From an optimization exercise on the open Yosys and OpenROAD flow, aimed at small area; shortcuts taken in it are not production practice.
RTL that was checked went through simulation tests only; none was proved equivalent to the original.
Not every run is shown, and edits may drop behaviour that the tests do not exercise.
Function not checked in runs 2 to 4 and 7: the RTL went through the layout flow alone.
The clock port is modelled as an ideal driver; clocking choices that lean on that would not hold on a real chip.
Power and IR-drop figures of this design are not reliable: the tool's default activity estimate is inflated in some of its runs.

<file path="flow/design.v">
module control_fsm
(
	input logic clk,
	input logic n_rst, 
	input logic [7:0] tx_packet_data,
	input logic [6:0] tx_packet_data_size,
	input logic [1:0] tx_packet,
	input logic rollover_flag8,
	input logic rollover_flag64,
	input logic rollover_flag512,
	input logic stuffing,
	input logic [15:0] calculated_crc,
	output logic timer_count_enable,
	output logic timer_clear,
	output logic timer_latch_packet_size,
	output logic crc_clear,
	output logic crc_shift,
	output logic get_tx_packet_data,
	output logic pts_shift,
	output logic pts_load,
	output logic [7:0] data_out,
	output logic eop
);
typedef enum logic [3:0] {IDLE, START_TRANSFER, SYNC_BYTE, LOAD_PID, DATA_PID, LOAD_DATA, SEND_BYTE, CRC0, CRC1, ACK_PID, NACK_PID, DELAY, EOP} State;
State state, next_state;
localparam tx_packet_IDLE 	    = 2'b00;
localparam tx_packet_DATA = 2'b01;
localparam tx_packet_SEND_ACK 	    = 2'b10;
localparam tx_packet_SEND_NACK 	    = 2'b11;
always_ff @(posedge clk, negedge n_rst) begin
	if (!n_rst) begin
		state <= IDLE;
	end else begin
		state <= next_state;
	end
end
always_comb begin
	next_state = state;
	case(state)
		IDLE: begin
			if(tx_packet != tx_packet_IDLE) next_state = START_TRANSFER;
		end
		START_TRANSFER: begin
			next_state = SYNC_BYTE;
		end
		SYNC_BYTE: begin
			if(rollover_flag64) next_state = LOAD_PID;
		end
		LOAD_PID: begin
			if (tx_packet == tx_packet_DATA) next_state = DATA_PID;
			else if (tx_packet == tx_packet_SEND_ACK) next_state = ACK_PID;
			else next_state = NACK_PID;
		end
		DATA_PID: begin
			if(rollover_flag64) next_state = LOAD_DATA;
		end
		LOAD_DATA: begin
			next_state = SEND_BYTE;
			if (rollover_flag512) next_state = CRC0;
		end
		SEND_BYTE: begin
			if (rollover_flag64) next_state = LOAD_DATA;
		end
		CRC0: begin 
			if (rollover_flag64) next_state = CRC1;
		end
		CRC1: begin 
			if (rollover_flag64) next_state = DELAY;
		end
		ACK_PID: begin 
			if (rollover_flag64) next_state = DELAY;
		end
		NACK_PID: begin 
			if (rollover_flag64) next_state = DELAY;
		end
		DELAY: begin
			if(rollover_flag8 || rollover_flag64) next_state = EOP;
		end
		EOP: begin
			next_state = IDLE;
		end
	endcase
	if (stuffing)
		next_state = state;
end
always_comb begin
	timer_count_enable = 1;
	timer_clear = 0;
	data_out = '0;
	eop = 0;
	get_tx_packet_data = 0;
	crc_clear = 0;
	crc_shift = 0;
	timer_latch_packet_size = 0;
	pts_load = 0;
	pts_shift = rollover_flag8 && !stuffing && state != IDLE;
	case(state)
		IDLE: begin
		end
		START_TRANSFER: begin
			pts_load = 1;
			data_out = 8'b10000000;
			timer_clear = 1;
			timer_latch_packet_size = 1;
		end
		SYNC_BYTE: begin
		end
		LOAD_PID: begin
			pts_load = 1;
			if (tx_packet == tx_packet_DATA) data_out = 8'b00111100;
			else if (tx_packet == tx_packet_SEND_ACK) data_out = 8'b10110100; 
			else data_out = 8'b10100101;
		end
		DATA_PID: begin
			if(rollover_flag64) begin 
				timer_clear = 1;
				get_tx_packet_data = 1;
			end
			crc_clear = 1;
		end
		LOAD_DATA: begin
			data_out = tx_packet_data;
			if(rollover_flag512) begin
				data_out = calculated_crc[7:0];
			end
			pts_load = 1;
		end
		SEND_BYTE: begin
			if(rollover_flag64 && !stuffing)
				get_tx_packet_data = 1;
			if(rollover_flag8)
				crc_shift = 1;
		end
		CRC0: begin 
			if(rollover_flag64) begin
				data_out = calculated_crc[15:8];
				pts_load = 1;
			end
		end
		CRC1: begin 
		end
		ACK_PID: begin 
			data_out = 8'b10110100;
		end
		NACK_PID: begin 
			data_out = 8'b10100101;
		end
		EOP: eop = 1;
	endcase
end
endmodule
module encoder
(
    input logic clk,
    input logic n_rst,
    input logic serial_in,
    input logic rollover_flag8,
	input logic rollover_flag64,
    input logic EOP,
    output logic dplus,
    output logic dminus
);
typedef enum {IDLE, ZERO1, ZERO2, ONE1, ONE2, EOP1, EOP2} State;
State state, next_state;
logic next_dplus, next_dminus;
always_ff @(posedge clk, negedge n_rst) begin
    if (!n_rst) begin
        state <= IDLE;
        dplus <= 1;
        dminus <= 0;
    end else begin
        state <= next_state;
        dplus <= next_dplus;
        dminus <= next_dminus;
    end
end
always_comb begin
    next_state = state;
    case(state)
        IDLE: begin
		if(rollover_flag8) begin
            	if (serial_in == 0)
                	next_state = ZERO1;
            	else
                	next_state = ONE1;
			end
        end
        ZERO1: begin
			next_state = IDLE;
        end
        ONE1: begin
			next_state = IDLE;
        end
        EOP1: begin
	    	if(rollover_flag8)
                 next_state = EOP2;
        end
        EOP2: begin
	    	if(rollover_flag8)
                 next_state = IDLE;
        end
    endcase
    if (EOP)
        next_state = EOP1;
end
always_comb begin
    next_dplus = !dminus;
    next_dminus = !dplus;
    case(state)
        IDLE: begin
			if(dplus == dminus) begin
				next_dplus = 1;
				next_dminus = 0;
			end
		end
        ZERO1: begin
            next_dplus = !dplus;
            next_dminus = !dminus;
        end
        ONE1: begin
            next_dplus = dplus;
            next_dminus = dminus;
        end
        EOP1: begin
            next_dplus = 0;
            next_dminus = 0;
        end
        EOP2: begin
            next_dplus = 0;
            next_dminus = 0;
        end
    endcase
end
endmodule
module bit_stuffer 
(
    input logic clk,
    input logic n_rst,
    input logic serial_in,
    input logic rollover_flag64,
    output logic stuffing,
    output logic stuffed_serial_out
);
typedef enum {IDLE, ONE1, ONE2, ONE3, ONE4, ONE5, ONE6, ZERO} State;
State state, next_state;
always_ff @(posedge clk, negedge n_rst) begin
    if(!n_rst) begin
        state <= IDLE;
    end else begin
        state <= next_state;
    end
end
always_comb begin
    next_state = state;
    case(state)
        IDLE: begin
            if (serial_in == 1 && rollover_flag64)
                next_state = ONE1;
        end
        ONE1: begin
            if (serial_in == 1 && rollover_flag64)
                next_state = ONE2;
        end
        ONE2: begin
            if (serial_in == 1 && rollover_flag64)
                next_state = ONE3;
        end
        ONE3: begin
            if (serial_in == 1 && rollover_flag64)
                next_state = ONE4;
        end
        ONE4: begin
            if (serial_in == 1 && rollover_flag64)
                next_state = ONE5;
        end
        ONE5: begin
            if (serial_in == 1 && rollover_flag64)
                next_state = ZERO;
        end
        ZERO: begin
            if(rollover_flag64)
                next_state = IDLE;
        end
    endcase
    if (serial_in == 0 && rollover_flag64) 
        next_state = IDLE;
end
always_comb begin
    stuffing = 0;
    stuffed_serial_out = serial_in;
    if (state == ZERO) begin
        stuffing = 1;
        stuffed_serial_out = 0;
    end
end
endmodule
module timer
(
    input logic clk,
    input logic n_rst,
    input logic count_enable,
    input logic [6:0] tx_packet_size,
    input logic latch_packet_size,
    input logic clear,
    output logic rollover_flag8,
    output logic rollover_flag64,
    output logic rollover_flag512
);
logic [6:0] saved_packet_size;
logic [3:0] counter8, counter64;
logic [6:0] counter512;
always_ff @(posedge clk, negedge n_rst) begin
	if(!n_rst)
		saved_packet_size <= '0;
	else begin
		saved_packet_size <= saved_packet_size;
		if(latch_packet_size)
			saved_packet_size <= tx_packet_size;
	end
end
flex_counter #(.NUM_CNT_BITS(4)) count8 (.clk(clk), .n_rst(n_rst),
    .clear(clear), .count_enable(count_enable), .rollover_val(4'd8),
    .count_out(counter8), .rollover_flag(rollover_flag8));
flex_counter #(.NUM_CNT_BITS(4)) count64 (.clk(clk), .n_rst(n_rst),
    .clear(clear), .count_enable(rollover_flag8), .rollover_val(4'd8),
    .count_out(counter64), .rollover_flag(rollover_flag64));
flex_counter #(.NUM_CNT_BITS(7)) count512 (.clk(clk), .n_rst(n_rst),
    .clear(clear), .count_enable(rollover_flag64), .rollover_val(saved_packet_size),
    .count_out(counter512), .rollover_flag(rollover_flag512));
endmodule
module pts_shift
(
	input wire clk,
	input wire n_rst,
	input wire shift_enable,
	input wire load_enable,
	input wire [7:0] parallel_in,
	output reg serial_out
);
flex_pts_sr #(.NUM_BITS(8), .SHIFT_MSB(0)) pts (.clk(clk), .n_rst(n_rst), .shift_enable(shift_enable), 
	.load_enable(load_enable), .parallel_in(parallel_in), .serial_out(serial_out));
endmodule
module flex_pts_sr
#(
	parameter NUM_BITS = 4,
	parameter SHIFT_MSB = 1
)
(
	input wire clk,
	input wire n_rst,
	input wire shift_enable,
	input wire load_enable,
	input wire [NUM_BITS-1:0] parallel_in,
	output reg serial_out
);
	reg [NUM_BITS - 1:0] next_state;
	reg [NUM_BITS - 1:0] out_state;
	always_comb begin
		if (load_enable == 1) begin
			next_state = parallel_in;
		end else if (shift_enable == 1 && load_enable == 0) begin
			if (SHIFT_MSB == 1) begin
				next_state = {out_state[NUM_BITS - 2:0], 1'b1};
			end else begin
				next_state = {1'b1, out_state[NUM_BITS - 1:1]};
			end
		end else begin
			next_state = out_state;
		end
	end
	always_comb begin
		if (SHIFT_MSB == 1) begin
			serial_out = out_state[NUM_BITS - 1];
		end else begin
			serial_out = out_state[0];
		end
	end
	always_ff @(posedge clk, negedge n_rst) begin
		if (n_rst == 0) begin
			out_state <= '1;
		end else begin
			out_state <= next_state;
		end
	end
endmodule
module flex_counter
#(
parameter NUM_CNT_BITS = 4
)
(
input logic clk,
input logic n_rst,
input logic clear,
input logic count_enable,
input logic [(NUM_CNT_BITS - 1):0] rollover_val,
output logic [(NUM_CNT_BITS - 1):0] count_out,
output logic rollover_flag
);
logic [(NUM_CNT_BITS - 1):0] next_count_out;
logic next_rollover_flag;
always_ff @(posedge clk, negedge n_rst) begin
	if(!n_rst) begin
		count_out <= '0;
                rollover_flag <= '0;
	end
	else begin
		count_out <= next_count_out;
                rollover_flag <= next_rollover_flag;
	end
end
always_comb begin
	next_rollover_flag = 1'b0; 
	next_count_out = count_out;
	if (clear) begin
		next_count_out = '0;
		next_rollover_flag = '0;
	end
	else if (count_enable) begin
		next_count_out = count_out + 1;
		if(count_out == rollover_val)
			next_count_out = 1;
		next_rollover_flag = 0;
		if(count_out == rollover_val - 1)
			next_rollover_flag = 1'b1;
	end        
end
endmodule
module crc_generator_16bit (
	input wire clk,
	input wire nRst,
	input wire din,
	input wire shiftEn,
	input wire clear,
	output reg [15:0] crc
);
wire xor1, xor2, xor3;
assign xor3 = din ^ crc[15];
assign xor2 = crc[14] ^ xor3;
assign xor1 = crc[1] ^ xor3;
always_ff @(posedge clk, negedge nRst) begin
	if (nRst == 1'b0) begin
		crc <= '0;
	end else begin
		if (clear == 1'b1) begin
			crc <= '0;
		end else begin
			if (shiftEn == 1'b1) begin
				crc[15] <= xor2;
				crc[14] <= crc[13];
				crc[13] <= crc[12];
				crc[12] <= crc[11];
				crc[11] <= crc[10];
				crc[10] <= crc[9];
				crc[9]  <= crc[8];
				crc[8]  <= crc[7];
				crc[7]  <= crc[6];
				crc[6]  <= crc[5];
				crc[5]  <= crc[4];
				crc[4]  <= crc[3];
				crc[3]  <= crc[2];
				crc[2]  <= xor1;
				crc[1]  <= crc[0];
				crc[0]  <= xor3;
			end else begin
				crc <= crc;
			end
		end
	end
end
endmodule
module usb_tx
(
	input logic clk,
	input logic n_rst, 
	input logic [7:0] tx_packet_data,
	input logic [6:0] tx_packet_data_size,
	input logic [1:0] tx_packet,
	output logic tx_status,
	output logic get_tx_packet_data,
	output logic dplus_out,
	output logic dminus_out
);
logic rollover_flag8, rollover_flag64, rollover_flag512, timer_count_enable, timer_clear, timer_latch_packet_size, crc_clear, crc_shift;
logic pts_shift_en, pts_load, pts_serial_out, stuffing, stuffed_serial_out;
logic [15:0] calculated_crc;
logic [7:0] fsm_data_out;
control_fsm fsm (.clk(clk), .n_rst(n_rst),  .tx_packet_data(tx_packet_data), .tx_packet_data_size(tx_packet_data_size), 
	.tx_packet(tx_packet), .rollover_flag8(rollover_flag8), .rollover_flag64(rollover_flag64), .rollover_flag512(rollover_flag512), 
	.stuffing(stuffing), .calculated_crc(calculated_crc), .timer_count_enable(timer_count_enable), .timer_clear(timer_clear), 
	.timer_latch_packet_size(timer_latch_packet_size), .crc_clear(crc_clear), .crc_shift(crc_shift), 
	.get_tx_packet_data(get_tx_packet_data), .pts_shift(pts_shift_en), .pts_load(pts_load), .data_out(fsm_data_out), .eop(tx_status));
encoder encoder (.clk(clk), .n_rst(n_rst), .serial_in(stuffed_serial_out), .rollover_flag8(rollover_flag8), .rollover_flag64(rollover_flag64), .EOP(tx_status), .dplus(dplus_out), .dminus(dminus_out));
bit_stuffer bit_stuffer(.clk(clk), .n_rst(n_rst), .serial_in(pts_serial_out), .rollover_flag64(rollover_flag64), .stuffing(stuffing), .stuffed_serial_out(stuffed_serial_out));
timer timer (.clk(clk), .n_rst(n_rst), .count_enable(timer_count_enable), .tx_packet_size(tx_packet_data_size), 
	.latch_packet_size(timer_latch_packet_size), .clear(timer_clear), .rollover_flag8(rollover_flag8), 
	.rollover_flag64(rollover_flag64), .rollover_flag512(rollover_flag512));
pts_shift pts_shift (.clk(clk), .n_rst(n_rst), .shift_enable(pts_shift_en), .load_enable(pts_load), .parallel_in(fsm_data_out), .serial_out(pts_serial_out));
crc_generator_16bit crc (.clk(clk), .nRst(n_rst), .din(pts_serial_out), .shiftEn(crc_shift), .clear(crc_clear), .crc(calculated_crc));
endmodule
</file>
<file path="flow/run.sh">
#!/bin/bash
# synth_recipe.tcl (not shown) runs the flow's synth.tcl, then flattens the netlist and writes it again
# the make line also repeats each setting of config.mk as NAME=value (left out here)
make -C /OpenROAD-flow-scripts/flow DESIGN_CONFIG=/design/flow/config.mk WORK_HOME=/design/flow/orfs CLKGATE_MAP_FILE= SYNTH_SCRIPT=/design/flow/synth_recipe.tcl finish
</file>
<file path="flow/config.mk">
export PLATFORM = sky130hd
export DESIGN_NAME = usb_tx
export DESIGN_NICKNAME = usb_tx
export VERILOG_FILES = /design/flow/design.v
export SDC_FILE = /design/flow/constraint.sdc
export NUM_CORES = 4
export LEC_CHECK = 0
export CAP_MARGIN = 20
export CORE_MARGIN = 2
export CORE_UTILIZATION = 40
export PLACE_DENSITY = 0.6
export SLEW_MARGIN = 20
</file>
<file path="flow/constraint.sdc">
create_clock -name core_clock -period 5.0 [get_ports {clk}]
set_input_delay 1.0000 -clock core_clock [delete_from_list [all_inputs] [get_ports {clk}]]
set_output_delay 1.0000 -clock core_clock [all_outputs]
set_load 0.01 [all_outputs]
</file>
Figure 1. Routing view (run 1).
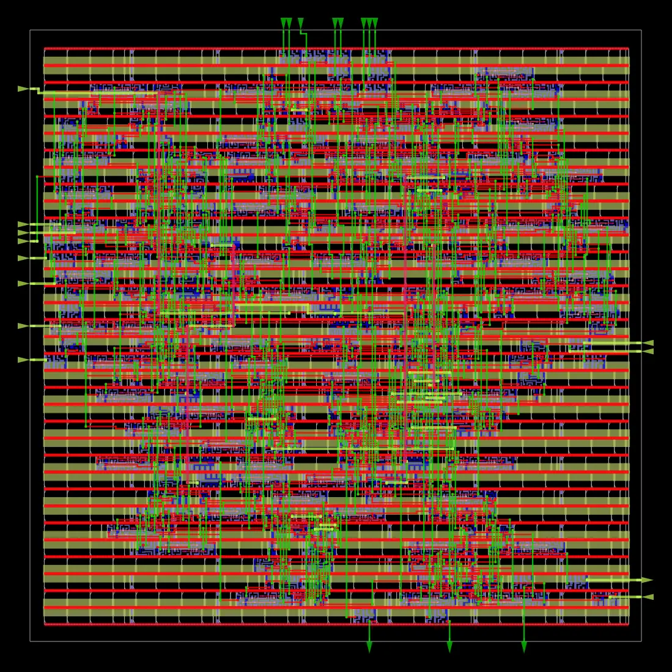
DR vias: 2846
DR top layer: met4
DR WL/cell: 14.6 µm
DRT met1 WL: 3640 µm
total length of routed wires: 7570 µm

Figure 2. Port wiring (run 1).
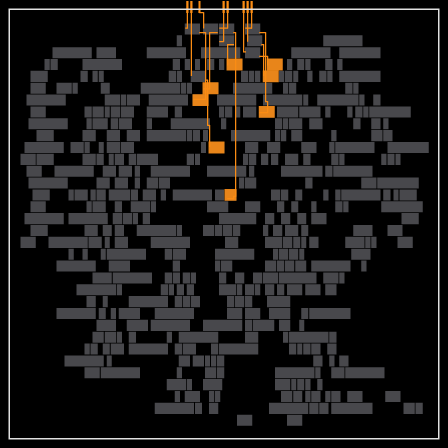
legend:
  tx_packet_data:
    colour: orange
    direction: input
    edge: top
    end_cells: 8
    buffers: 8
    wire: 192 µm
Port Buffers: 22
IO Pins: 23

Figure 3. Pin placement (run 1).
Bar = 20 µm. Pins as bars across the die edge, other pins in grey.
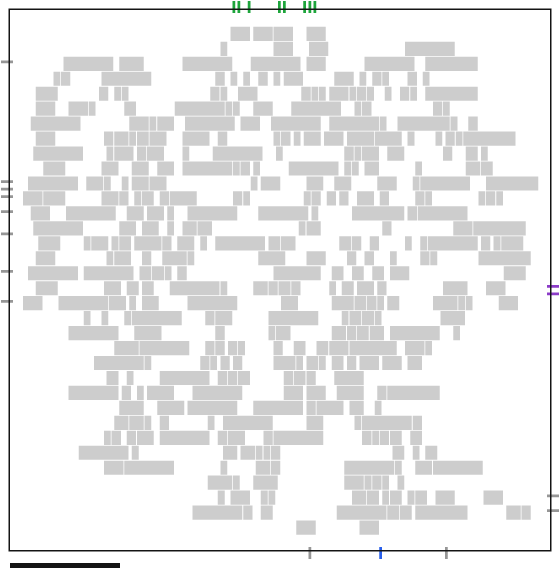
legend:
  tx_packet_data:
    colour: green
    pins: 8
    direction: input
    edge: top
  tx_packet:
    colour: purple
    pins: 2
    direction: input
    edge: right
  tx_status:
    colour: blue
    pins: 1
    direction: output
    edge: bottom

run 1: cell usage after synthesis (6+ instances only):
| cell type | count | area share |
|---|---|---|
| inv_1 | 15 | 0.016 |
| nand4_1 | 6 | 0.011 |
| xnor2_1 | 11 | 0.027 |
| nor2_1 | 37 | 0.039 |
| o21ai_1 | 16 | 0.023 |
| clkbuf_1 | 10 | 0.011 |
| o21ai_0 | 18 | 0.025 |
| mux2_2 | 6 | 0.019 |
| a21oi_1 | 23 | 0.032 |
| nand3_1 | 6 | 0.0085 |
| buf_2 | 8 | 0.011 |
| nor3_1 | 9 | 0.013 |
| nand2_1 | 54 | 0.057 |
| dfstp_2 | 9 | 0.067 |
| ha_1 | 9 | 0.032 |
| dfrtp_1 | 52 | 0.37 |
| nand2b_1 | 9 | 0.016 |
| xor2_1 | 10 | 0.025 |
| mux2i_1 | 11 | 0.031 |
==> reports/metrics.yaml, run 1 <==
global_routing:
  use_met3: 0.0286
  use_met1: 0.223
  antenna_found_initial: 0
  met2_usage: 0.270
  grt_max_degree: 62
  grt_pass1_vias: 2707
  grt_use_total: 0.166
  grt_busiest_layer: "met2"
routing:
  met3_length_um: 237
  antenna_left: 0
  first_iter_violations: 124
  dr.pass1.iters: 4
worst_setup_path:
  r2r-end: "pts_shift.pts.out_state[3]"
  crit_path_end: "tx_status"
  critPathBufInv: 1
  crit_chain: "nand2b_1 -> nor3b_1 -> clkdlybuf4s50_1"
  rrSetupSlack_ns: 2.72
  critPathMaxFanout: 15
  cp_top_family: "simple AND/OR/NAND/NOR gates"
  cp.arrival_ns: 2.31
  cpMaxStageDelayCell: "dfrtp_1"
  startpoint: "fsm.state[2]"
  end_kind: "primary output"
  ff2ff_path_depth: 4
  worst_ep_required_time_ns: 4.00
  path_class: "flop to primary output"
  critical_path.max_stage_delay_ns: 0.67
final_layout:
  dominant_cells: "multi-input gates"
  diodes: 0
  final-clk-cell-share: 0.0444
  drive_gt1_frac: 0.109
  top_regs: "crc.crc x16, pts_shift.pts.out_state x8"
  register_area_um2: 1540
  area_delta_synth_final_pct: 12.8
  final_core_util: 0.461
  multi_input_area_um2: 1860
  layout_commonest_cell: "nand2_1"
  seq-cell-share: 0.385
  nNonClkInverters: 16
  buffers: 24
  fillers: 872
  nets: 435
  num-multi-input-gates: 295
  buf_share: 0.0575
  multi_input_area_share: 0.465
  final_cells: 520
  postLayoutCellArea_um2: 4000
yosys:
  muxShareOfSynthArea: 0.0564
  synthSimpleGateAreaFrac: 0.212
  syn_nets: 421
  synth-compound-area-share: 0.170
  async_flop_share: 1.00
  ys.flop_type: "dfrtp_1"
  syn_inst: 393
  yosys.area_share.adder: 0.0317
  synth.avg_cell_area_um2: 9.03
  synth_edf_count: 0
  ys_warn_count: 8
  synth.distinct_cells: 62
  synth_top_family_by_area: "simple AND/OR/NAND/NOR gates"
  synth_xor_area_frac: 0.0518
flow_run:
  drv_cap: 0
placement:
  dp_cells: 504
  place_ws_ns: 1.82
  dp_hpwl_um: 5180
  place.gp.congestion: 0.888
timing:
  layout_min_cycle_time_ns: 3.31
  worst_slew_pin_slew_ns: 0.908
  finalHoldViolations: 0
  worst_slack_ns: 1.69
  rsz0062_at_grt: "no"
  max_freq_mhz: 302
  finalMaxSlewViolations: 0
  tns_ns: 0
  max_slew_margin: 0.394
floorplanning:
  core_area_um2: 8680
  die_w_um: 98.2
  die_y_um: 98.2
  rows: 34
clock_network:
  clkLatencyLatePin_ns: 0.34
  ctsResizeCount: 0
  cts_buffers: 9
  cts_root_buffer: "clkbuf_8"
worst_hold_path:
  hold-path-cell-count: 2
run_status:
  status: "no timing/DRC/antenna violations"
==> run 2, diff against run 1 <==
==> flow/design.v (replaced) <==
module usb_tx
(
	input logic clk,
	input logic n_rst,
	input logic [7:0] tx_packet_data,
	input logic [6:0] tx_packet_data_size,
	input logic [1:0] tx_packet,
	output logic tx_status,
	output logic get_tx_packet_data,
	output logic dplus_out,
	output logic dminus_out
);
localparam logic [3:0] S_IDLE  = 4'd0,  S_START = 4'd1, S_SYNC  = 4'd2, S_LPID = 4'd3,
                       S_DPID  = 4'd4,  S_LDATA = 4'd5, S_SEND  = 4'd6, S_CRC0 = 4'd7,
                       S_WAIT  = 4'd8,  S_DELAY = 4'd9, S_EOP   = 4'd10;
logic [3:0] st, st_n;
logic [5:0] ph;         
logic       pre;        
logic [6:0] saved;      
logic [6:0] rem;        
logic       f512;
logic [2:0] bs;         
logic [7:0] pts;
logic [15:0] crc;
logic [1:0] es;         
logic       dp, dm;
wire f8       = ~pre & (ph[2:0] == 3'd1);
wire f64      = ~pre & (ph == 6'd2);
wire stuffing = bs[2] & bs[1];
wire ser      = pts[0];
wire in_start = (st == S_START);
wire in_dpid  = (st == S_DPID);
wire in_send  = (st == S_SEND);
wire clr      = in_start | (in_dpid & f64);
always_comb begin
	st_n = st;
	case (st)
		S_IDLE:  if (tx_packet != 2'b00) st_n = S_START;
		S_START: st_n = S_SYNC;
		S_SYNC:  if (f64) st_n = S_LPID;
		S_LPID:  st_n = (tx_packet == 2'b01) ? S_DPID : S_WAIT;
		S_DPID:  if (f64) st_n = S_LDATA;
		S_LDATA: st_n = f512 ? S_CRC0 : S_SEND;
		S_SEND:  if (f64) st_n = S_LDATA;
		S_CRC0:  if (f64) st_n = S_WAIT;
		S_WAIT:  if (f64) st_n = S_DELAY;
		S_DELAY: if (f8 | f64) st_n = S_EOP;
		S_EOP:   st_n = S_IDLE;
		default: st_n = 'x;
	endcase
	if (stuffing) st_n = st;
end
logic       load;
logic [7:0] dout;
always_comb begin
	load = 1'b0;
	dout = 'x;
	case (st)
		S_START: begin load = 1'b1; dout = 8'b10000000; end
		S_LPID:  begin load = 1'b1;
			if (tx_packet == 2'b01) dout = 8'b00111100;
			else if (tx_packet == 2'b10) dout = 8'b10110100;
			else dout = 8'b10100101;
		end
		S_LDATA: begin load = 1'b1; dout = f512 ? crc[7:0] : tx_packet_data; end
		S_CRC0:  begin load = f64; dout = crc[15:8]; end
		default: ;
	endcase
end
wire shift = f8 & ~stuffing & (st != S_IDLE);
assign tx_status = (st == S_EOP);
assign get_tx_packet_data = f64 & (in_dpid | (in_send & ~stuffing));
assign dplus_out = dp;
assign dminus_out = dm;
always_ff @(posedge clk, negedge n_rst) begin
	if (!n_rst) begin
		st <= S_IDLE;
		ph <= 6'd1;
		pre <= 1'b1;
		saved <= '0;
		rem <= '0;
		f512 <= 1'b0;
		bs <= '0;
		pts <= '1;
		crc <= '0;
		es <= 2'd0;
		dp <= 1'b1;
		dm <= 1'b0;
	end else begin
		st <= st_n;
		if (clr) begin
			ph <= 6'd1;
			pre <= 1'b1;
		end else begin
			ph <= ph + 6'd1;
			pre <= pre & ~ph[1];
		end
		if (in_start) saved <= tx_packet_data_size;
		if (in_dpid & f64) rem <= saved;
		else if (f64) rem <= ((rem == 7'd0) ? saved : rem) - 7'd1;
		f512 <= f64 & ~in_dpid & (rem == 7'd1) & (saved != 7'd0);
		if (f64) bs <= (~ser | stuffing) ? 3'd0 : bs + 3'd1;
		if (load) pts <= dout;
		else if (shift) pts <= {1'b1, pts[7:1]};
		if (in_dpid) crc <= '0;
		else if (in_send & f8)
			crc <= {crc[14] ^ ser ^ crc[15], crc[13:2], crc[1] ^ ser ^ crc[15], crc[0], ser ^ crc[15]};
		case (es)
			2'd0: begin
				if (dp == dm) begin dp <= 1'b1; dm <= 1'b0; end
				if (f8 & ~(ser & ~stuffing)) es <= 2'd1;
			end
			2'd1: begin dp <= ~dp; dm <= ~dm; es <= 2'd0; end
			2'd2: begin dp <= 1'b0; dm <= 1'b0; if (f8) es <= 2'd3; end
			2'd3: begin dp <= 1'b0; dm <= 1'b0; if (f8) es <= 2'd0; end
		endcase
		if (tx_status) es <= 2'd2;
	end
end
endmodule
--- a/flow/config.mk
+++ b/flow/config.mk
@@ -5,6 +5,7 @@
 export SDC_FILE = /design/flow/constraint.sdc
 export NUM_CORES = 4
 export LEC_CHECK = 0
+export ABC_AREA = 1
 export CAP_MARGIN = 20
 export CORE_MARGIN = 2
 export CORE_UTILIZATION = 40
Figure 4. Port wiring (run 2).
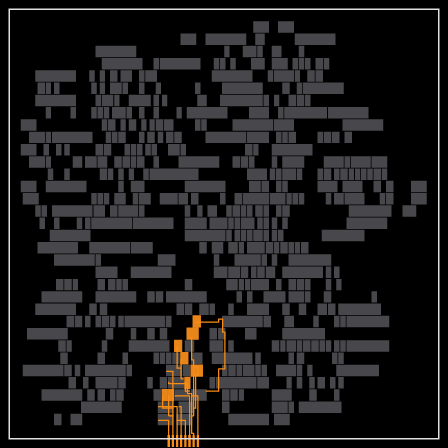
legend:
  tx_packet_data:
    colour: orange
    direction: input
    edge: bottom
    end_cells: 8
    buffers: 8
    wire: 166 µm

Figure 5. Pin placement (run 2).
Bar = 20 µm. Pins as bars across the die edge, other pins in grey.
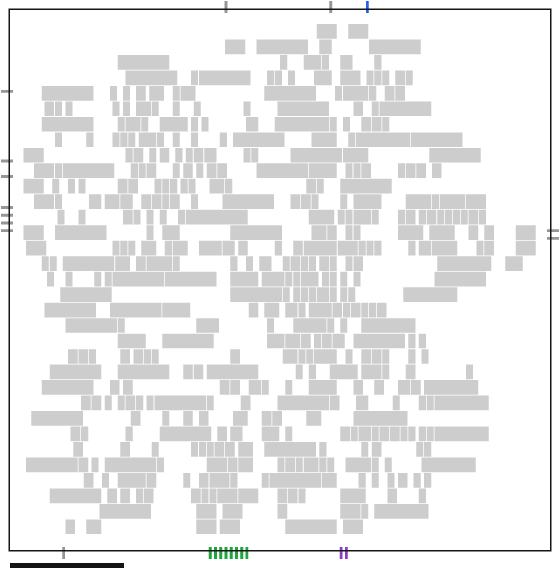
legend:
  tx_packet:
    colour: purple
    pins: 2
    direction: input
    edge: bottom
  tx_status:
    colour: blue
    pins: 1
    direction: output
    edge: top
  tx_packet_data:
    colour: green
    pins: 8
    direction: input
    edge: bottom
all pins by edge: 11 bottom, 7 left, 3 top, 2 right
Die X: 94.9 µm
die height: 94.9 µm

==> run 2 against run 1 <==
Sequential share of layout area down 0.69 points; worst hold slack worse by 0.029 ns; non-clock buffer count shrank 1; register-to-register slack better by 0.22 ns; global-route usage is 0.95 points higher; wire length is 5.5% lower; count of clock-buffer cells in the layout did not move; clock skew is 0.0034 ns higher; still clean on timing, DRC and antenna; final area decreased by 4.7%; critical path type unchanged; highest routed layer unchanged.
==> reports/metrics.yaml, run 2 <==
worst_setup_path:
  worstSetupStartpointType: "flop"  # unchanged
  worst_ep_required_time_ns: 4.00  # about the same
  rr_startpoint: "ph[0]"  # was fsm.state[3]
  cpMaxStageDelayCell: "clkdlybuf4s50_1"  # was dfrtp_1
  cpMostUsedCell: "inv_1"
  critical_path.max_stage_delay_ns: 0.60  # was 0.67 ns
  rrSetupSlack_ns: 2.94  # was 2.72 ns
  startpoint: "ph[0]"  # was fsm.state[2]
  ff2ff_path_depth: 11  # was 4
  crit_chain: "inv_1 -> ha_1 -> inv_1 -> nor3_2 -> nand2_2 -> a211oi_1 -> clkdlybuf4s50_1"  # was nand2b_1 -> nor3b_1 -> clkdlybuf4s50_1
  end_kind: "primary output"  # unchanged
  r2r-end: "pts[0]"  # was pts_shift.pts.out_state[3]
  critPathMaxFanout: 14  # was 15
  cp.arrival_ns: 2.32  # was 2.31 ns
  path_class: "flop to primary output"  # unchanged
  crit_path_end: "get_tx_packet_data"  # was tx_status
global_routing:
  grt_pass1_vias: 2624  # was 2707
  overflow: 0  # unchanged
  antenna_found_initial: 0  # unchanged
  grt_use_total: 0.176  # was 0.166
  grt_pass1_wl_um: 12200  # was 13100 µm
  grt_max_degree: 58  # was 62
yosys:
  synth-compound-area-share: 0.151  # was 0.170
  synth_top_family_by_area: "simple AND/OR/NAND/NOR gates"  # unchanged
  syn_nets: 459  # was 421
  syn-cell-area_um2: 3300  # was 3550 µm²
  syn_inst: 428  # was 393
  yosys.area.top_type: "dfrtp_1"  # unchanged
  synth_edf_count: 0  # unchanged
  synth.distinct_cells: 39  # was 62
  muxShareOfSynthArea: 0.00644  # was 0.0564
  synth.avg_cell_area_um2: 7.72  # was 9.03 µm²
  synth_xor_area_frac: 0.0186  # was 0.0518
  async_flop_share: 1.00  # unchanged
  yosys.area_share.adder: 0.0455  # was 0.0317
  ys_seq_area_frac: 0.436  # was 0.433
  synthSimpleGateAreaFrac: 0.253  # was 0.212
  ys_warn_count: 1  # was 8
  synthTopCellsByArea: "dfrtp_1 (35%), nand2_1 (12%), dfstp_2 (8.8%)"  # was dfrtp_1 (37%), dfstp_2 (6.7%), nand2_1 (5.7%)
  ys_seq_elements: 57  # was 61
  yosysMostFrequentCell: "nand2_1"  # unchanged
  ys.flop_type: "dfrtp_1"  # unchanged
  synthTopCellsByCount: "nand2_1 (102), inv_1 (63), dfrtp_1 (46)"  # was nand2_1 (54), dfrtp_1 (52), nor2_1 (37)
  synth_top_cell_area_share: 0.348  # was 0.367
timing:
  finalHoldViolations: 0  # unchanged
  max_slew_margin: 0.530  # was 0.394
  tns_ns: 0  # unchanged
  worst_slack_ns: 1.68  # was 1.69 ns
  finalMaxSlewViolations: 0  # unchanged
  rsz0062_at_grt: "no"  # unchanged
  fin_skew_ns: 0.00841  # was 0.00506 ns
  fin_crit_sh: 0.664  # was 0.663
  hold_slack_ns: 0.471  # was 0.500 ns
  layout_min_cycle_time_ns: 3.32  # was 3.31 ns
  max_freq_mhz: 301  # was 302 MHz
  worst_slew_pin_slew_ns: 0.705  # was 0.908 ns
  finalSetupViolations: 0  # unchanged
clock_network:
  postCtsSetupBuffers: 0  # unchanged
  clock-sinks: 57  # was 61
  ctsHoldBuffers: 0  # unchanged
  cts_tree: "done"  # unchanged
  clk_pin_slew_ns: 0.07  # about the same
  clkLatencyLatePin_ns: 0.34  # about the same
  cts_root_buffer: "clkbuf_8"  # unchanged
  htreeDepth: 3  # unchanged
  ctsResizeCount: 0  # unchanged
  cts_buffers: 9  # unchanged
  clock_path_buffers: 2  # unchanged
floorplanning:
  die-area_um2: 9000  # was 9640 µm²
  start_util: 0.408  # was 0.409
  pin_count: 23  # unchanged
final_layout:
  area_delta_synth_final_pct: 15.4  # was 12.8%
  multi_input_area_um2: 1570  # was 1860 µm²
  top_register: "crc"  # was crc.crc
  drive_gt1_frac: 0.111  # was 0.109
  layout_commonest_cell: "nand2_1"  # unchanged
  largest_reg_flops: 16  # unchanged
  final_cell_mix: "nand2_1 (102), inv_1 (63), dfrtp_1 (46)"  # was nand2_1 (54), dfrtp_1 (51), nor2_1 (37)
  register_area_um2: 1440  # was 1540 µm²
  top_regs: "crc x16, pts x8"  # was crc.crc x16, pts_shift.pts.out_state x8
  diodes: 0  # unchanged
  final_cells: 565  # was 520
  fillers: 822  # was 872
  nets: 486  # was 435
routing:
  routed_wl_um: 7160  # was 7570 µm
  viasPerCell: 4.95  # was 5.47
  antenna_left: 0  # unchanged
  drc: 0  # unchanged
  routed.top_layer: "met4"  # unchanged
  route.met2.wl_um: 3320  # was 3560 µm
  wl_met1_um: 3480  # was 3640 µm
  met3_length_um: 297  # was 237 µm
  dr.pass1.iters: 4  # unchanged
  via_count: 2799  # was 2846
  wl_per_cell_um: 12.7  # was 14.6 µm
  first_iter_violations: 169  # was 124
placement:
  dp_cells: 549  # was 504
  place_ws_ns: 2.01  # was 1.82 ns
  place.gp.congestion: 0.805  # was 0.888
  dp_hpwl_um: 5140  # was 5180 µm
  port_buffers: 22  # unchanged
  placedInstanceArea_um2: 3620  # was 3810 µm²
worst_hold_path:
  worstHoldPathType: "flop to flop"  # unchanged
  holdPathEnd: "pts[2]"  # was pts_shift.pts.out_state[2]
  hold_start: "pts[2]"  # was pts_shift.pts.out_state[2]
  hold-path-cell-count: 2  # unchanged
flow_run:
  drv_cap: 0  # unchanged
run_status:
  status: "no timing/DRC/antenna violations"  # unchanged
Figure 6. Placement by cell class (run 2).
Bar = 20 µm. Fill, decap, tap and diode cells in grey.
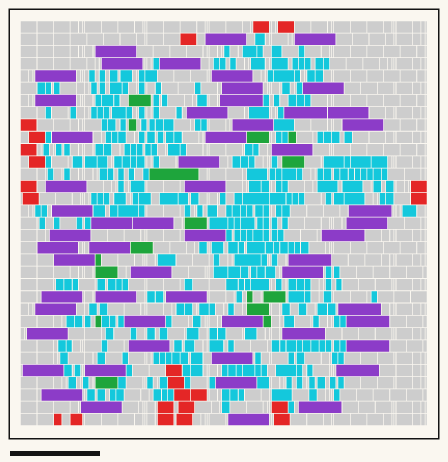
legend:
  clock drivers and dummy loads:
    colour: green
    cells: 16
  registers:
    colour: purple
    cells: 57
  remaining logic cells:
    colour: cyan
    cells: 364
  remaining buffers and delay cells:
    colour: red
    cells: 23
Core Area: 8090 µm²
final instance area: 3810 µm²
row count: 33
final core occ: 0.471
register share of the cell area: 0.378

Figure 7. IR drop over the die (run 2).
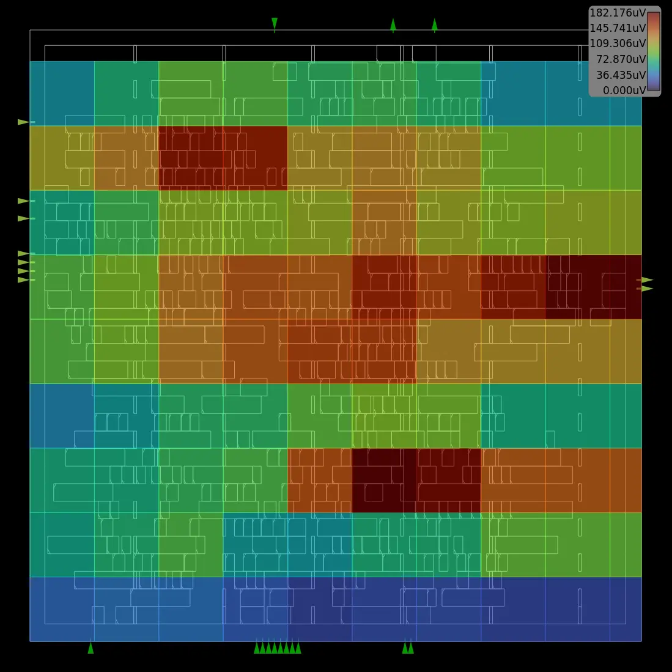

[run 2: cell types whose count changed after synthesis, sizes merged, moves of 7 or more]
| cell | before | now |
|---|---|---|
| nand2b | 9 | 0 |
| mux2i | 11 | 1 |
| a21oi | 24 | 15 |
| xnor2 | 11 | 1 |
| inv | 16 | 69 |
| o21ai | 34 | 47 |
| buf | 11 | 4 |
| nand3 | 8 | 35 |
| nand2 | 56 | 107 |
| mux2 | 8 | 1 |
| clkbuf | 10 | 3 |
[run 2: critical path: cells and delay by family, from the launching register on]
family                   cells  cell delay, ns
AO/OA/AOI/OAI                1            0.34
adder cells (fa/ha/maj)      1            0.14
flip-flops                   1            0.39
buffers and inverters        3            0.70
AND/OR/NAND/NOR              2            0.40
[run 2: final cells by class]
| class | count | share of cell area |
|---|---|---|
| clock buffer | 12 | 0.0354 |
| clock inverter | 4 | 0.0118 |
| inverter | 70 | 0.0692 |
| multi-input combinational | 294 | 0.413 |
| sequential | 57 | 0.378 |
| tap | 105 | 0.0345 |
| timing repair buffer | 23 | 0.0584 |
[run 2: layer usage]
metal	GRT usage	vias to the layer above
met1	0.243	1296
met3	0.0295	4
li1	-	1446
met4	0.0725	0
met5	0	-
met2	0.274	53
==> run 3, diff against run 2 <==
--- a/flow/config.mk
+++ b/flow/config.mk
@@ -8,6 +8,8 @@
 export ABC_AREA = 1
 export CAP_MARGIN = 20
 export CORE_MARGIN = 2
-export CORE_UTILIZATION = 40
-export PLACE_DENSITY = 0.6
+export CORE_UTILIZATION = 70
+export CTS_BUF_LIST = sky130_fd_sc_hd__clkbuf_2 sky130_fd_sc_hd__clkbuf_4
+export CTS_CLUSTER_SIZE = 30
+export PLACE_DENSITY = 0.85
 export SLEW_MARGIN = 20
Figure 8. Logic cells by family (run 3).
Bar = 20 µm.
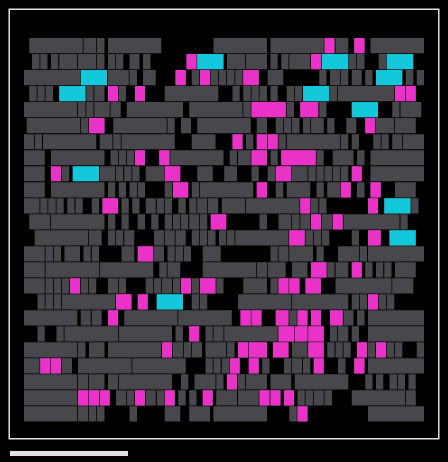
legend:
  aoi and oai cells:
    colour: magenta
    cells: 85
    most_used: o21ai_0
  fa/ha/maj cells:
    colour: cyan
    cells: 12
    most_used: ha_1

Figure 9. Port wiring (run 3).
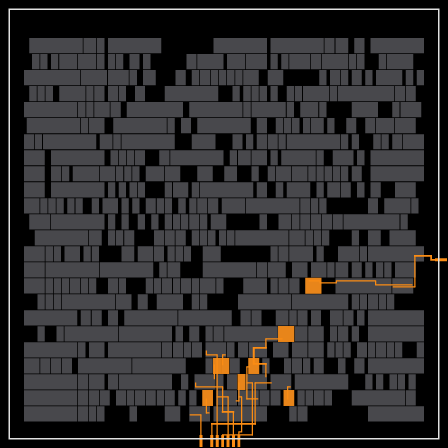
legend:
  tx_packet_data:
    colour: orange
    direction: input
    edge: 7 bottom, 1 right
    end_cells: 8
    buffers: 8
    wire: 154 µm

==> run 3 against run 2 <==
Setup slack improved by 0.054 ns; first-iteration DRC count is 62% higher; area after synthesis unchanged; sequential cell count unchanged; synthesized cell count unchanged; clock skew increased by 0.0058 ns; count of clock-buffer cells in the layout is 1 lower; fmax increased by 1.6%; final area fell by 3.7%; worst hold slack better by 0.0066 ns; critical endpoint unchanged.
==> reports/metrics.yaml, run 3 <==
run_status:
  status: "no timing/DRC/antenna violations"  # unchanged
worst_setup_path:
  rrSetupSlack_ns: 2.93  # was 2.94 ns
  ff2ff_path_depth: 12  # was 11
  critical_path.max_stage_delay_ns: 0.57  # was 0.60 ns
  path_class: "flop to primary output"  # unchanged
  cp.arrival_ns: 2.27  # was 2.32 ns
  cpMaxStageDelayCell: "clkdlybuf4s50_1"  # unchanged
  worst_ep_required_time_ns: 4.00  # about the same
  crit_path_end: "get_tx_packet_data"  # unchanged
  crit_cells: 6  # was 7
  rr_startpoint: "rem[6]"  # was ph[0]
  end_kind: "primary output"  # unchanged
  critPathMaxFanout: 14  # unchanged
  crit_chain: "ha_1 -> inv_1 -> nor3_2 -> nand2_2 -> a211oi_1 -> clkdlybuf4s50_1"  # was inv_1 -> ha_1 -> inv_1 -> nor3_2 -> nand2_2 -> a211oi_1 -> clkdlybuf4s50_1
  cp_top_family: "buffers and inverters"  # unchanged
  startpoint: "ph[1]"  # was ph[0]
  critPathBufInv: 2  # was 3
  r2r-end: "rem[6]"  # was pts[0]
floorplanning:
  die-area_um2: 5280  # was 9000 µm²
  pin_count: 23  # unchanged
  die_y_um: 72.7  # was 94.9 µm
  start_util: 0.743  # was 0.408
  rows: 24  # was 33
placement:
  placedInstanceArea_um2: 3560  # was 3620 µm²
  place_ws_ns: 2.17  # was 2.01 ns
  place.gp.congestion: 0.920  # was 0.805
  port_buffers: 22  # unchanged
  dp_hpwl_um: 5460  # was 5140 µm
yosys:
  ys_seq_elements: 57  # unchanged
  synthTopCellsByCount: "nand2_1 (102), inv_1 (63), dfrtp_1 (46)"  # unchanged
  async_flop_share: 1.00  # unchanged
  synthTopCellsByArea: "dfrtp_1 (35%), nand2_1 (12%), dfstp_2 (8.8%)"  # unchanged
  synth.avg_cell_area_um2: 7.72  # unchanged
  synth_top_cell_area_share: 0.348  # unchanged
  syn_inst: 428  # unchanged
  ys_seq_area_frac: 0.436  # unchanged
  yosysMostFrequentCell: "nand2_1"  # unchanged
  synth.distinct_cells: 39  # unchanged
  synth_edf_count: 0  # unchanged
  syn-cell-area_um2: 3300  # unchanged
  yosys.area.top_type: "dfrtp_1"  # unchanged
  syn_nets: 459  # unchanged
  ys_warn_count: 1  # unchanged
routing:
  antenna_left: 0  # unchanged
  routed.top_layer: "met4"  # unchanged
  wl_per_cell_um: 14.4  # was 12.7 µm
  met3_length_um: 502  # was 297 µm
  wl_met1_um: 3200  # was 3480 µm
  dr.pass1.iters: 7  # was 4
  viasPerCell: 5.73  # was 4.95
  drc: 0  # unchanged
timing:
  worst_slack_ns: 1.73  # was 1.68 ns
  finalMaxSlewViolations: 0  # unchanged
  rsz0062_at_grt: "no"  # unchanged
  tns_ns: 0  # unchanged
  finalSetupViolations: 0  # unchanged
  fin_skew_ns: 0.0142  # was 0.00841 ns
  layout_min_cycle_time_ns: 3.27  # was 3.32 ns
  max_freq_mhz: 306  # was 301 MHz
  fin_crit_sh: 0.653  # was 0.664
  max_slew_margin: 0.516  # was 0.530
  worst_slew_pin_slew_ns: 0.726  # was 0.705 ns
  finalHoldViolations: 0  # unchanged
worst_hold_path:
  worstHoldPathType: "flop to flop"  # unchanged
  hold-path-cell-count: 2  # unchanged
  holdPathEnd: "pts[2]"  # unchanged
clock_network:
  clock-sinks: 57  # unchanged
  htreeDepth: 3  # unchanged
  cts_root_buffer: "clkbuf_4"  # was clkbuf_8
  ctsResizeCount: 0  # unchanged
  postCtsSetupBuffers: 0  # unchanged
  clk_pin_slew_ns: 0.09  # was 0.07 ns
  cts_buffers: 9  # unchanged
  clock_path_buffers: 2  # unchanged
  ctsHoldBuffers: 0  # unchanged
  clkLatencyLatePin_ns: 0.41  # was 0.34 ns
  cts_tree: "done"  # unchanged
global_routing:
  overflow: 0  # unchanged
  use_met3: 0.0649  # was 0.0295
  met2_usage: 0.497  # was 0.274
  antenna_found_initial: 0  # unchanged
  grt_busiest_layer: "met2"  # unchanged
  use_met1: 0.413  # was 0.243
  grt_pass1_vias: 2731  # was 2624
  grt_use_total: 0.309  # was 0.176
  grt_max_degree: 34  # was 58
flow_run:
  drv_cap: 0  # unchanged
final_layout:
  layout_commonest_cell: "nand2_1"  # unchanged
  diodes: 0  # unchanged
  drive_gt1_frac: 0.113  # was 0.111
  top_register: "crc"  # unchanged
  area_delta_synth_final_pct: 11.1  # was 15.4%
  fillers: 293  # was 822
  final_cell_mix: "nand2_1 (102), inv_1 (63), dfrtp_1 (46)"  # unchanged
  largest_reg_flops: 16  # unchanged
  postLayoutCellArea_um2: 3670  # was 3810 µm²
  nets: 486  # unchanged
Figure 10. Routing view (run 3).
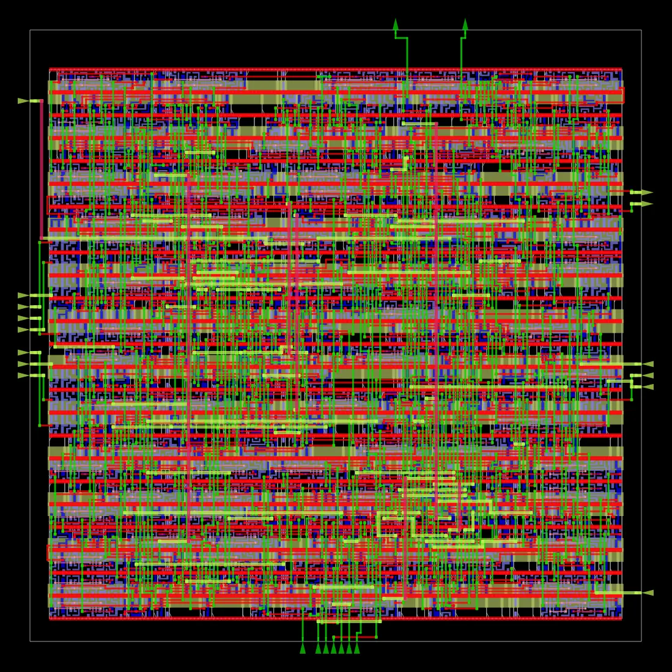
total length of routed wires: 7370 µm
WL met2: 3490 µm

Figure 11. Metal 4 (run 3).
Bar = 20 µm. Supply wires on this layer in grey.
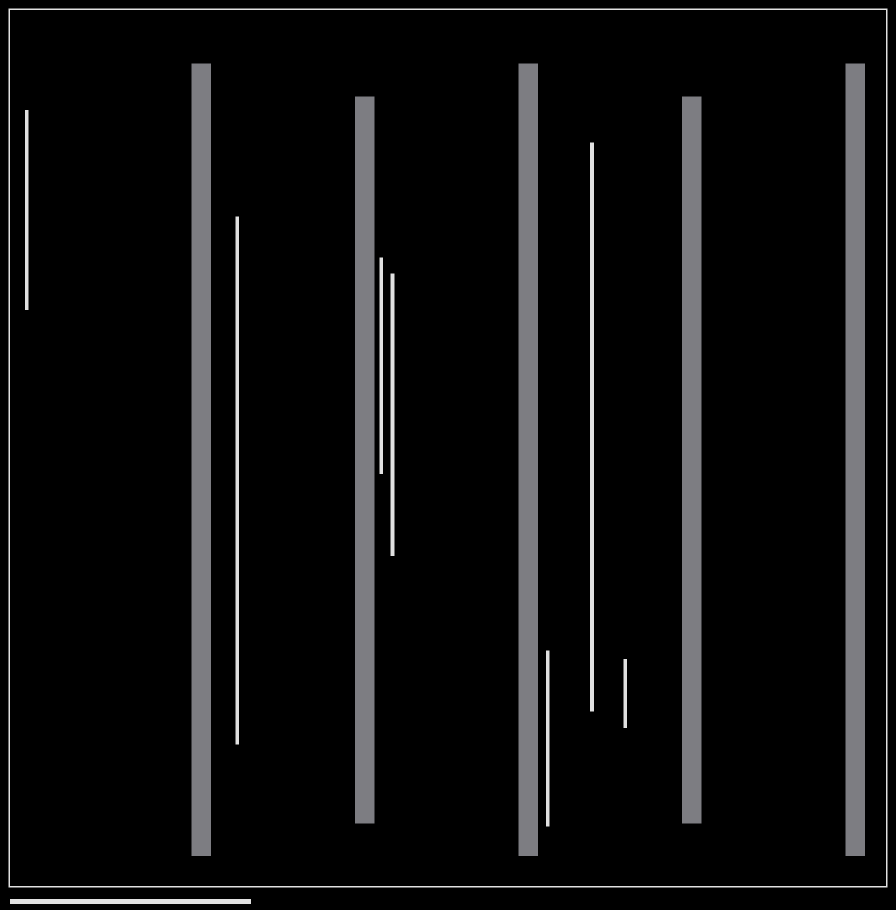
longest straight run: 46.9 µm
share of all routed wire: 2.3%
main direction: vertical
wire length on this layer: 167 µm
nets with wire on the layer: 6
DR vias: 2934

run 3: cell counts after synthesis:
No cell type changed its count.
run 3: kinds of logic after synthesis:
group / after synthesis / share of synthesized area
and+or+nand+nor: 188 / 0.253
DFF: 57 / 0.436
buffers and inverters: 77 / 0.0898
adders and majority gates: 12 / 0.0455
xor gates and xnor gates: 7 / 0.0186
AOI/OAI and AO/OA: 85 / 0.151
muxes: 2 / 0.00644
run 3: metrics by stage:
stage          cells  utilization  hold WS [ns]
2_1_floorplan    428            -         0.447
6_report         512        0.826         0.477
4_1_cts          512        0.824         0.476
5_1_grt          512        0.826         0.496
3_3_place_gp     496        0.801         0.459
3_5_place_dp     496        0.801         0.461
run 3: area by class of cell:
class                           count  area, µm²  area share
Multi-Input combinational cell    294       1570       0.429
Tap cell                           52       65.1      0.0177
Timing Repair Buffer               23        223      0.0607
Inverter                           70        264      0.0719
Clock buffer                       11       82.6      0.0225
Clock inverter                      5       22.5     0.00613
Sequential cell                    57       1440       0.392
==> run 4, diff against run 3 <==
==> flow/flow/run.sh (new file) <==
#!/bin/bash
# Own flow: the standard layout (standard.sh) with
#  - synthesis through flow/my_synth.tcl (area-oriented ABC mapping),
#  - the smallest buffer on every input and output port,
#  - a small clock tree (small buffers, no dummy loads).
# Each tool's full output goes to the ORFS logs under orfs/logs; make's output to standard.log.
set -e
F=$(pwd)/flow
export MY_ABC_SCRIPT=$F/area.abc
bash standard.sh \
  SYNTH_SCRIPT=$F/my_synth.tcl \
  "BUFFER_PORTS_ARGS=-buffer_cell sky130_fd_sc_hd__buf_1" \
  "CTS_ARGS=-sink_clustering_enable -repair_clock_nets -dont_use_dummy_load -sink_clustering_size 40 -sink_clustering_max_diameter 150 -buf_list sky130_fd_sc_hd__clkbuf_4 -root_buf sky130_fd_sc_hd__clkbuf_4" \
  finish > standard.log 2>&1
mkdir -p logs
cp -r orfs/logs/* logs/ 2>/dev/null || true
==> flow/flow/area.abc (new file) <==
strash
&get -n
&deepsyn -T 60
&put
dch -f
amap
strash
&get -n
&deepsyn -T 30
&put
dch -f
amap
==> flow/flow/my_synth.tcl (new file) <==
# The standard flow's synthesis script (synth_recipe.tcl) with one change: the technology
# mapping step runs an area-oriented ABC script (flow/area.abc) instead of
# ORFS's, so only the combinational logic differs; registers are untouched.
proc synth {args} { yosys synth -nofsm -noshare {*}$args }
proc abc {args} {
  set new {}
  set skip 0
  foreach a $args {
    if { $skip } { set skip 0; continue }
    if { $a eq "-script" } { set skip 1; continue }
    lappend new $a
  }
  yosys abc -script $::env(MY_ABC_SCRIPT) {*}$new
}
source $::env(SCRIPTS_DIR)/synth.tcl
# left out here: clear keep_hierarchy, flatten, clean up, hide names made inside functions, write 1_2_yosys.v
==> flow/standard.sh (new file) <==
#!/bin/bash
# synth_recipe.tcl (not shown) runs the flow's synth.tcl, then flattens the netlist and writes it again
# the make line also repeats each setting of config.mk as NAME=value (left out here)
make -C /OpenROAD-flow-scripts/flow DESIGN_CONFIG=/design/flow/config.mk WORK_HOME=/design/flow/orfs CLKGATE_MAP_FILE= SYNTH_SCRIPT=/design/flow/synth_recipe.tcl "${@:-finish}"
==> flow/config.mk (replaced) <==
export PLATFORM = sky130hd
export DESIGN_NAME = usb_tx
export DESIGN_NICKNAME = usb_tx
export VERILOG_FILES = /design/flow/design.v
export SDC_FILE = /design/flow/constraint.sdc
export NUM_CORES = 4
export LEC_CHECK = 0
export CAP_MARGIN = 20
export CORE_MARGIN = 2
export CORE_UTILIZATION = 70
export PLACE_DENSITY = 0.85
export SLEW_MARGIN = 20
removed: flow/run.sh
Figure 12. Pin placement (run 4).
Bar = 20 µm. Pins as bars across the die edge, other pins in grey.
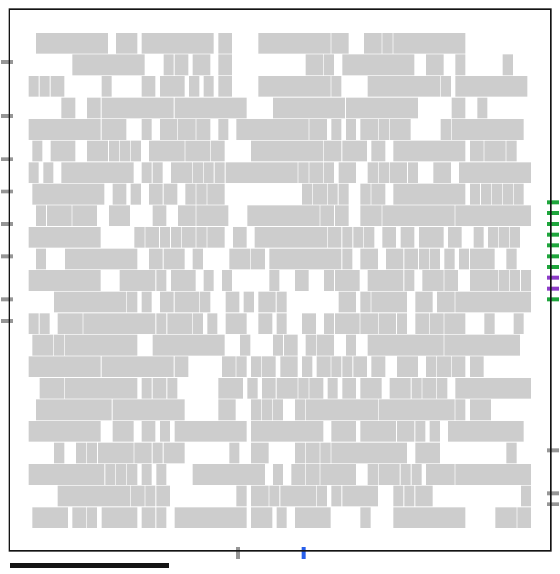
legend:
  tx_status:
    colour: blue
    pins: 1
    direction: output
    edge: bottom
  tx_packet:
    colour: purple
    pins: 2
    direction: input
    edge: right
  tx_packet_data:
    colour: green
    pins: 8
    direction: input
    edge: right
all pins by edge: 13 right, 8 left, 2 bottom

Figure 13. Metal 4 (run 4).
Bar = 20 µm. Supply wires on this layer in grey.
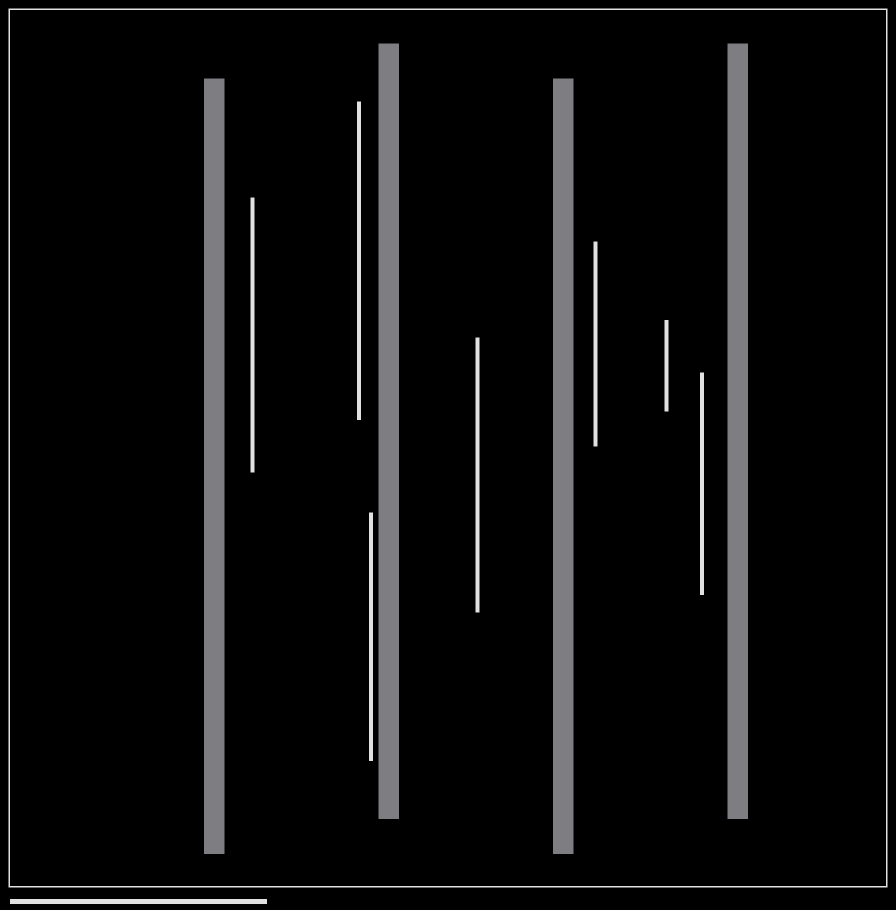
wire length on this layer: 125 µm
share of all routed wire: 1.9%
DR vias: 2580
total length of routed wires: 6440 µm

==> run 4 against run 3 <==
Critical path depth increased by 3; area after synthesis decreased by 13%; setup slack got worse by 0.66 ns; count of clock-buffer cells in the layout decreased by 2; final area decreased by 16%; clock skew increased by 0.012 ns; register-to-register slack got worse by 0.81 ns; final cell count decreased by 20%; sequential share of layout area increased by 7.2 points; non-clock buffer count unchanged.
==> reports/metrics.yaml, run 4 <==
worst_setup_path:
  path_class: "flop to primary output"  # unchanged
  cpMaxStageDelayCell: "nor3_1"  # was clkdlybuf4s50_1
  cp.arrival_ns: 2.93  # was 2.27 ns
  end_kind: "primary output"  # unchanged
  critical_path.max_stage_delay_ns: 0.57  # about the same
  cp_top_family: "simple AND/OR/NAND/NOR gates"  # was buffers and inverters
  crit_chain: "clkinv_1 -> ha_1 -> nand4_1 -> nor3_1 -> clkinv_1 -> nor2_1 -> o21ai_0 -> o21ai_0 -> buf_1"  # was ha_1 -> inv_1 -> nor3_2 -> nand2_2 -> a211oi_1 -> clkdlybuf4s50_1
  rr_startpoint: "ph[0]"  # was rem[6]
  critPathBufInv: 3  # was 2
  worstSetupStartpointType: "flop"  # unchanged
  critPathMaxFanout: 8  # was 14
  rrSetupSlack_ns: 2.12  # was 2.93 ns
  ff2ff_path_depth: 9  # was 12
  r2r-end: "pts[3]"  # was rem[6]
  worst_ep_required_time_ns: 4.00  # about the same
clock_network:
  cts_tree: "done"  # unchanged
  ctsHoldBuffers: 0  # unchanged
  htreeDepth: 3  # unchanged
  clkLatencyLatePin_ns: 0.40  # was 0.41 ns
  postCtsSetupBuffers: 0  # unchanged
  cts_buffers: 9  # unchanged
  cts_root_buffer: "clkbuf_4"  # unchanged
  clock-sinks: 57  # unchanged
  ctsResizeCount: 0  # unchanged
  clock_path_buffers: 2  # unchanged
  clk_pin_slew_ns: 0.07  # was 0.09 ns
placement:
  place.gp.congestion: 0.885  # was 0.920
  placedInstanceArea_um2: 3030  # was 3560 µm²
  dp_cells: 399  # was 496
  dp_hpwl_um: 4750  # was 5460 µm
  port_buffers: 22  # unchanged
  place_ws_ns: 1.55  # was 2.17 ns
routing:
  viasPerCell: 6.32  # was 5.73
  dr.pass1.iters: 5  # was 7
  first_iter_violations: 360  # was 274
  antenna_left: 0  # unchanged
  wl_per_cell_um: 15.8  # was 14.4 µm
  drc: 0  # unchanged
final_layout:
  nets: 391  # was 486
  layout_commonest_cell: "clkinv_1"  # was nand2_1
  final_core_util: 0.780  # was 0.826
  largest_reg_flops: 16  # unchanged
  final_cell_mix: "clkinv_1 (51), nor2_1 (47), dfrtp_1 (46)"  # was nand2_1 (102), inv_1 (63), dfrtp_1 (46)
  top_register: "crc"  # unchanged
  top_regs: "crc x16, pts x8"  # unchanged
  drive_gt1_frac: 0.0615  # was 0.113
  area_delta_synth_final_pct: 7.70  # was 11.1%
  final_cells: 408  # was 512
  diodes: 0  # unchanged
  postLayoutCellArea_um2: 3100  # was 3670 µm²
global_routing:
  antenna_found_initial: 0  # unchanged
  grt_pass1_wl_um: 10600  # was 12400 µm
  grt_pass1_vias: 2390  # was 2731
  grt_max_degree: 58  # was 34
  overflow: 0  # unchanged
timing:
  max_freq_mhz: 254  # was 306 MHz
  fin_crit_sh: 0.786  # was 0.653
  fin_skew_ns: 0.0261  # was 0.0142 ns
  layout_min_cycle_time_ns: 3.93  # was 3.27 ns
  rsz0062_at_grt: "no"  # unchanged
  finalSetupViolations: 0  # unchanged
  finalMaxSlewViolations: 0  # unchanged
  hold_slack_ns: 0.474  # was 0.477 ns
  max_slew_margin: 0.328  # was 0.516
  worst_slew_pin_slew_ns: 0.998  # was 0.726 ns
  tns_ns: 0  # unchanged
  worst_slack_ns: 1.07  # was 1.73 ns
  finalHoldViolations: 0  # unchanged
worst_hold_path:
  worstHoldPathType: "flop to flop"  # unchanged
  hold-path-cell-count: 1  # was 2
  hold_start: "ph[0]"  # was pts[2]
  holdPathEnd: "ph[0]"  # was pts[2]
flow_run:
  drv_cap: 0  # unchanged
run_status:
  status: "no timing/DRC/antenna violations"  # unchanged
yosys:
  synthTopCellsByCount: "clkinv_1 (51), nor2_1 (47), dfrtp_1 (46)"  # was nand2_1 (102), inv_1 (63), dfrtp_1 (46)
  async_flop_share: 1.00  # unchanged
  synth_top_cell_area_share: 0.400  # was 0.348
  synthTopCellsByArea: "dfrtp_1 (40%), dfstp_2 (10%), clkinv_1 (6.7%)"  # was dfrtp_1 (35%), nand2_1 (12%), dfstp_2 (8.8%)
  synth.distinct_cells: 33  # was 39
  syn_inst: 326  # was 428
  synth_edf_count: 0  # unchanged
  syn-cell-area_um2: 2880  # was 3300 µm²
  ys.flop_type: "dfrtp_1"  # unchanged
  yosysMostFrequentCell: "clkinv_1"  # was nand2_1
  ys_warn_count: 1  # unchanged
  ys_seq_area_frac: 0.500  # was 0.436
  synth.avg_cell_area_um2: 8.83  # was 7.72 µm²
  syn_nets: 357  # was 459
  yosys.area.top_type: "dfrtp_1"  # unchanged
  ys_seq_elements: 57  # unchanged
floorplanning:
  start_util: 0.725  # was 0.743
  rows: 23  # was 24
  die_y_um: 68.1  # was 72.7 µm
  die-area_um2: 4640  # was 5280 µm²
  die_w_um: 68.1  # was 72.7 µm
  pin_count: 23  # unchanged
  core_area_um2: 3970  # was 4440 µm²
Figure 14. Routing view (run 4).
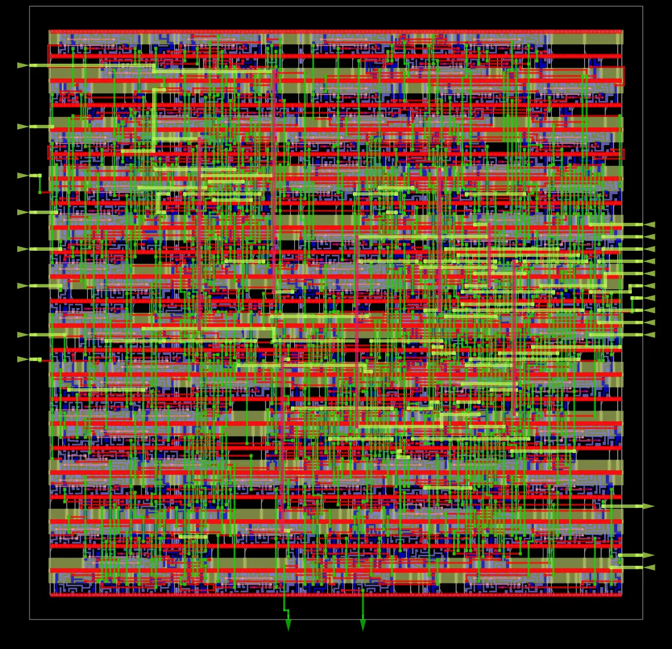
global-route usage over all layers: 0.312
WL met2: 3080 µm
DRT met1 WL: 2730 µm

Figure 15. IR drop over the die (run 4).
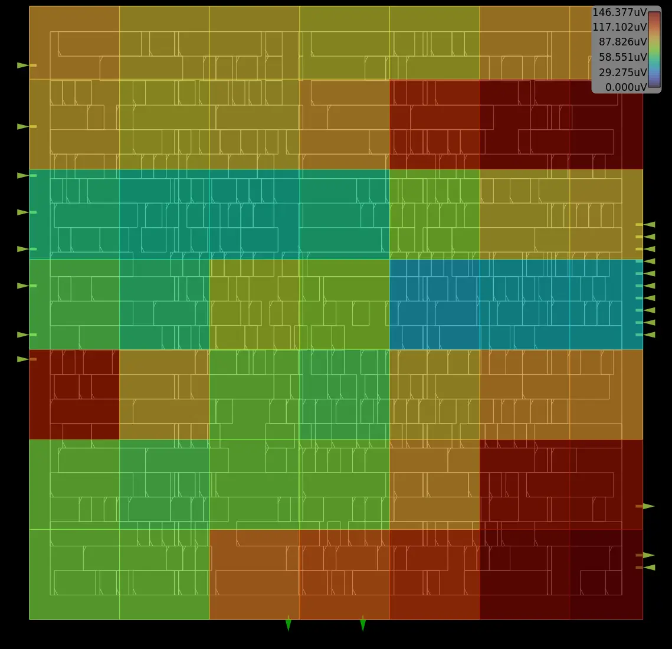

## run 4: cell count changes after synthesis, moves of 18 or more
cell and change:
inv_1 -63, clkinv_1 +51, nand3_1 -26, nand2_1 -73
nor2_1 +18
## run 4: kinds of logic after synthesis
family,after synthesis,share of synthesized area
flops,57,0.500
compound gates,96,0.215
fa+ha+maj,12,0.0522
buf+inv,51,0.0665
simple gates,109,0.163
xor+xnor,1,0.00304
## run 4: area by class of cell
| class | instances | area (µm²) |
|---|---|---|
| Fill cell | 281 | 872 |
| Timing Repair Buffer | 23 | 91.3 |
| Inverter | 51 | 191 |
| Sequential cell | 57 | 1440 |
| Tap cell | 50 | 62.6 |
| Clock buffer | 9 | 67.6 |
| Multi-Input combinational cell | 218 | 1250 |
## run 4: worst max-delay path by stage
stage,start,endpoint,cells after the start
floorplan,ph[0],get_tx_packet_data,8
global placement,ph[0],get_tx_packet_data,9
detailed placement,ph[0],get_tx_packet_data,9
CTS,ph[0],get_tx_packet_data,9
global route,ph[0],get_tx_packet_data,9
finish,ph[0],get_tx_packet_data,9
## run 4: metal layers
layer	GRT usage	wire length (µm)
met1	0.403	2730
met2	0.495	3080
met3	0.0839	506
met4	0.135	125
met5	0	0
==> run 5, diff against run 4 <==
--- a/flow/design.v
+++ b/flow/design.v
@@ -63,7 +63,7 @@
 			else dout = 8'b10100101;
 		end
 		S_LDATA: begin load = 1'b1; dout = f512 ? crc[7:0] : tx_packet_data; end
-		S_CRC0:  begin load = f64; dout = crc[15:8]; end
+		S_CRC0:  begin load = f64; dout = crc[7:0]; end
 		default: ;
 	endcase
 end
@@ -77,12 +77,8 @@
 		st <= S_IDLE;
 		ph <= 6'd1;
 		pre <= 1'b1;
-		saved <= '0;
-		rem <= '0;
-		f512 <= 1'b0;
 		bs <= '0;
 		pts <= '1;
-		crc <= '0;
 		es <= 2'd0;
 		dp <= 1'b1;
 		dm <= 1'b0;
@@ -95,16 +91,9 @@
 			ph <= ph + 6'd1;
 			pre <= pre & ~ph[1];
 		end
-		if (in_start) saved <= tx_packet_data_size;
-		if (in_dpid & f64) rem <= saved;
-		else if (f64) rem <= ((rem == 7'd0) ? saved : rem) - 7'd1;
-		f512 <= f64 & ~in_dpid & (rem == 7'd1) & (saved != 7'd0);
 		if (f64) bs <= (~ser | stuffing) ? 3'd0 : bs + 3'd1;
 		if (load) pts <= dout;
 		else if (shift) pts <= {1'b1, pts[7:1]};
-		if (in_dpid) crc <= '0;
-		else if (in_send & f8)
-			crc <= {crc[14] ^ ser ^ crc[15], crc[13:2], crc[1] ^ ser ^ crc[15], crc[0], ser ^ crc[15]};
 		case (es)
 			2'd0: begin
 				if (dp == dm) begin dp <= 1'b1; dm <= 1'b0; end
@@ -117,4 +106,17 @@
 		if (tx_status) es <= 2'd2;
 	end
 end
+wire       in_crc0 = (st == S_CRC0);
+wire       crc_en  = in_dpid | (f8 & (in_send | (in_crc0 & ~stuffing)));
+wire       cx      = in_send & (ser ^ crc[15]);
+wire       c0      = in_send ? (ser ^ crc[15]) : (in_crc0 & crc[15]);
+wire       rz   = (rem == 7'd0);
+wire [6:0] rsel = (in_dpid | (rz & f64)) ? saved : rem;
+always_ff @(posedge clk) begin
+	if (in_start) saved <= tx_packet_data_size;
+	rem <= rsel - {6'd0, f64 & ~in_dpid};
+	f512 <= f64 & ~in_dpid & (rem == 7'd1) & (saved != 7'd0);
+	if (crc_en)
+		crc <= {crc[14] ^ cx, crc[13:2], crc[1] ^ cx, crc[0], c0};
+end
 endmodule
==> flow/flow/run.sh (replaced) <==
#!/bin/bash
# Own flow: the standard layout (standard.sh) with
#  - synthesis through flow/my_synth.tcl (area-oriented ABC mapping, no hard adder cells),
#  - the smallest buffer on every input and output port,
#  - a small clock tree (flow/cts_args.txt: small buffers, no dummy loads).
# Each tool's full output goes to the ORFS logs under orfs/logs; make's output to standard.log.
set -e
F=$(pwd)/flow
export MY_ABC_SCRIPT=$F/area.abc
bash standard.sh \
  SYNTH_SCRIPT=$F/my_synth.tcl ADDER_MAP_FILE= \
  "BUFFER_PORTS_ARGS=-buffer_cell sky130_fd_sc_hd__buf_1" \
  "CTS_ARGS=$(cat $F/cts_args.txt)" \
  finish > standard.log 2>&1
mkdir -p logs
cp -r orfs/logs/* logs/ 2>/dev/null || true
==> flow/flow/cts_args.txt (new file) <==
-sink_clustering_enable -repair_clock_nets -dont_use_dummy_load -sink_clustering_size 60 -sink_clustering_max_diameter 400 -buf_list sky130_fd_sc_hd__clkbuf_8 -root_buf sky130_fd_sc_hd__clkbuf_8
--- a/flow/config.mk
+++ b/flow/config.mk
@@ -7,6 +7,6 @@
 export LEC_CHECK = 0
 export CAP_MARGIN = 20
 export CORE_MARGIN = 2
-export CORE_UTILIZATION = 70
-export PLACE_DENSITY = 0.85
+export CORE_UTILIZATION = 85
+export PLACE_DENSITY = 0.95
 export SLEW_MARGIN = 20
==> run 5 against run 4 <==
The flow now stops in 3_3_place_gp; area after synthesis down 15%; synthesized cell count down 26%.
==> reports/metrics.yaml, run 5 <==
yosys:
  synth.avg_cell_area_um2: 10.2  # was 8.83 µm²
  ys_warn_count: 1  # unchanged
  synthTopCellsByArea: "edfxtp_1 (28%), dfrtp_1 (15%), dfstp_2 (12%)"  # was dfrtp_1 (40%), dfstp_2 (10%), clkinv_1 (6.7%)
  yosysMostFrequentCell: "nor2_1"  # was clkinv_1
  syn_nets: 260  # was 357
  syn-cell-area_um2: 2460  # was 2880 µm²
  ys.flop_type: "edfxtp_1"  # was dfrtp_1
  syn_inst: 241  # was 326
  async_flop_share: 0.456  # was 1.00
  synthTopCellsByCount: "nor2_1 (40), clkinv_1 (39), edfxtp_1 (23)"  # was clkinv_1 (51), nor2_1 (47), dfrtp_1 (46)
  synth.distinct_cells: 34  # was 33
  ys_seq_area_frac: 0.616  # was 0.500
  synth_edf_count: 23  # was 0
  synth_top_cell_area_share: 0.281  # was 0.400
  ys_seq_elements: 57  # unchanged
  yosys.area.top_type: "edfxtp_1"  # was dfrtp_1
floorplanning:
  rows: 19  # was 23
  die_y_um: 57.8  # was 68.1 µm
  start_util: 0.892  # was 0.725
  pin_count: 23  # unchanged
  die_w_um: 57.8  # was 68.1 µm
run_status:
  stop_stage: "3_3_place_gp"
  error: "[ERROR GPL-0301] Utilization 100.776 % exceeds 100%."
  status: "did not finish"  # was no timing/DRC/antenna violations
placement:
  port_buffers: 22  # unchanged
-- run 5: changes by cell type after synthesis, moves of 5 or more --
cell      before  now
ha_1          12    0
edfxtp_1       0   23
o22a_1         7    1
nand3_1        7    2
nand2_1       29   16
a21oi_1       19    9
nor2_1        47   40
o21ai_0       25   11
dfxtp_1        0    8
dfrtp_1       46   15
clkinv_1      51   39
-- run 5: kinds of logic after synthesis --
family | count (synthesis) | share of synthesized area
AO/OA/AOI/OAI | 63 | 0.175
flip-flops | 57 | 0.616
AND/OR/NAND/NOR | 82 | 0.149
buffers and inverters | 39 | 0.0595
==> run 6, diff against run 5 <==
==> flow/flow/cts_args.txt (replaced) <==
-sink_clustering_enable -repair_clock_nets -dont_use_dummy_load -sink_clustering_size 40 -sink_clustering_max_diameter 150 -buf_list sky130_fd_sc_hd__clkbuf_4 -root_buf sky130_fd_sc_hd__clkbuf_4
--- a/flow/config.mk
+++ b/flow/config.mk
@@ -7,6 +7,6 @@
 export LEC_CHECK = 0
 export CAP_MARGIN = 20
 export CORE_MARGIN = 2
-export CORE_UTILIZATION = 85
-export PLACE_DENSITY = 0.95
+export CORE_UTILIZATION = 70
+export PLACE_DENSITY = 0.85
 export SLEW_MARGIN = 20
Figure 16. Logic cells by family (run 6).
Bar = 20 µm.
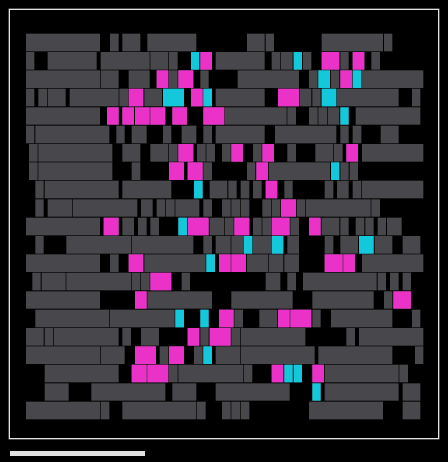
legend:
  nand cells:
    colour: cyan
    cells: 21
    most_used: nand2_1
  aoi and oai cells:
    colour: magenta
    cells: 48
    most_used: o22ai_1

Figure 17. Pin placement (run 6).
Bar = 20 µm. Pins as bars across the die edge, other pins in grey.
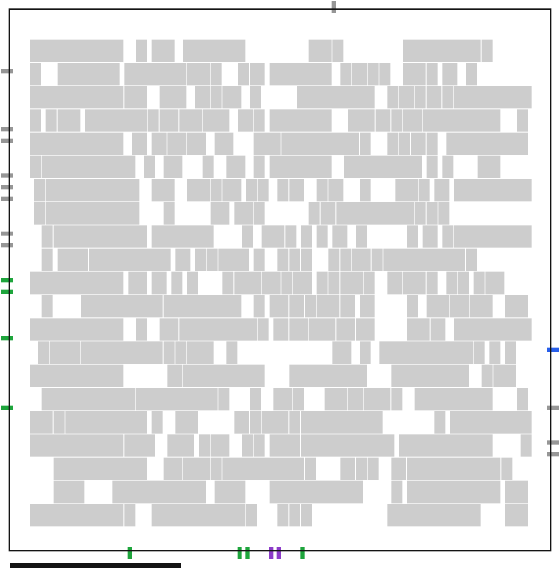
legend:
  tx_packet:
    colour: purple
    pins: 2
    direction: input
    edge: bottom
  tx_packet_data:
    colour: green
    pins: 8
    direction: input
    edge: 4 bottom, 4 left
  tx_status:
    colour: blue
    pins: 1
    direction: output
    edge: right

==> run 6 against run 5 <==
The run now finishes clean; synthesized cell count unchanged; area after synthesis unchanged.
==> reports/metrics.yaml, run 6 <==
run_status:
  status: "no timing/DRC/antenna violations"  # was did not finish
final_layout:
  multi_input_area_share: 0.299
  nets: 294
  layout_commonest_cell: "nor2_1"
  buffers: 23
  diodes: 0
  area_delta_synth_final_pct: 8.96
  final_core_util: 0.797
  dominant_cells: "flip-flops and latches"
  final_cells: 319
  largest_reg_flops: 16
  final-clk-cell-share: 0.0252
  clock_buffers: 9
  register_area_um2: 1520
  nNonClkInverters: 39
worst_setup_path:
  startpoint: "ph[1]"
  path_class: "flop to flop"
  cpMaxStageDelayCell: "nor3_1"
  crit_chain: "clkinv_1 -> nor2_1 -> clkinv_1 -> nor3_1 -> clkinv_1 -> nor2_1 -> clkinv_1 -> nor4_1 -> o22ai_1 -> o22ai_1 -> o2111ai_1 -> nand4b_1 -> nor2_1 -> a21oi_1 -> o22a_1"
  r2r-end: "rem[6]"
  cp_top_family: "simple AND/OR/NAND/NOR gates"
  critical_path.max_stage_delay_ns: 0.48
  end_kind: "flop"
  crit_path_end: "rem[6]"
  rrSetupSlack_ns: 1.39
global_routing:
  grt_max_degree: 27
  grt_use_total: 0.261
  grt_pass1_vias: 1763
  antenna_found_initial: 0
floorplanning:
  core_area_um2: 3360
  die_w_um: 63.3  # was 57.8 µm
  rows: 21  # was 19
  die_y_um: 63.3  # was 57.8 µm
clock_network:
  cts_tree: "done"
  clock_path_buffers: 2
  clock-sinks: 57
  clk_pin_slew_ns: 0.09
  cts_root_buffer: "clkbuf_4"
  clkLatencyLatePin_ns: 0.40
  ctsHoldBuffers: 0
  postCtsSetupBuffers: 0
  ctsResizeCount: 0
  htreeDepth: 3
yosys:
  syn_inst: 241  # unchanged
  yosysMostFrequentCell: "nor2_1"  # unchanged
  ys_seq_area_frac: 0.616  # unchanged
  syn_nets: 260  # unchanged
  syn-cell-area_um2: 2460  # unchanged
  synthTopCellsByArea: "edfxtp_1 (28%), dfrtp_1 (15%), dfstp_2 (12%)"  # unchanged
  synthTopCellsByCount: "nor2_1 (40), clkinv_1 (39), edfxtp_1 (23)"  # unchanged
  yosys.area.top_type: "edfxtp_1"  # unchanged
  ys.flop_type: "edfxtp_1"  # unchanged
  synth_edf_count: 23  # unchanged
routing:
  antenna_left: 0
  routed_wl_um: 4450
  viasPerCell: 5.93
  via_count: 1891
placement:
  place_ws_ns: 1.49
  dp_cells: 310
timing:
  max_freq_mhz: 277
  finalMaxSlewViolations: 0
  rsz0062_at_grt: "no"
  hold_slack_ns: 0.399
  finalSetupViolations: 0
  fin_skew_ns: 0.0206
  worst_slack_ns: 1.39
flow_run:
  drv_cap: 0
worst_hold_path:
  worstHoldPathType: "flop to flop"
Figure 18. Metal 4 (run 6).
Bar = 20 µm. Supply wires on this layer in grey.
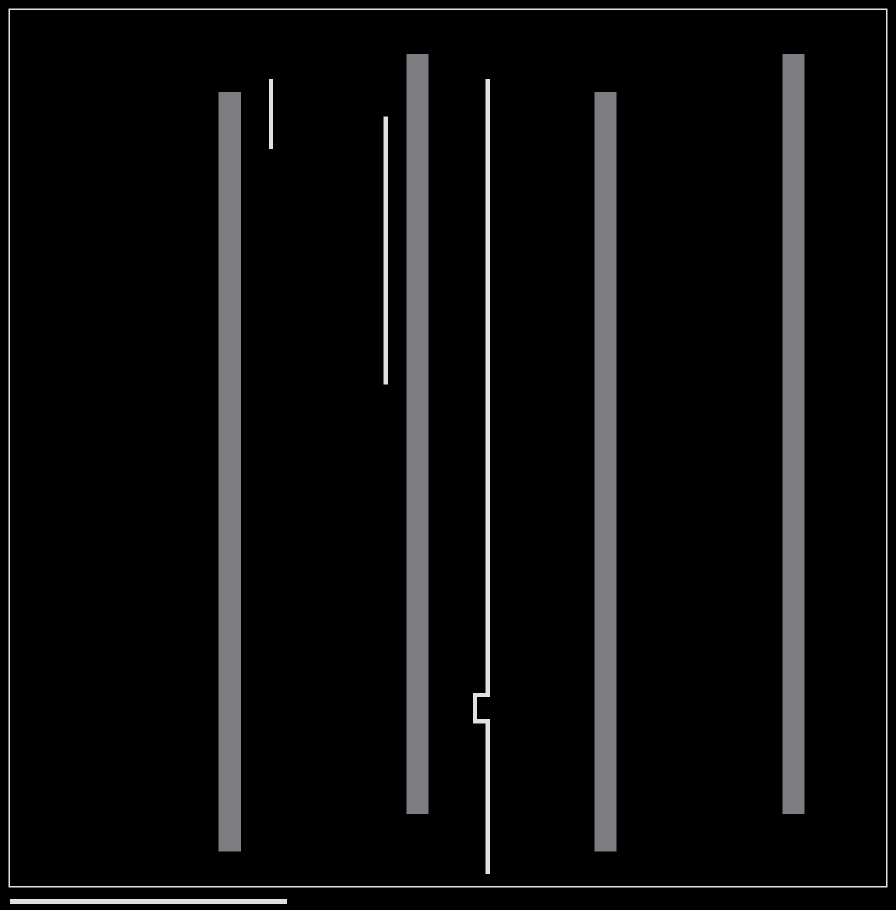
main direction: vertical
longest straight run: 44.3 µm
share of all routed wire: 1.9%
nets with wire on the layer: 2
wire length on this layer: 82.8 µm

Figure 19. Routing view (run 6).
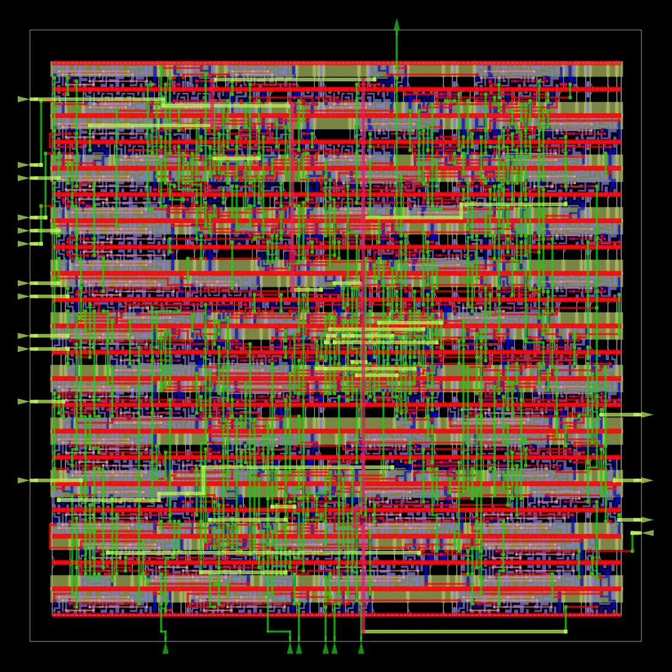
DRT met1 WL: 2030 µm
WL met2: 2050 µm

==> run 6: cell counts after synthesis <==
Identical to the previous run, type by type.
==> run 6: worst min path at each step <==
stage / cells after the start / end / startpoint / slack (ns)
after floorplan: 1 / dp / es[1] / 0.39
final: 0 / crc[9] / crc[8] / 0.40
after global routing: 0 / crc[9] / crc[8] / 0.44
after detailed placement: 0 / crc[9] / crc[8] / 0.41
after CTS: 0 / crc[9] / crc[8] / 0.41
after global placement: 0 / crc[13] / crc[12] / 0.40
==> run 6: worst reg2reg max path: stages, from the launching register on <==
cell and delay, ns:
dfrtp_1 0.39, clkinv_1 0.11, nor2_1 0.14, clkinv_1 0.10, nor3_1 0.48, clkinv_1 0.22, nor2_1 0.17, clkinv_1 0.12
nor4_1 0.31, o22ai_1 0.26, o22ai_1 0.25, o2111ai_1 0.15, nand4b_1 0.30, nor2_1 0.21, a21oi_1 0.10, o22a_1 0.20
==> run 6: kinds of logic after synthesis <==
family | share of synthesized area
buf+inv | 0.0595
compound gates | 0.175
flops | 0.616
simple gates | 0.149
==> run 6: metal layers <==
metal	routed length, µm	up-vias	track usage
met3	286	9	0.116
met2	2050	53	0.375
met4	82	0	0.117
li1	-	938	-
met1	2030	891	0.344
met5	0	-	0
==> run 7, diff against run 6 <==
--- a/flow/design.v
+++ b/flow/design.v
@@ -20,14 +20,15 @@
 logic [6:0] rem;        
 logic       f512;
 logic [2:0] bs;         
-logic [7:0] pts;
+logic [7:1] ptsh;       
+logic       pts0;
 logic [15:0] crc;
 logic [1:0] es;         
 logic       dp, dm;
 wire f8       = ~pre & (ph[2:0] == 3'd1);
 wire f64      = ~pre & (ph == 6'd2);
 wire stuffing = bs[2] & bs[1];
-wire ser      = pts[0];
+wire ser      = pts0;
 wire in_start = (st == S_START);
 wire in_dpid  = (st == S_DPID);
 wire in_send  = (st == S_SEND);
@@ -78,7 +79,7 @@
 		ph <= 6'd1;
 		pre <= 1'b1;
 		bs <= '0;
-		pts <= '1;
+		pts0 <= 1'b1;
 		es <= 2'd0;
 		dp <= 1'b1;
 		dm <= 1'b0;
@@ -92,8 +93,8 @@
 			pre <= pre & ~ph[1];
 		end
 		if (f64) bs <= (~ser | stuffing) ? 3'd0 : bs + 3'd1;
-		if (load) pts <= dout;
-		else if (shift) pts <= {1'b1, pts[7:1]};
+		if (load) pts0 <= dout[0];
+		else if (shift) pts0 <= ptsh[1];
 		case (es)
 			2'd0: begin
 				if (dp == dm) begin dp <= 1'b1; dm <= 1'b0; end
@@ -113,6 +114,8 @@
 wire       rz   = (rem == 7'd0);
 wire [6:0] rsel = (in_dpid | (rz & f64)) ? saved : rem;
 always_ff @(posedge clk) begin
+	if (load) ptsh <= dout[7:1];
+	else if (shift) ptsh <= {1'b1, ptsh[7:2]};
 	if (in_start) saved <= tx_packet_data_size;
 	rem <= rsel - {6'd0, f64 & ~in_dpid};
 	f512 <= f64 & ~in_dpid & (rem == 7'd1) & (saved != 7'd0);
==> flow/flow/cts_args.txt (replaced) <==
-sink_clustering_enable -repair_clock_nets -dont_use_dummy_load -sink_clustering_size 60 -sink_clustering_max_diameter 500 -buf_list sky130_fd_sc_hd__clkbuf_16 -root_buf sky130_fd_sc_hd__clkbuf_16
--- a/flow/config.mk
+++ b/flow/config.mk
@@ -7,6 +7,6 @@
 export LEC_CHECK = 0
 export CAP_MARGIN = 20
 export CORE_MARGIN = 2
-export CORE_UTILIZATION = 70
-export PLACE_DENSITY = 0.85
+export CORE_UTILIZATION = 76
+export PLACE_DENSITY = 0.9
 export SLEW_MARGIN = 20
Figure 20. Metal 4 (run 7).
Bar = 20 µm. Supply wires on this layer in grey.
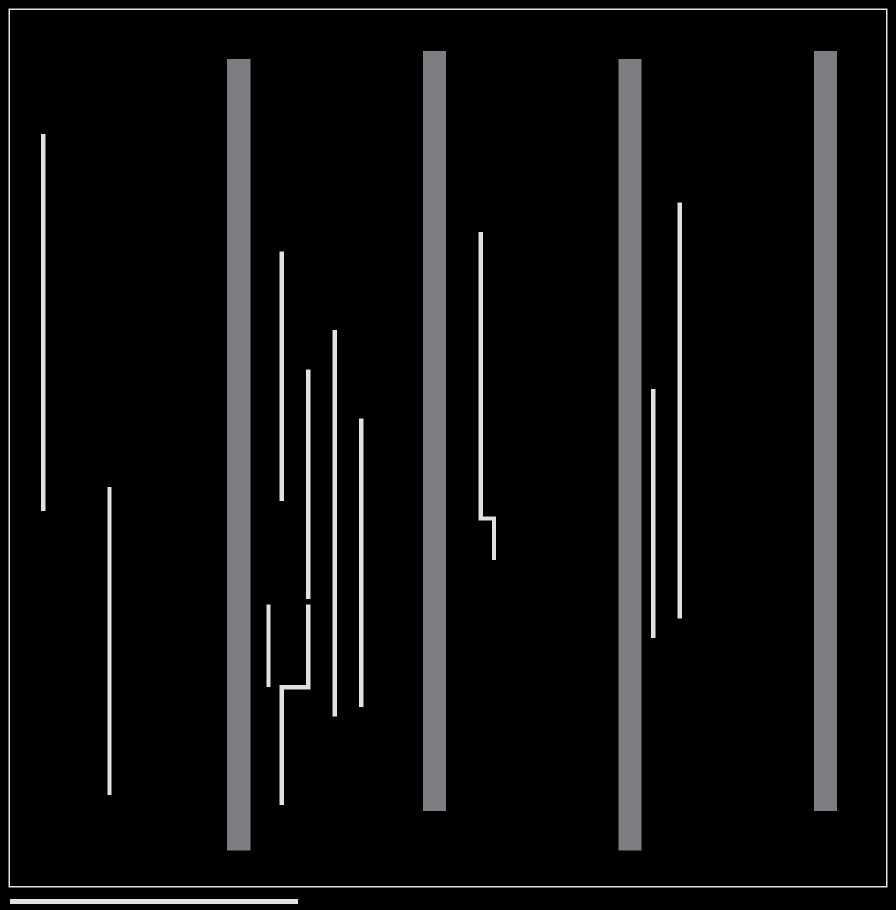
main direction: vertical
wire length on this layer: 216 µm
longest straight run: 28.6 µm
nets with wire on the layer: 11
DR vias: 2029
total length of routed wires: 6130 µm

Figure 21. IR drop over the die (run 7).
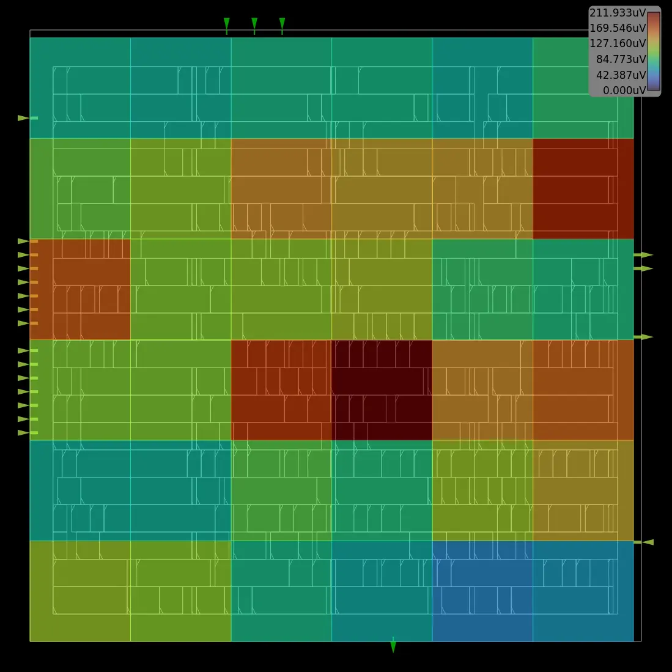

==> run 7 against run 6 <==
Utilization grew 13 points; sequential share of layout area fell by 1.9 points; critical path depth is 2 higher; fmax fell by 14%; setup slack worse by 0.60 ns; largest cell class unchanged; highest routed layer unchanged.
==> reports/metrics.yaml, run 7 <==
run_status:
  status: "no timing/DRC/antenna violations"  # unchanged
worst_setup_path:
  cpMaxStageDelayCell: "o21ai_0"  # was nor3_1
  critPathMaxFanout: 7  # unchanged
  cp.arrival_ns: 4.42  # was 3.89 ns
  cp_top_family: "simple AND/OR/NAND/NOR gates"  # unchanged
  worstSetupStartpointType: "flop"  # unchanged
  worst_ep_required_time_ns: 5.21  # was 5.28 ns
  end_kind: "flop"  # unchanged
  path_class: "flop to flop"  # unchanged
  crit_chain: "clkinv_1 -> nor2_1 -> nand3_1 -> nor4_1 -> nand2b_1 -> o21ai_0 -> clkinv_1 -> o22ai_1 -> nand2_1 -> clkinv_1 -> nand2_1 -> clkinv_1 -> nand2_1 -> or2_0 -> nor2_1 -> a21oi_1 -> a22o_1"  # was clkinv_1 -> nor2_1 -> clkinv_1 -> nor3_1 -> clkinv_1 -> nor2_1 -> clkinv_1 -> nor4_1 -> o22ai_1 -> o22ai_1 -> o2111ai_1 -> nand4b_1 -> nor2_1 -> a21oi_1 -> o22a_1
  cpMostUsedCell: "clkinv_1"  # unchanged
  critical_path.max_stage_delay_ns: 0.74  # was 0.48 ns
  critPathBufInv: 4  # unchanged
yosys:
  synth_top_family_by_area: "simple AND/OR/NAND/NOR gates"  # was compound AO/OA/AOI/OAI gates
  syn_inst: 237  # was 241
  synth_xor_area_frac: 0.00358  # was 0
  synth_edf_count: 30  # was 23
  synth-compound-area-share: 0.149  # was 0.175
  async_flop_share: 0.333  # was 0.456
  synthSimpleGateAreaFrac: 0.163  # was 0.149
  synthTopCellsByArea: "edfxtp_1 (37%), dfrtp_1 (15%), dfxtp_1 (6.5%)"  # was edfxtp_1 (28%), dfrtp_1 (15%), dfstp_2 (12%)
  syn-cell-area_um2: 2450  # was 2460 µm²
  muxShareOfSynthArea: 0  # unchanged
  ys_warn_count: 1  # unchanged
  yosys.area.top_type: "edfxtp_1"  # unchanged
  synth.avg_cell_area_um2: 10.3  # was 10.2 µm²
  ys_seq_area_frac: 0.629  # was 0.616
  synth.distinct_cells: 34  # unchanged
  yosysMostFrequentCell: "nor2_1"  # unchanged
  ys_seq_elements: 57  # unchanged
  ys.flop_type: "edfxtp_1"  # unchanged
  yosys.area_share.adder: 0  # unchanged
  synth_top_cell_area_share: 0.368  # was 0.281
  syn_nets: 256  # was 260
  synthTopCellsByCount: "nor2_1 (39), clkinv_1 (36), edfxtp_1 (30)"  # was nor2_1 (40), clkinv_1 (39), edfxtp_1 (23)
final_layout:
  postLayoutCellArea_um2: 2820  # was 2680 µm²
  register_area_um2: 1540  # was 1520 µm²
  nets: 290  # was 294
  final_cell_mix: "nor2_1 (39), clkinv_1 (36), edfxtp_1 (30)"  # was nor2_1 (40), clkinv_1 (39), edfxtp_1 (23)
  multi_input_area_um2: 773  # was 802 µm²
  diodes: 0  # unchanged
  fillers: 125  # was 236
  largest_reg_flops: 16  # unchanged
  area_delta_synth_final_pct: 15.2  # was 8.96%
  drive_gt1_frac: 0.0558  # was 0.0806
  final_cells: 313  # was 319
  layout_commonest_cell: "nor2_1"  # unchanged
  final_core_util: 0.924  # was 0.797
  top_register: "crc"  # unchanged
clock_network:
  ctsHoldBuffers: 0  # unchanged
  clk_pin_slew_ns: 0.04  # was 0.09 ns
  htreeDepth: 3  # unchanged
  cts_root_buffer: "clkbuf_16"  # was clkbuf_4
  cts_buffers: 9  # unchanged
  clock_path_buffers: 2  # unchanged
  cts_tree: "done"  # unchanged
  ctsResizeCount: 0  # unchanged
  postCtsSetupBuffers: 0  # unchanged
  clkLatencyLatePin_ns: 0.32  # was 0.40 ns
  clock-sinks: 57  # unchanged
routing:
  first_iter_violations: 175  # was 121
  drc: 0  # unchanged
  dr.pass1.iters: 11  # was 4
  antenna_left: 0  # unchanged
  wl_per_cell_um: 19.6  # was 13.9 µm
  viasPerCell: 6.48  # was 5.93
flow_run:
  drv_cap: 0  # unchanged
placement:
  port_buffers: 22  # unchanged
  dp_hpwl_um: 3820  # was 3220 µm
  place_ws_ns: 1.26  # was 1.49 ns
  place.gp.congestion: 0.940  # was 0.889
  placedInstanceArea_um2: 2590  # was 2610 µm²
  dp_cells: 304  # was 310
worst_hold_path:
  worstHoldPathType: "flop to flop"  # unchanged
global_routing:
  antenna_found_initial: 0  # unchanged
  grt_use_total: 0.380  # was 0.261
  grt_pass1_vias: 2011  # was 1763
  overflow: 0  # unchanged
  grt_pass1_wl_um: 9670  # was 7720 µm
  grt_max_degree: 20  # was 27
floorplanning:
  start_util: 0.802  # was 0.731
  die-area_um2: 3690  # was 4000 µm²
  core_area_um2: 3050  # was 3360 µm²
  die_y_um: 60.8  # was 63.3 µm
  die_w_um: 60.8  # was 63.3 µm
  rows: 20  # was 21
  pin_count: 23  # unchanged
timing:
  finalSetupViolations: 0  # unchanged
  max_slew_margin: 0.401  # was 0.470
  tns_ns: 0  # unchanged
  layout_min_cycle_time_ns: 4.21  # was 3.61 ns
  hold_slack_ns: 0.427  # was 0.399 ns
  max_freq_mhz: 237  # was 277 MHz
  finalMaxSlewViolations: 0  # unchanged
  fin_crit_sh: 0.843  # was 0.722
  fin_skew_ns: 0.0138  # was 0.0206 ns
  finalHoldViolations: 0  # unchanged
  worst_slew_pin_slew_ns: 0.889  # was 0.787 ns
  worst_slack_ns: 0.787  # was 1.39 ns
  rsz0062_at_grt: "no"  # unchanged
Figure 22. Port wiring (run 7).
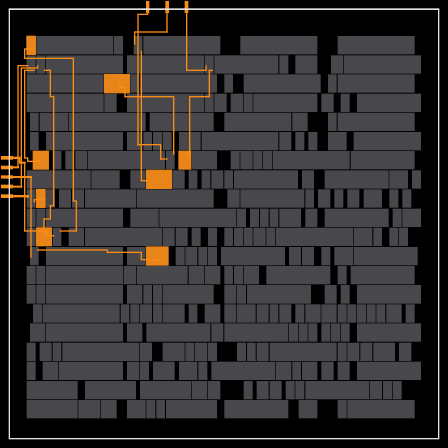
legend:
  tx_packet_data:
    colour: orange
    direction: input
    edge: 5 left, 3 top
    end_cells: 8
    buffers: 8
    wire: 271 µm

Figure 23. Logic cells by family (run 7).
Bar = 20 µm.
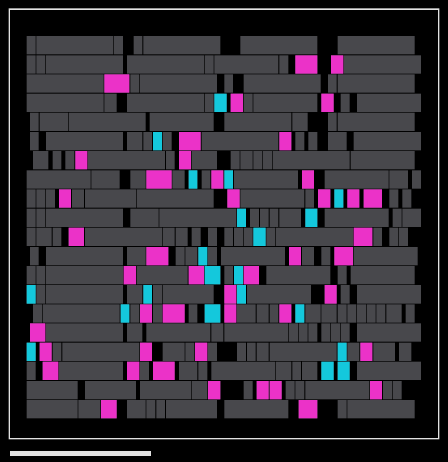
legend:
  nand cells:
    colour: cyan
    cells: 21
    most_used: nand2_1
  aoi and oai cells:
    colour: magenta
    cells: 45
    most_used: o21ai_0
    where: widely spread

[run 7: cell count changes after synthesis, sizes merged, moves of 3 or more]
| cell | before | now |
|---|---|---|
| dfstp | 11 | 4 |
| nor3 | 9 | 12 |
| clkinv | 39 | 36 |
| a221o | 6 | 0 |
| o21ai | 11 | 17 |
| nand3 | 2 | 5 |
| o221ai | 5 | 2 |
| or2 | 3 | 6 |
| edfxtp | 23 | 30 |
| o22ai | 14 | 5 |
[run 7: worst paths after layout]
kind	from	endpoint	slack, ns	depth (start not counted)
max reg2reg	ph[1]	rem[6]	0.79	17
min reg2reg	crc[12]	crc[13]	0.43	0
min in group asynchronous	n_rst	st[0]	0.62	1
max in group asynchronous	n_rst	ph[0]	4.03	1
max	ph[1]	rem[6]	0.79	17
min	crc[12]	crc[13]	0.43	0
[run 7: final cells by class]
cell class / instances / area share
Timing Repair Buffer: 23 / 0.0324
Multi-Input combinational cell: 144 / 0.274
Tap cell: 44 / 0.0195
Sequential cell: 57 / 0.546
Inverter: 36 / 0.0479
Clock buffer: 9 / 0.0798
[run 7: layer usage]
layer	global-route usage	share of wire
met5	0	0
met4	0.214	0.035
met3	0.122	0.098
met2	0.628	0.51
met1	0.437	0.36
==> run 8, diff against run 7 <==
--- a/flow/design.v
+++ b/flow/design.v
@@ -114,8 +114,8 @@
 wire       rz   = (rem == 7'd0);
 wire [6:0] rsel = (in_dpid | (rz & f64)) ? saved : rem;
 always_ff @(posedge clk) begin
-	if (load) ptsh <= dout[7:1];
-	else if (shift) ptsh <= {1'b1, ptsh[7:2]};
+	ptsh <= ({7{load}} & dout[7:1]) | ({7{~load & shift}} & {1'b1, ptsh[7:2]}) |
+	        ({7{~load & ~shift}} & ptsh);
 	if (in_start) saved <= tx_packet_data_size;
 	rem <= rsel - {6'd0, f64 & ~in_dpid};
 	f512 <= f64 & ~in_dpid & (rem == 7'd1) & (saved != 7'd0);
==> flow/flow/cts_args.txt (replaced) <==
-sink_clustering_enable -repair_clock_nets -dont_use_dummy_load -buf_list sky130_fd_sc_hd__clkbuf_2 -root_buf sky130_fd_sc_hd__clkbuf_4
--- a/flow/config.mk
+++ b/flow/config.mk
@@ -7,6 +7,6 @@
 export LEC_CHECK = 0
 export CAP_MARGIN = 20
 export CORE_MARGIN = 2
-export CORE_UTILIZATION = 76
-export PLACE_DENSITY = 0.9
+export CORE_UTILIZATION = 70
+export PLACE_DENSITY = 0.85
 export SLEW_MARGIN = 20
Figure 24. Logic cells by family (run 8).
Bar = 20 µm.
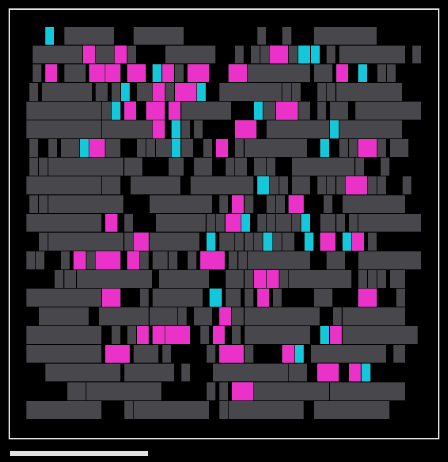
legend:
  aoi and oai cells:
    colour: magenta
    cells: 51
    most_used: o21ai_0
  nand cells:
    colour: cyan
    cells: 25
    most_used: nand2_1

Figure 25. Port wiring (run 8).
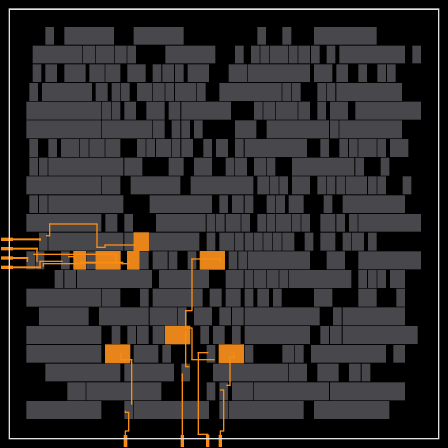
legend:
  tx_packet_data:
    colour: orange
    direction: input
    edge: 4 bottom, 4 left
    end_cells: 8
    buffers: 8
    wire: 147 µm

==> run 8 against run 7 <==
Count of clock-buffer cells in the layout did not move; setup slack better by 0.20 ns; via count decreased by 6.2%; register-to-register slack better by 0.79 ns; utilization is 13 points lower; critical path depth down 5; global-route usage shrank 11 points; final area down 7.9%; area after synthesis down 3.1%; critical endpoint is now get_tx_packet_data; largest cell class unchanged; highest routed layer unchanged.
==> reports/metrics.yaml, run 8 <==
run_status:
  status: "no timing/DRC/antenna violations"  # unchanged
final_layout:
  layout_commonest_cell: "nor2_1"  # unchanged
  largest_reg_flops: 16  # unchanged
  postLayoutCellArea_um2: 2600  # was 2820 µm²
  final_cell_mix: "nor2_1 (44), clkinv_1 (37), edfxtp_1 (23)"  # was nor2_1 (39), clkinv_1 (36), edfxtp_1 (30)
  nets: 294  # was 290
  area_delta_synth_final_pct: 9.44  # was 15.2%
  drive_gt1_frac: 0.0586  # was 0.0558
  final_cells: 319  # was 313
  top_register: "crc"  # unchanged
  final_core_util: 0.791  # was 0.924
  diodes: 0  # unchanged
placement:
  port_buffers: 22  # unchanged
  place_ws_ns: 1.49  # was 1.26 ns
  dp_cells: 310  # was 304
  placedInstanceArea_um2: 2530  # was 2590 µm²
  dp_hpwl_um: 3390  # was 3820 µm
  place.gp.congestion: 0.936  # was 0.940
global_routing:
  grt_max_degree: 20  # unchanged
  met2_usage: 0.432  # was 0.628
  use_met3: 0.0507  # was 0.122
  grt_busiest_layer: "met2"  # unchanged
  grt_pass1_vias: 1847  # was 2011
  grt_pass1_wl_um: 7910  # was 9670 µm
  use_met1: 0.336  # was 0.437
  overflow: 0  # unchanged
  grt_use_total: 0.269  # was 0.380
  antenna_found_initial: 0  # unchanged
yosys:
  synth-compound-area-share: 0.156  # was 0.149
  async_flop_share: 0.333  # unchanged
  synth.distinct_cells: 32  # was 34
  synthSimpleGateAreaFrac: 0.162  # was 0.163
  ys_warn_count: 1  # unchanged
  muxShareOfSynthArea: 0  # unchanged
  syn_inst: 240  # was 237
  synth_xor_area_frac: 0.00369  # was 0.00358
  synthTopCellsByCount: "nor2_1 (44), clkinv_1 (37), edfxtp_1 (23)"  # was nor2_1 (39), clkinv_1 (36), edfxtp_1 (30)
  synth_edf_count: 23  # was 30
  syn-cell-area_um2: 2370  # was 2450 µm²
  yosys.area_share.adder: 0  # unchanged
  yosysMostFrequentCell: "nor2_1"  # unchanged
  synth_top_family_by_area: "simple AND/OR/NAND/NOR gates"  # unchanged
  ys_seq_elements: 57  # unchanged
  synth_top_cell_area_share: 0.291  # was 0.368
  ys_seq_area_frac: 0.620  # was 0.629
  ys.flop_type: "edfxtp_1"  # unchanged
  syn_nets: 259  # was 256
  synth.avg_cell_area_um2: 9.89  # was 10.3 µm²
  yosys.area.top_type: "edfxtp_1"  # unchanged
  synthTopCellsByArea: "edfxtp_1 (29%), dfrtp_1 (16%), dfxtp_1 (13%)"  # was edfxtp_1 (37%), dfrtp_1 (15%), dfxtp_1 (6.5%)
routing:
  antenna_left: 0  # unchanged
  wl_met1_um: 1920  # was 2210 µm
  route.met2.wl_um: 2240  # was 3100 µm
  viasPerCell: 5.97  # was 6.48
  routed_wl_um: 4640  # was 6130 µm
  dr.pass1.iters: 7  # was 11
  drc: 0  # unchanged
  first_iter_violations: 183  # was 175
  met3_length_um: 374  # was 598 µm
  routed.top_layer: "met4"  # unchanged
  via_count: 1903  # was 2029
  wl_per_cell_um: 14.5  # was 19.6 µm
timing:
  fin_crit_sh: 0.802  # was 0.843
  rsz0062_at_grt: "no"  # unchanged
  fin_skew_ns: 0.0178  # was 0.0138 ns
  finalMaxSlewViolations: 0  # unchanged
  worst_slew_pin_slew_ns: 0.889  # about the same
  layout_min_cycle_time_ns: 4.01  # was 4.21 ns
  tns_ns: 0  # unchanged
  hold_slack_ns: 0.420  # was 0.427 ns
  max_freq_mhz: 250  # was 237 MHz
  finalSetupViolations: 0  # unchanged
  max_slew_margin: 0.402  # was 0.401
  worst_slack_ns: 0.992  # was 0.787 ns
  finalHoldViolations: 0  # unchanged
worst_hold_path:
  worstHoldPathType: "flop to flop"  # unchanged
worst_setup_path:
  cp.arrival_ns: 3.01  # was 4.42 ns
  worstSetupStartpointType: "flop"  # unchanged
  crit_path_end: "get_tx_packet_data"  # was rem[6]
  r2r-end: "rem[6]"  # unchanged
  end_kind: "primary output"  # was flop
  critPathMaxFanout: 6  # was 7
  startpoint: "st[3]"  # was ph[1]
  rr_startpoint: "ph[1]"  # unchanged
  path_class: "flop to primary output"  # was flop to flop
  ff2ff_path_depth: 18  # was 17
  worst_ep_required_time_ns: 4.00  # was 5.21 ns
  rrSetupSlack_ns: 1.58  # was 0.79 ns
clock_network:
  clkLatencyLatePin_ns: 0.40  # was 0.32 ns
  ctsHoldBuffers: 0  # unchanged
  ctsResizeCount: 0  # unchanged
  cts_tree: "done"  # unchanged
  cts_root_buffer: "clkbuf_4"  # was clkbuf_16
  clock_path_buffers: 2  # unchanged
  postCtsSetupBuffers: 0  # unchanged
  htreeDepth: 3  # unchanged
  clock-sinks: 57  # unchanged
  cts_buffers: 9  # unchanged
  clk_pin_slew_ns: 0.07  # was 0.04 ns
floorplanning:
  pin_count: 23  # unchanged
  start_util: 0.723  # was 0.802
  die_w_um: 62.2  # was 60.8 µm
  die-area_um2: 3870  # was 3690 µm²
  core_area_um2: 3280  # was 3050 µm²
  die_y_um: 62.2  # was 60.8 µm
  rows: 21  # was 20
flow_run:
  drv_cap: 0  # unchanged
Figure 26. IR drop over the die (run 8).
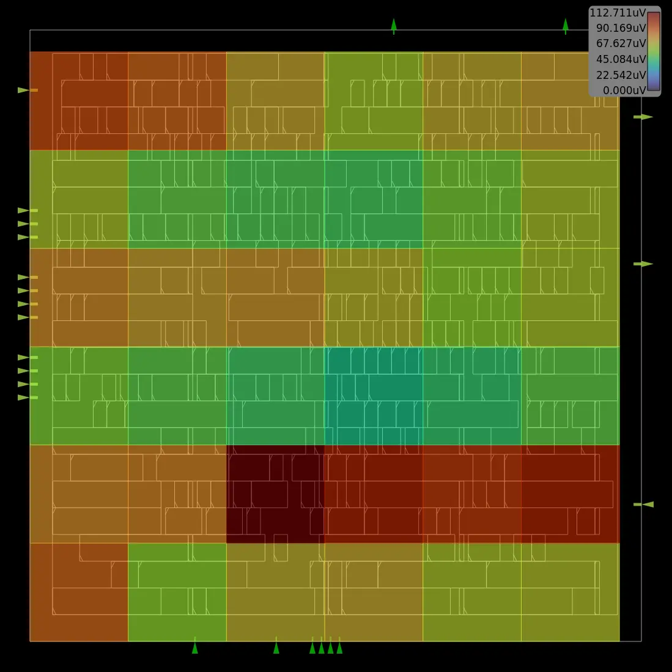

Figure 27. Pin placement (run 8).
Bar = 20 µm. Pins as bars across the die edge, other pins in grey.
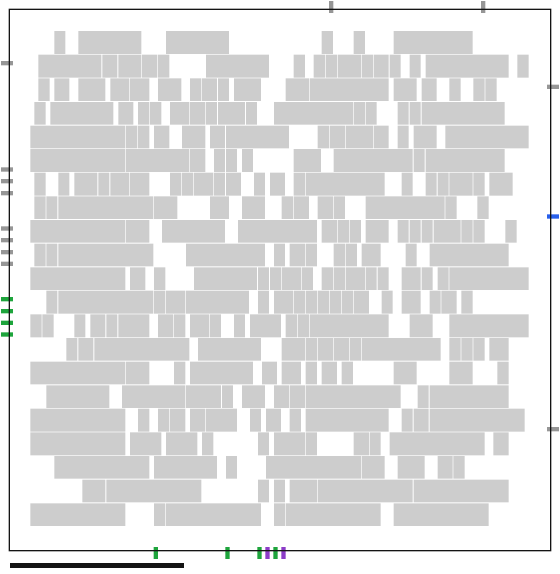
legend:
  tx_packet:
    colour: purple
    pins: 2
    direction: input
    edge: bottom
  tx_status:
    colour: blue
    pins: 1
    direction: output
    edge: right
  tx_packet_data:
    colour: green
    pins: 8
    direction: input
    edge: 4 bottom, 4 left
all pins by edge: 12 left, 6 bottom, 3 right, 2 top

run 8: final cells by class:
class | count | area, µm²
multi-input combinational | 146 | 763
timing repair buffer | 24 | 98.8
tap | 46 | 57.6
sequential | 57 | 1470
inverter | 37 | 139
fill | 229 | 687
clock buffer | 9 | 67.6
run 8: worst min-delay path by stage:
| stage | end | from | depth (start not counted) | slack [ns] |
|---|---|---|---|---|
| finish | crc[13] | crc[12] | 0 | 0.42 |
| global route | crc[13] | crc[12] | 0 | 0.43 |
| CTS | crc[13] | crc[12] | 0 | 0.42 |
| detailed placement | crc[13] | crc[12] | 0 | 0.41 |
| global placement | crc[9] | crc[8] | 0 | 0.40 |
| floorplan | crc[10] | crc[9] | 0 | 0.40 |
run 8: worst max-delay path, cell delays in order, from the launching register on:
cell and delay (ns):
dfrtp_1 0.44, clkinv_1 0.17, nand2_1 0.18, nor3_1 0.11
or3_1 0.39, nor2_1 0.18, o21ai_0 0.16, nor2_1 0.17
clkinv_1 0.14, o21ai_0 0.11, o221ai_1 0.16, nor3_1 0.23
buf_1 0.18
==> run 9, diff against run 8 <==
--- a/flow/flow/run.sh
+++ b/flow/flow/run.sh
@@ -7,10 +7,12 @@
 set -e
 F=$(pwd)/flow
 export MY_ABC_SCRIPT=$F/area.abc
+export MY_CLK_BUF=sky130_fd_sc_hd__clkbuf_8
+export MY_CLK_N=4
 bash standard.sh \
   SYNTH_SCRIPT=$F/my_synth.tcl ADDER_MAP_FILE= \
   "BUFFER_PORTS_ARGS=-buffer_cell sky130_fd_sc_hd__buf_1" \
-  "CTS_ARGS=$(cat $F/cts_args.txt)" \
+  "CTS_ARGS=$(cat $F/cts_args.txt)" PRE_CTS_TCL=$F/pre_cts.tcl \
   finish > standard.log 2>&1
 mkdir -p logs
 cp -r orfs/logs/* logs/ 2>/dev/null || true
==> flow/flow/cts_args.txt (replaced) <==
-clk_nets clk -dont_use_dummy_load -buf_list sky130_fd_sc_hd__clkbuf_4 -root_buf sky130_fd_sc_hd__clkbuf_4
==> flow/flow/pre_cts.tcl (new file) <==
# Clock distribution for this small design: the register clock pins are split
# into MY_CLK_N groups by position (k-means), and one clock buffer per group,
# placed at the group's centre, drives that group. The clock port drives only
# these buffers, so CTS finds no register sinks on its net and adds nothing.
set block [ord::get_db_block]
set db [ord::get_db]
set clknet [$block findNet clk]
set master [$db findMaster $::env(MY_CLK_BUF)]
set k $::env(MY_CLK_N)
set sinks {}
foreach it [$clknet getITerms] {
  set bb [[$it getInst] getBBox]
  lappend sinks [list $it [expr { ([$bb xMin] + [$bb xMax]) / 2.0 }] [expr { ([$bb yMin] + [$bb yMax]) / 2.0 }]]
}
set sinks [lsort -real -index 1 $sinks]
set n [llength $sinks]
# initial centres: spread along x
set cx {}; set cy {}
for { set j 0 } { $j < $k } { incr j } {
  set s [lindex $sinks [expr { int(($j + 0.5) * $n / $k) }]]
  lappend cx [lindex $s 1]; lappend cy [lindex $s 2]
}
for { set iter 0 } { $iter < 20 } { incr iter } {
  set asg {}
  foreach s $sinks {
    set best 0; set bd 1e30
    for { set j 0 } { $j < $k } { incr j } {
      set d [expr { abs([lindex $s 1] - [lindex $cx $j]) + abs([lindex $s 2] - [lindex $cy $j]) }]
      if { $d < $bd } { set bd $d; set best $j }
    }
    lappend asg $best
  }
  for { set j 0 } { $j < $k } { incr j } {
    set sx 0; set sy 0; set m 0
    foreach s $sinks a $asg {
      if { $a == $j } { set sx [expr { $sx + [lindex $s 1] }]; set sy [expr { $sy + [lindex $s 2] }]; incr m }
    }
    if { $m > 0 } { lset cx $j [expr { $sx / $m }]; lset cy $j [expr { $sy / $m }] }
  }
}
for { set j 0 } { $j < $k } { incr j } {
  set inst [odb::dbInst_create $block $master clkbuf_root_$j]
  set net [odb::dbNet_create $block clk_root_$j]
  $net setSigType CLOCK
  set m 0
  foreach s $sinks a $asg {
    if { $a == $j } {
      set it [lindex $s 0]
      $it disconnect
      $it connect $net
      incr m
    }
  }
  [$inst findITerm A] connect $clknet
  [$inst findITerm X] connect $net
  $inst setLocation [expr { int([lindex $cx $j]) }] [expr { int([lindex $cy $j]) }]
  $inst setPlacementStatus PLACED
  puts "Inserted clock buffer clkbuf_root_$j ($::env(MY_CLK_BUF)) driving $m register clock pins"
}
detailed_placement
Figure 28. Routing view (run 9).
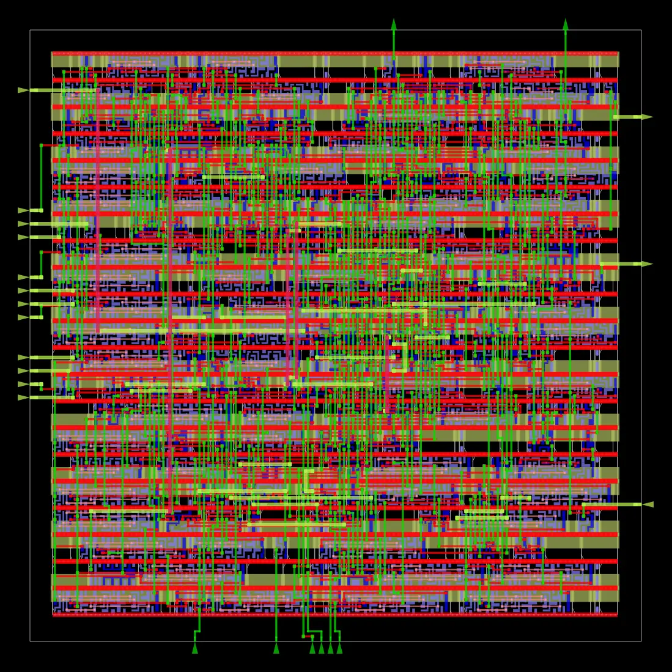
DR WL/cell: 14.9 µm
DR vias: 1882
met3 wire len: 238 µm

Figure 29. Placement by cell class (run 9).
Bar = 20 µm. Fill, decap, tap and diode cells in grey.
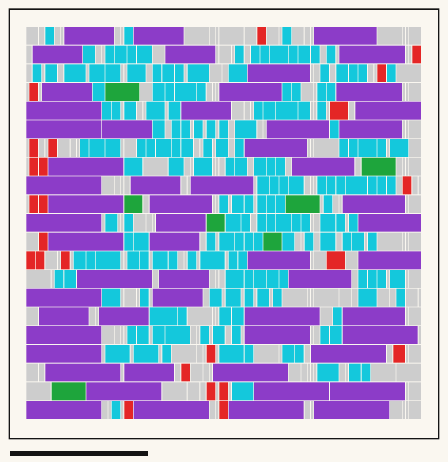
legend:
  remaining buffers and delay cells:
    colour: red
    cells: 24
  clock-net drivers:
    colour: green
    cells: 7
  registers:
    colour: purple
    cells: 57
  remaining logic cells:
    colour: cyan
    cells: 183
final instance area: 2610 µm²
final core occ: 0.794
Core Area: 3280 µm²

==> run 9 against run 8 <==
Via count fell by 1.1%; synthesized cell count did not move; wire length rose by 1.8%; register-to-register slack got worse by 0.06 ns; highest routed layer unchanged; utilization rose by 0.30 points; worst hold slack got worse by 0.0097 ns; clock skew fell by 0.0054 ns; still clean; fmax fell by 2.1%.
==> reports/metrics.yaml, run 9 <==
final_layout:
  top_register: "crc"  # unchanged
  final_cell_mix: "nor2_1 (44), clkinv_1 (37), edfxtp_1 (23)"  # unchanged
  nets: 292  # was 294
  final_cells: 317  # was 319
  drive_gt1_frac: 0.0517  # was 0.0586
  fillers: 223  # was 229
  layout_commonest_cell: "nor2_1"  # unchanged
  area_delta_synth_final_pct: 9.86  # was 9.44%
  register_area_um2: 1470  # unchanged
timing:
  worst_slew_pin_slew_ns: 0.867  # was 0.889 ns
  tns_ns: 0  # unchanged
  max_slew_margin: 0.417  # was 0.402
  finalMaxSlewViolations: 0  # unchanged
  fin_crit_sh: 0.819  # was 0.802
  rsz0062_at_grt: "no"  # unchanged
  hold_slack_ns: 0.410  # was 0.420 ns
  layout_min_cycle_time_ns: 4.10  # was 4.01 ns
yosys:
  synth-compound-area-share: 0.156  # unchanged
  synthTopCellsByCount: "nor2_1 (44), clkinv_1 (37), edfxtp_1 (23)"  # unchanged
  synthSimpleGateAreaFrac: 0.162  # unchanged
  ys_warn_count: 1  # unchanged
  synth_top_family_by_area: "simple AND/OR/NAND/NOR gates"  # unchanged
  synth.distinct_cells: 32  # unchanged
  synth_xor_area_frac: 0.00369  # unchanged
  muxShareOfSynthArea: 0  # unchanged
  ys.flop_type: "edfxtp_1"  # unchanged
  syn_nets: 259  # unchanged
  async_flop_share: 0.333  # unchanged
  synth.avg_cell_area_um2: 9.89  # unchanged
  yosysMostFrequentCell: "nor2_1"  # unchanged
  ys_seq_area_frac: 0.620  # unchanged
  synth_top_cell_area_share: 0.291  # unchanged
clock_network:
  postCtsSetupBuffers: 0  # unchanged
  ctsHoldBuffers: 0  # unchanged
  cts_tree: "done"  # unchanged
  cts_buffers: 3  # was 9
floorplanning:
  die_w_um: 62.2  # unchanged
  die_y_um: 62.2  # unchanged
  start_util: 0.723  # unchanged
worst_hold_path:
  hold_start: "crc[10]"  # was crc[12]
global_routing:
  use_met3: 0.0471  # was 0.0507
  grt_max_degree: 20  # unchanged
  overflow: 0  # unchanged
  use_met1: 0.330  # was 0.336
  met2_usage: 0.459  # was 0.432
  grt_use_total: 0.261  # was 0.269
worst_setup_path:
  cp_top_family: "simple AND/OR/NAND/NOR gates"  # unchanged
  path_class: "flop to primary output"  # unchanged
  worstSetupStartpointType: "flop"  # unchanged
  critPathBufInv: 3  # unchanged
  crit_chain: "clkinv_1 -> nand2_1 -> nor3_1 -> or3_1 -> nor2_1 -> o21ai_0 -> nor2_1 -> clkinv_1 -> o21ai_0 -> o221ai_1 -> nor3_1 -> buf_1"  # unchanged
  rr_startpoint: "ph[1]"  # unchanged
  r2r-end: "rem[6]"  # unchanged
  critPathMaxFanout: 6  # unchanged
placement:
  dp_cells: 310  # unchanged
  place.gp.congestion: 0.936  # unchanged
  dp_hpwl_um: 3390  # unchanged
routing:
  dr.pass1.iters: 5  # was 7
  routed.top_layer: "met4"  # unchanged
  routed_wl_um: 4720  # was 4640 µm
  viasPerCell: 5.94  # was 5.97
run_status:
  status: "no timing/DRC/antenna violations"  # unchanged
Figure 30. Pin placement (run 9).
Bar = 20 µm. Pins as bars across the die edge, other pins in grey.
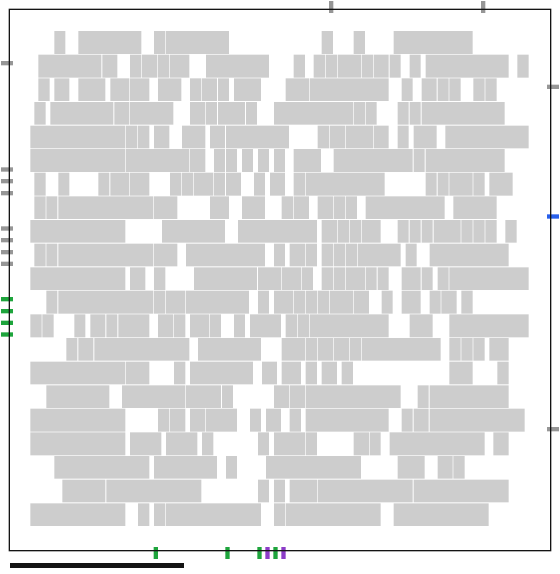
legend:
  tx_status:
    colour: blue
    pins: 1
    direction: output
    edge: right
  tx_packet_data:
    colour: green
    pins: 8
    direction: input
    edge: 4 bottom, 4 left
  tx_packet:
    colour: purple
    pins: 2
    direction: input
    edge: bottom

Figure 31. Port wiring (run 9).
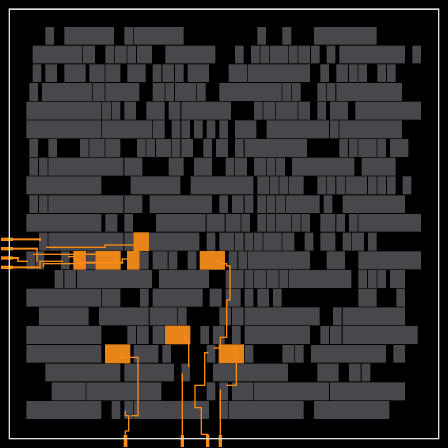
legend:
  tx_packet_data:
    colour: orange
    direction: input
    edge: 4 bottom, 4 left
    end_cells: 8
    buffers: 8
    wire: 139 µm

run 9: area by class of cell, without the clock buffers:
cell class | instances | share of cell area
Sequential cell | 57 | 0.564
Multi-Input combinational cell | 146 | 0.293
Inverter | 37 | 0.0533
Timing Repair Buffer | 24 | 0.0379
Tap cell | 46 | 0.0221
Buffer | 4 | 0.0211
run 9: per-stage QoR:
stage | util
after floorplan | -
after global placement | 0.770
after detailed placement | 0.770
after CTS | 0.794
after global routing | 0.794
final | 0.794
run 9: how the worst max path moves through the flow:
| stage | from | to | slack, ns | depth (start not counted) |
|---|---|---|---|---|
| finish | st[3] | get_tx_packet_data | 0.90 | 12 |
| global route | st[3] | get_tx_packet_data | 0.73 | 12 |
| global placement | st[3] | get_tx_packet_data | 1.66 | 12 |
| CTS | st[3] | get_tx_packet_data | 0.99 | 12 |
| floorplan | st[3] | get_tx_packet_data | 1.86 | 11 |
| detailed placement | st[3] | get_tx_packet_data | 1.49 | 12 |

==> gallery <==
Routing view.
image #1
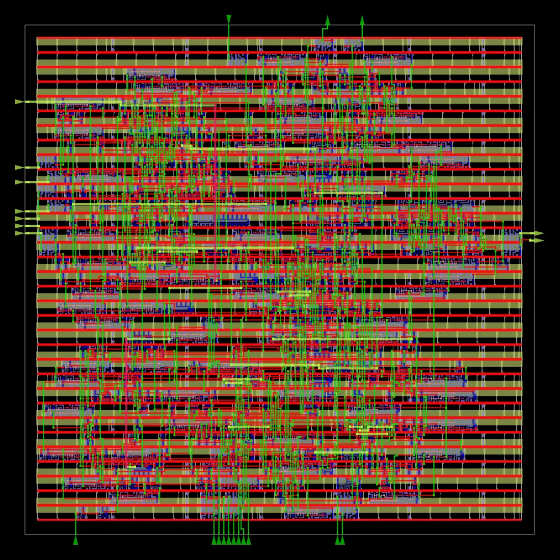
image #2
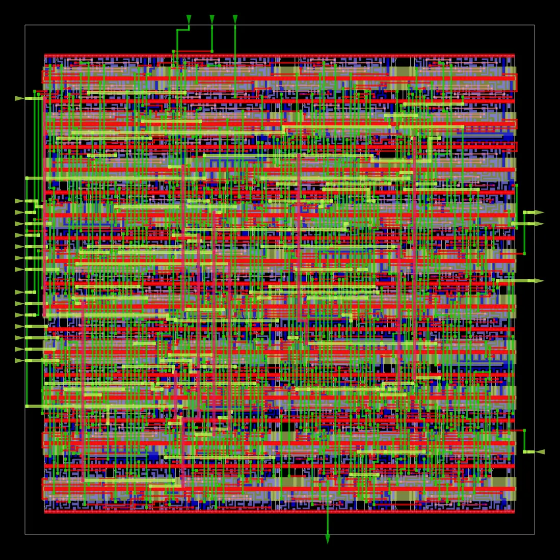
image #3
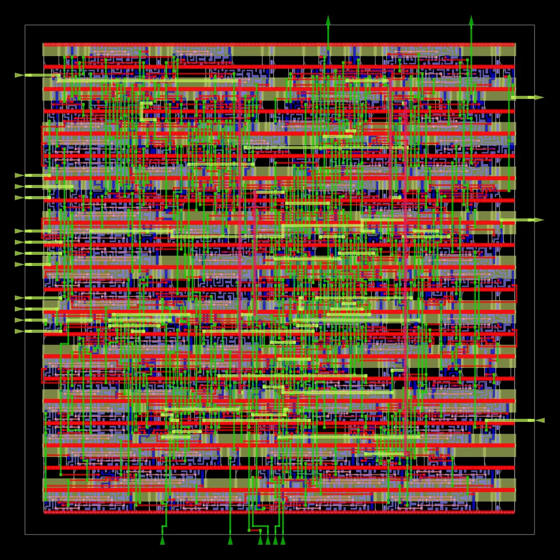
- image #1 = run 2
- image #3 = run 8
- image #2 = run 7
- lowest track usage: image #1
- most wire: image #1


==> layout pictures side by side <==
Logic cells by family.
Bar = 20 µm.
(a)
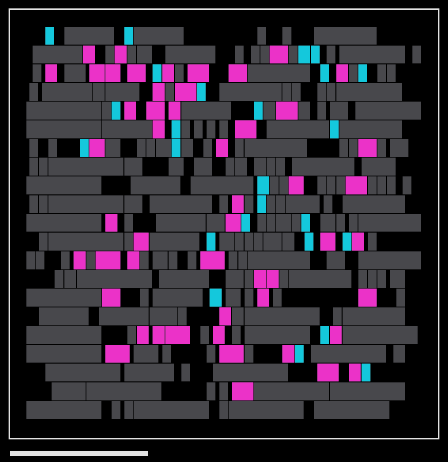
(b)
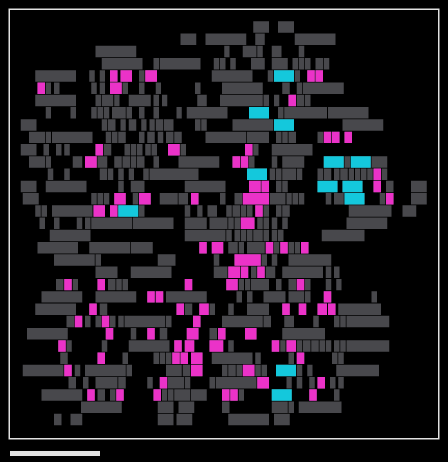
(c)
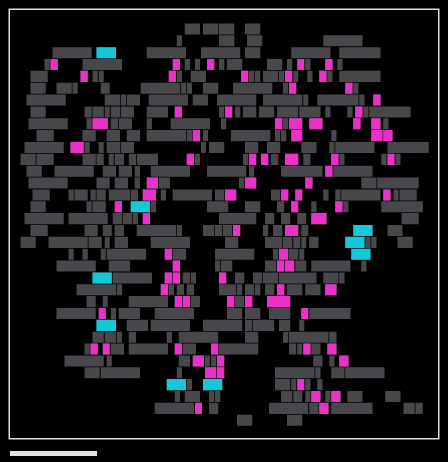
(d)
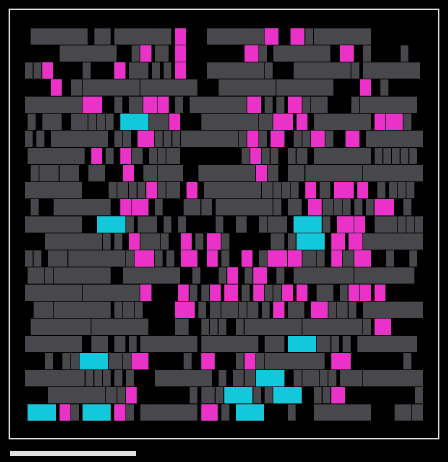
(c) -> run 1
(b) -> run 2
(d) -> run 4
(a) -> run 9
- fewest cells: (a)
- smallest die: (a)

Key to (b):
legend:
  aoi and oai cells:
    colour: magenta
    cells: 85
    most_used: o21ai_0
  fa/ha/maj cells:
    colour: cyan
    cells: 12
    most_used: ha_1

separate check: timing with driven ports:
In the flow no input, the clock included, has a driving cell. The finished layouts below were timed again as built, in two steps. Step 1 sets driving cells, clkbuf_16 on the clock port and buf_2 on the other inputs (assumed; they add their load-dependent delay and slew). Step 2 times the ports against the registers' clock, not the clock port: input delays grow and output delays shrink by t, the midpoint of the rising clock arrivals with the driver on. a / b / c = no drivers / after step 1 / after step 2; a / b = the first two.
run | t, ns | setup slack, ns | worst slew at a driven data input, ns | pins driven straight from the clock port
run 1 | 0.368 | 1.686 / 1.653 / 2.021 | 0.04 | 1
run 2 | 0.365 | 1.679 / 1.650 / 2.016 | 0.04 | 1
run 3 | 0.429 | 1.733 / 1.710 / 2.140 | 0.04 | 1
run 4 | 0.413 | 1.070 / 1.045 / 1.458 | 0.03 | 1
run 6 | 0.415 | 1.389 / 1.389 / 1.389 | 0.03 | 1
run 7 | 0.349 | 0.787 / 0.787 / 0.787 | 0.04 | 1
run 8 | 0.412 | 0.992 / 0.966 / 1.378 | 0.03 | 1
run 9 | 0.448 | 0.904 / 0.881 / 1.329 | 0.03 | 1
After both steps setup and hold are still met in every run listed.
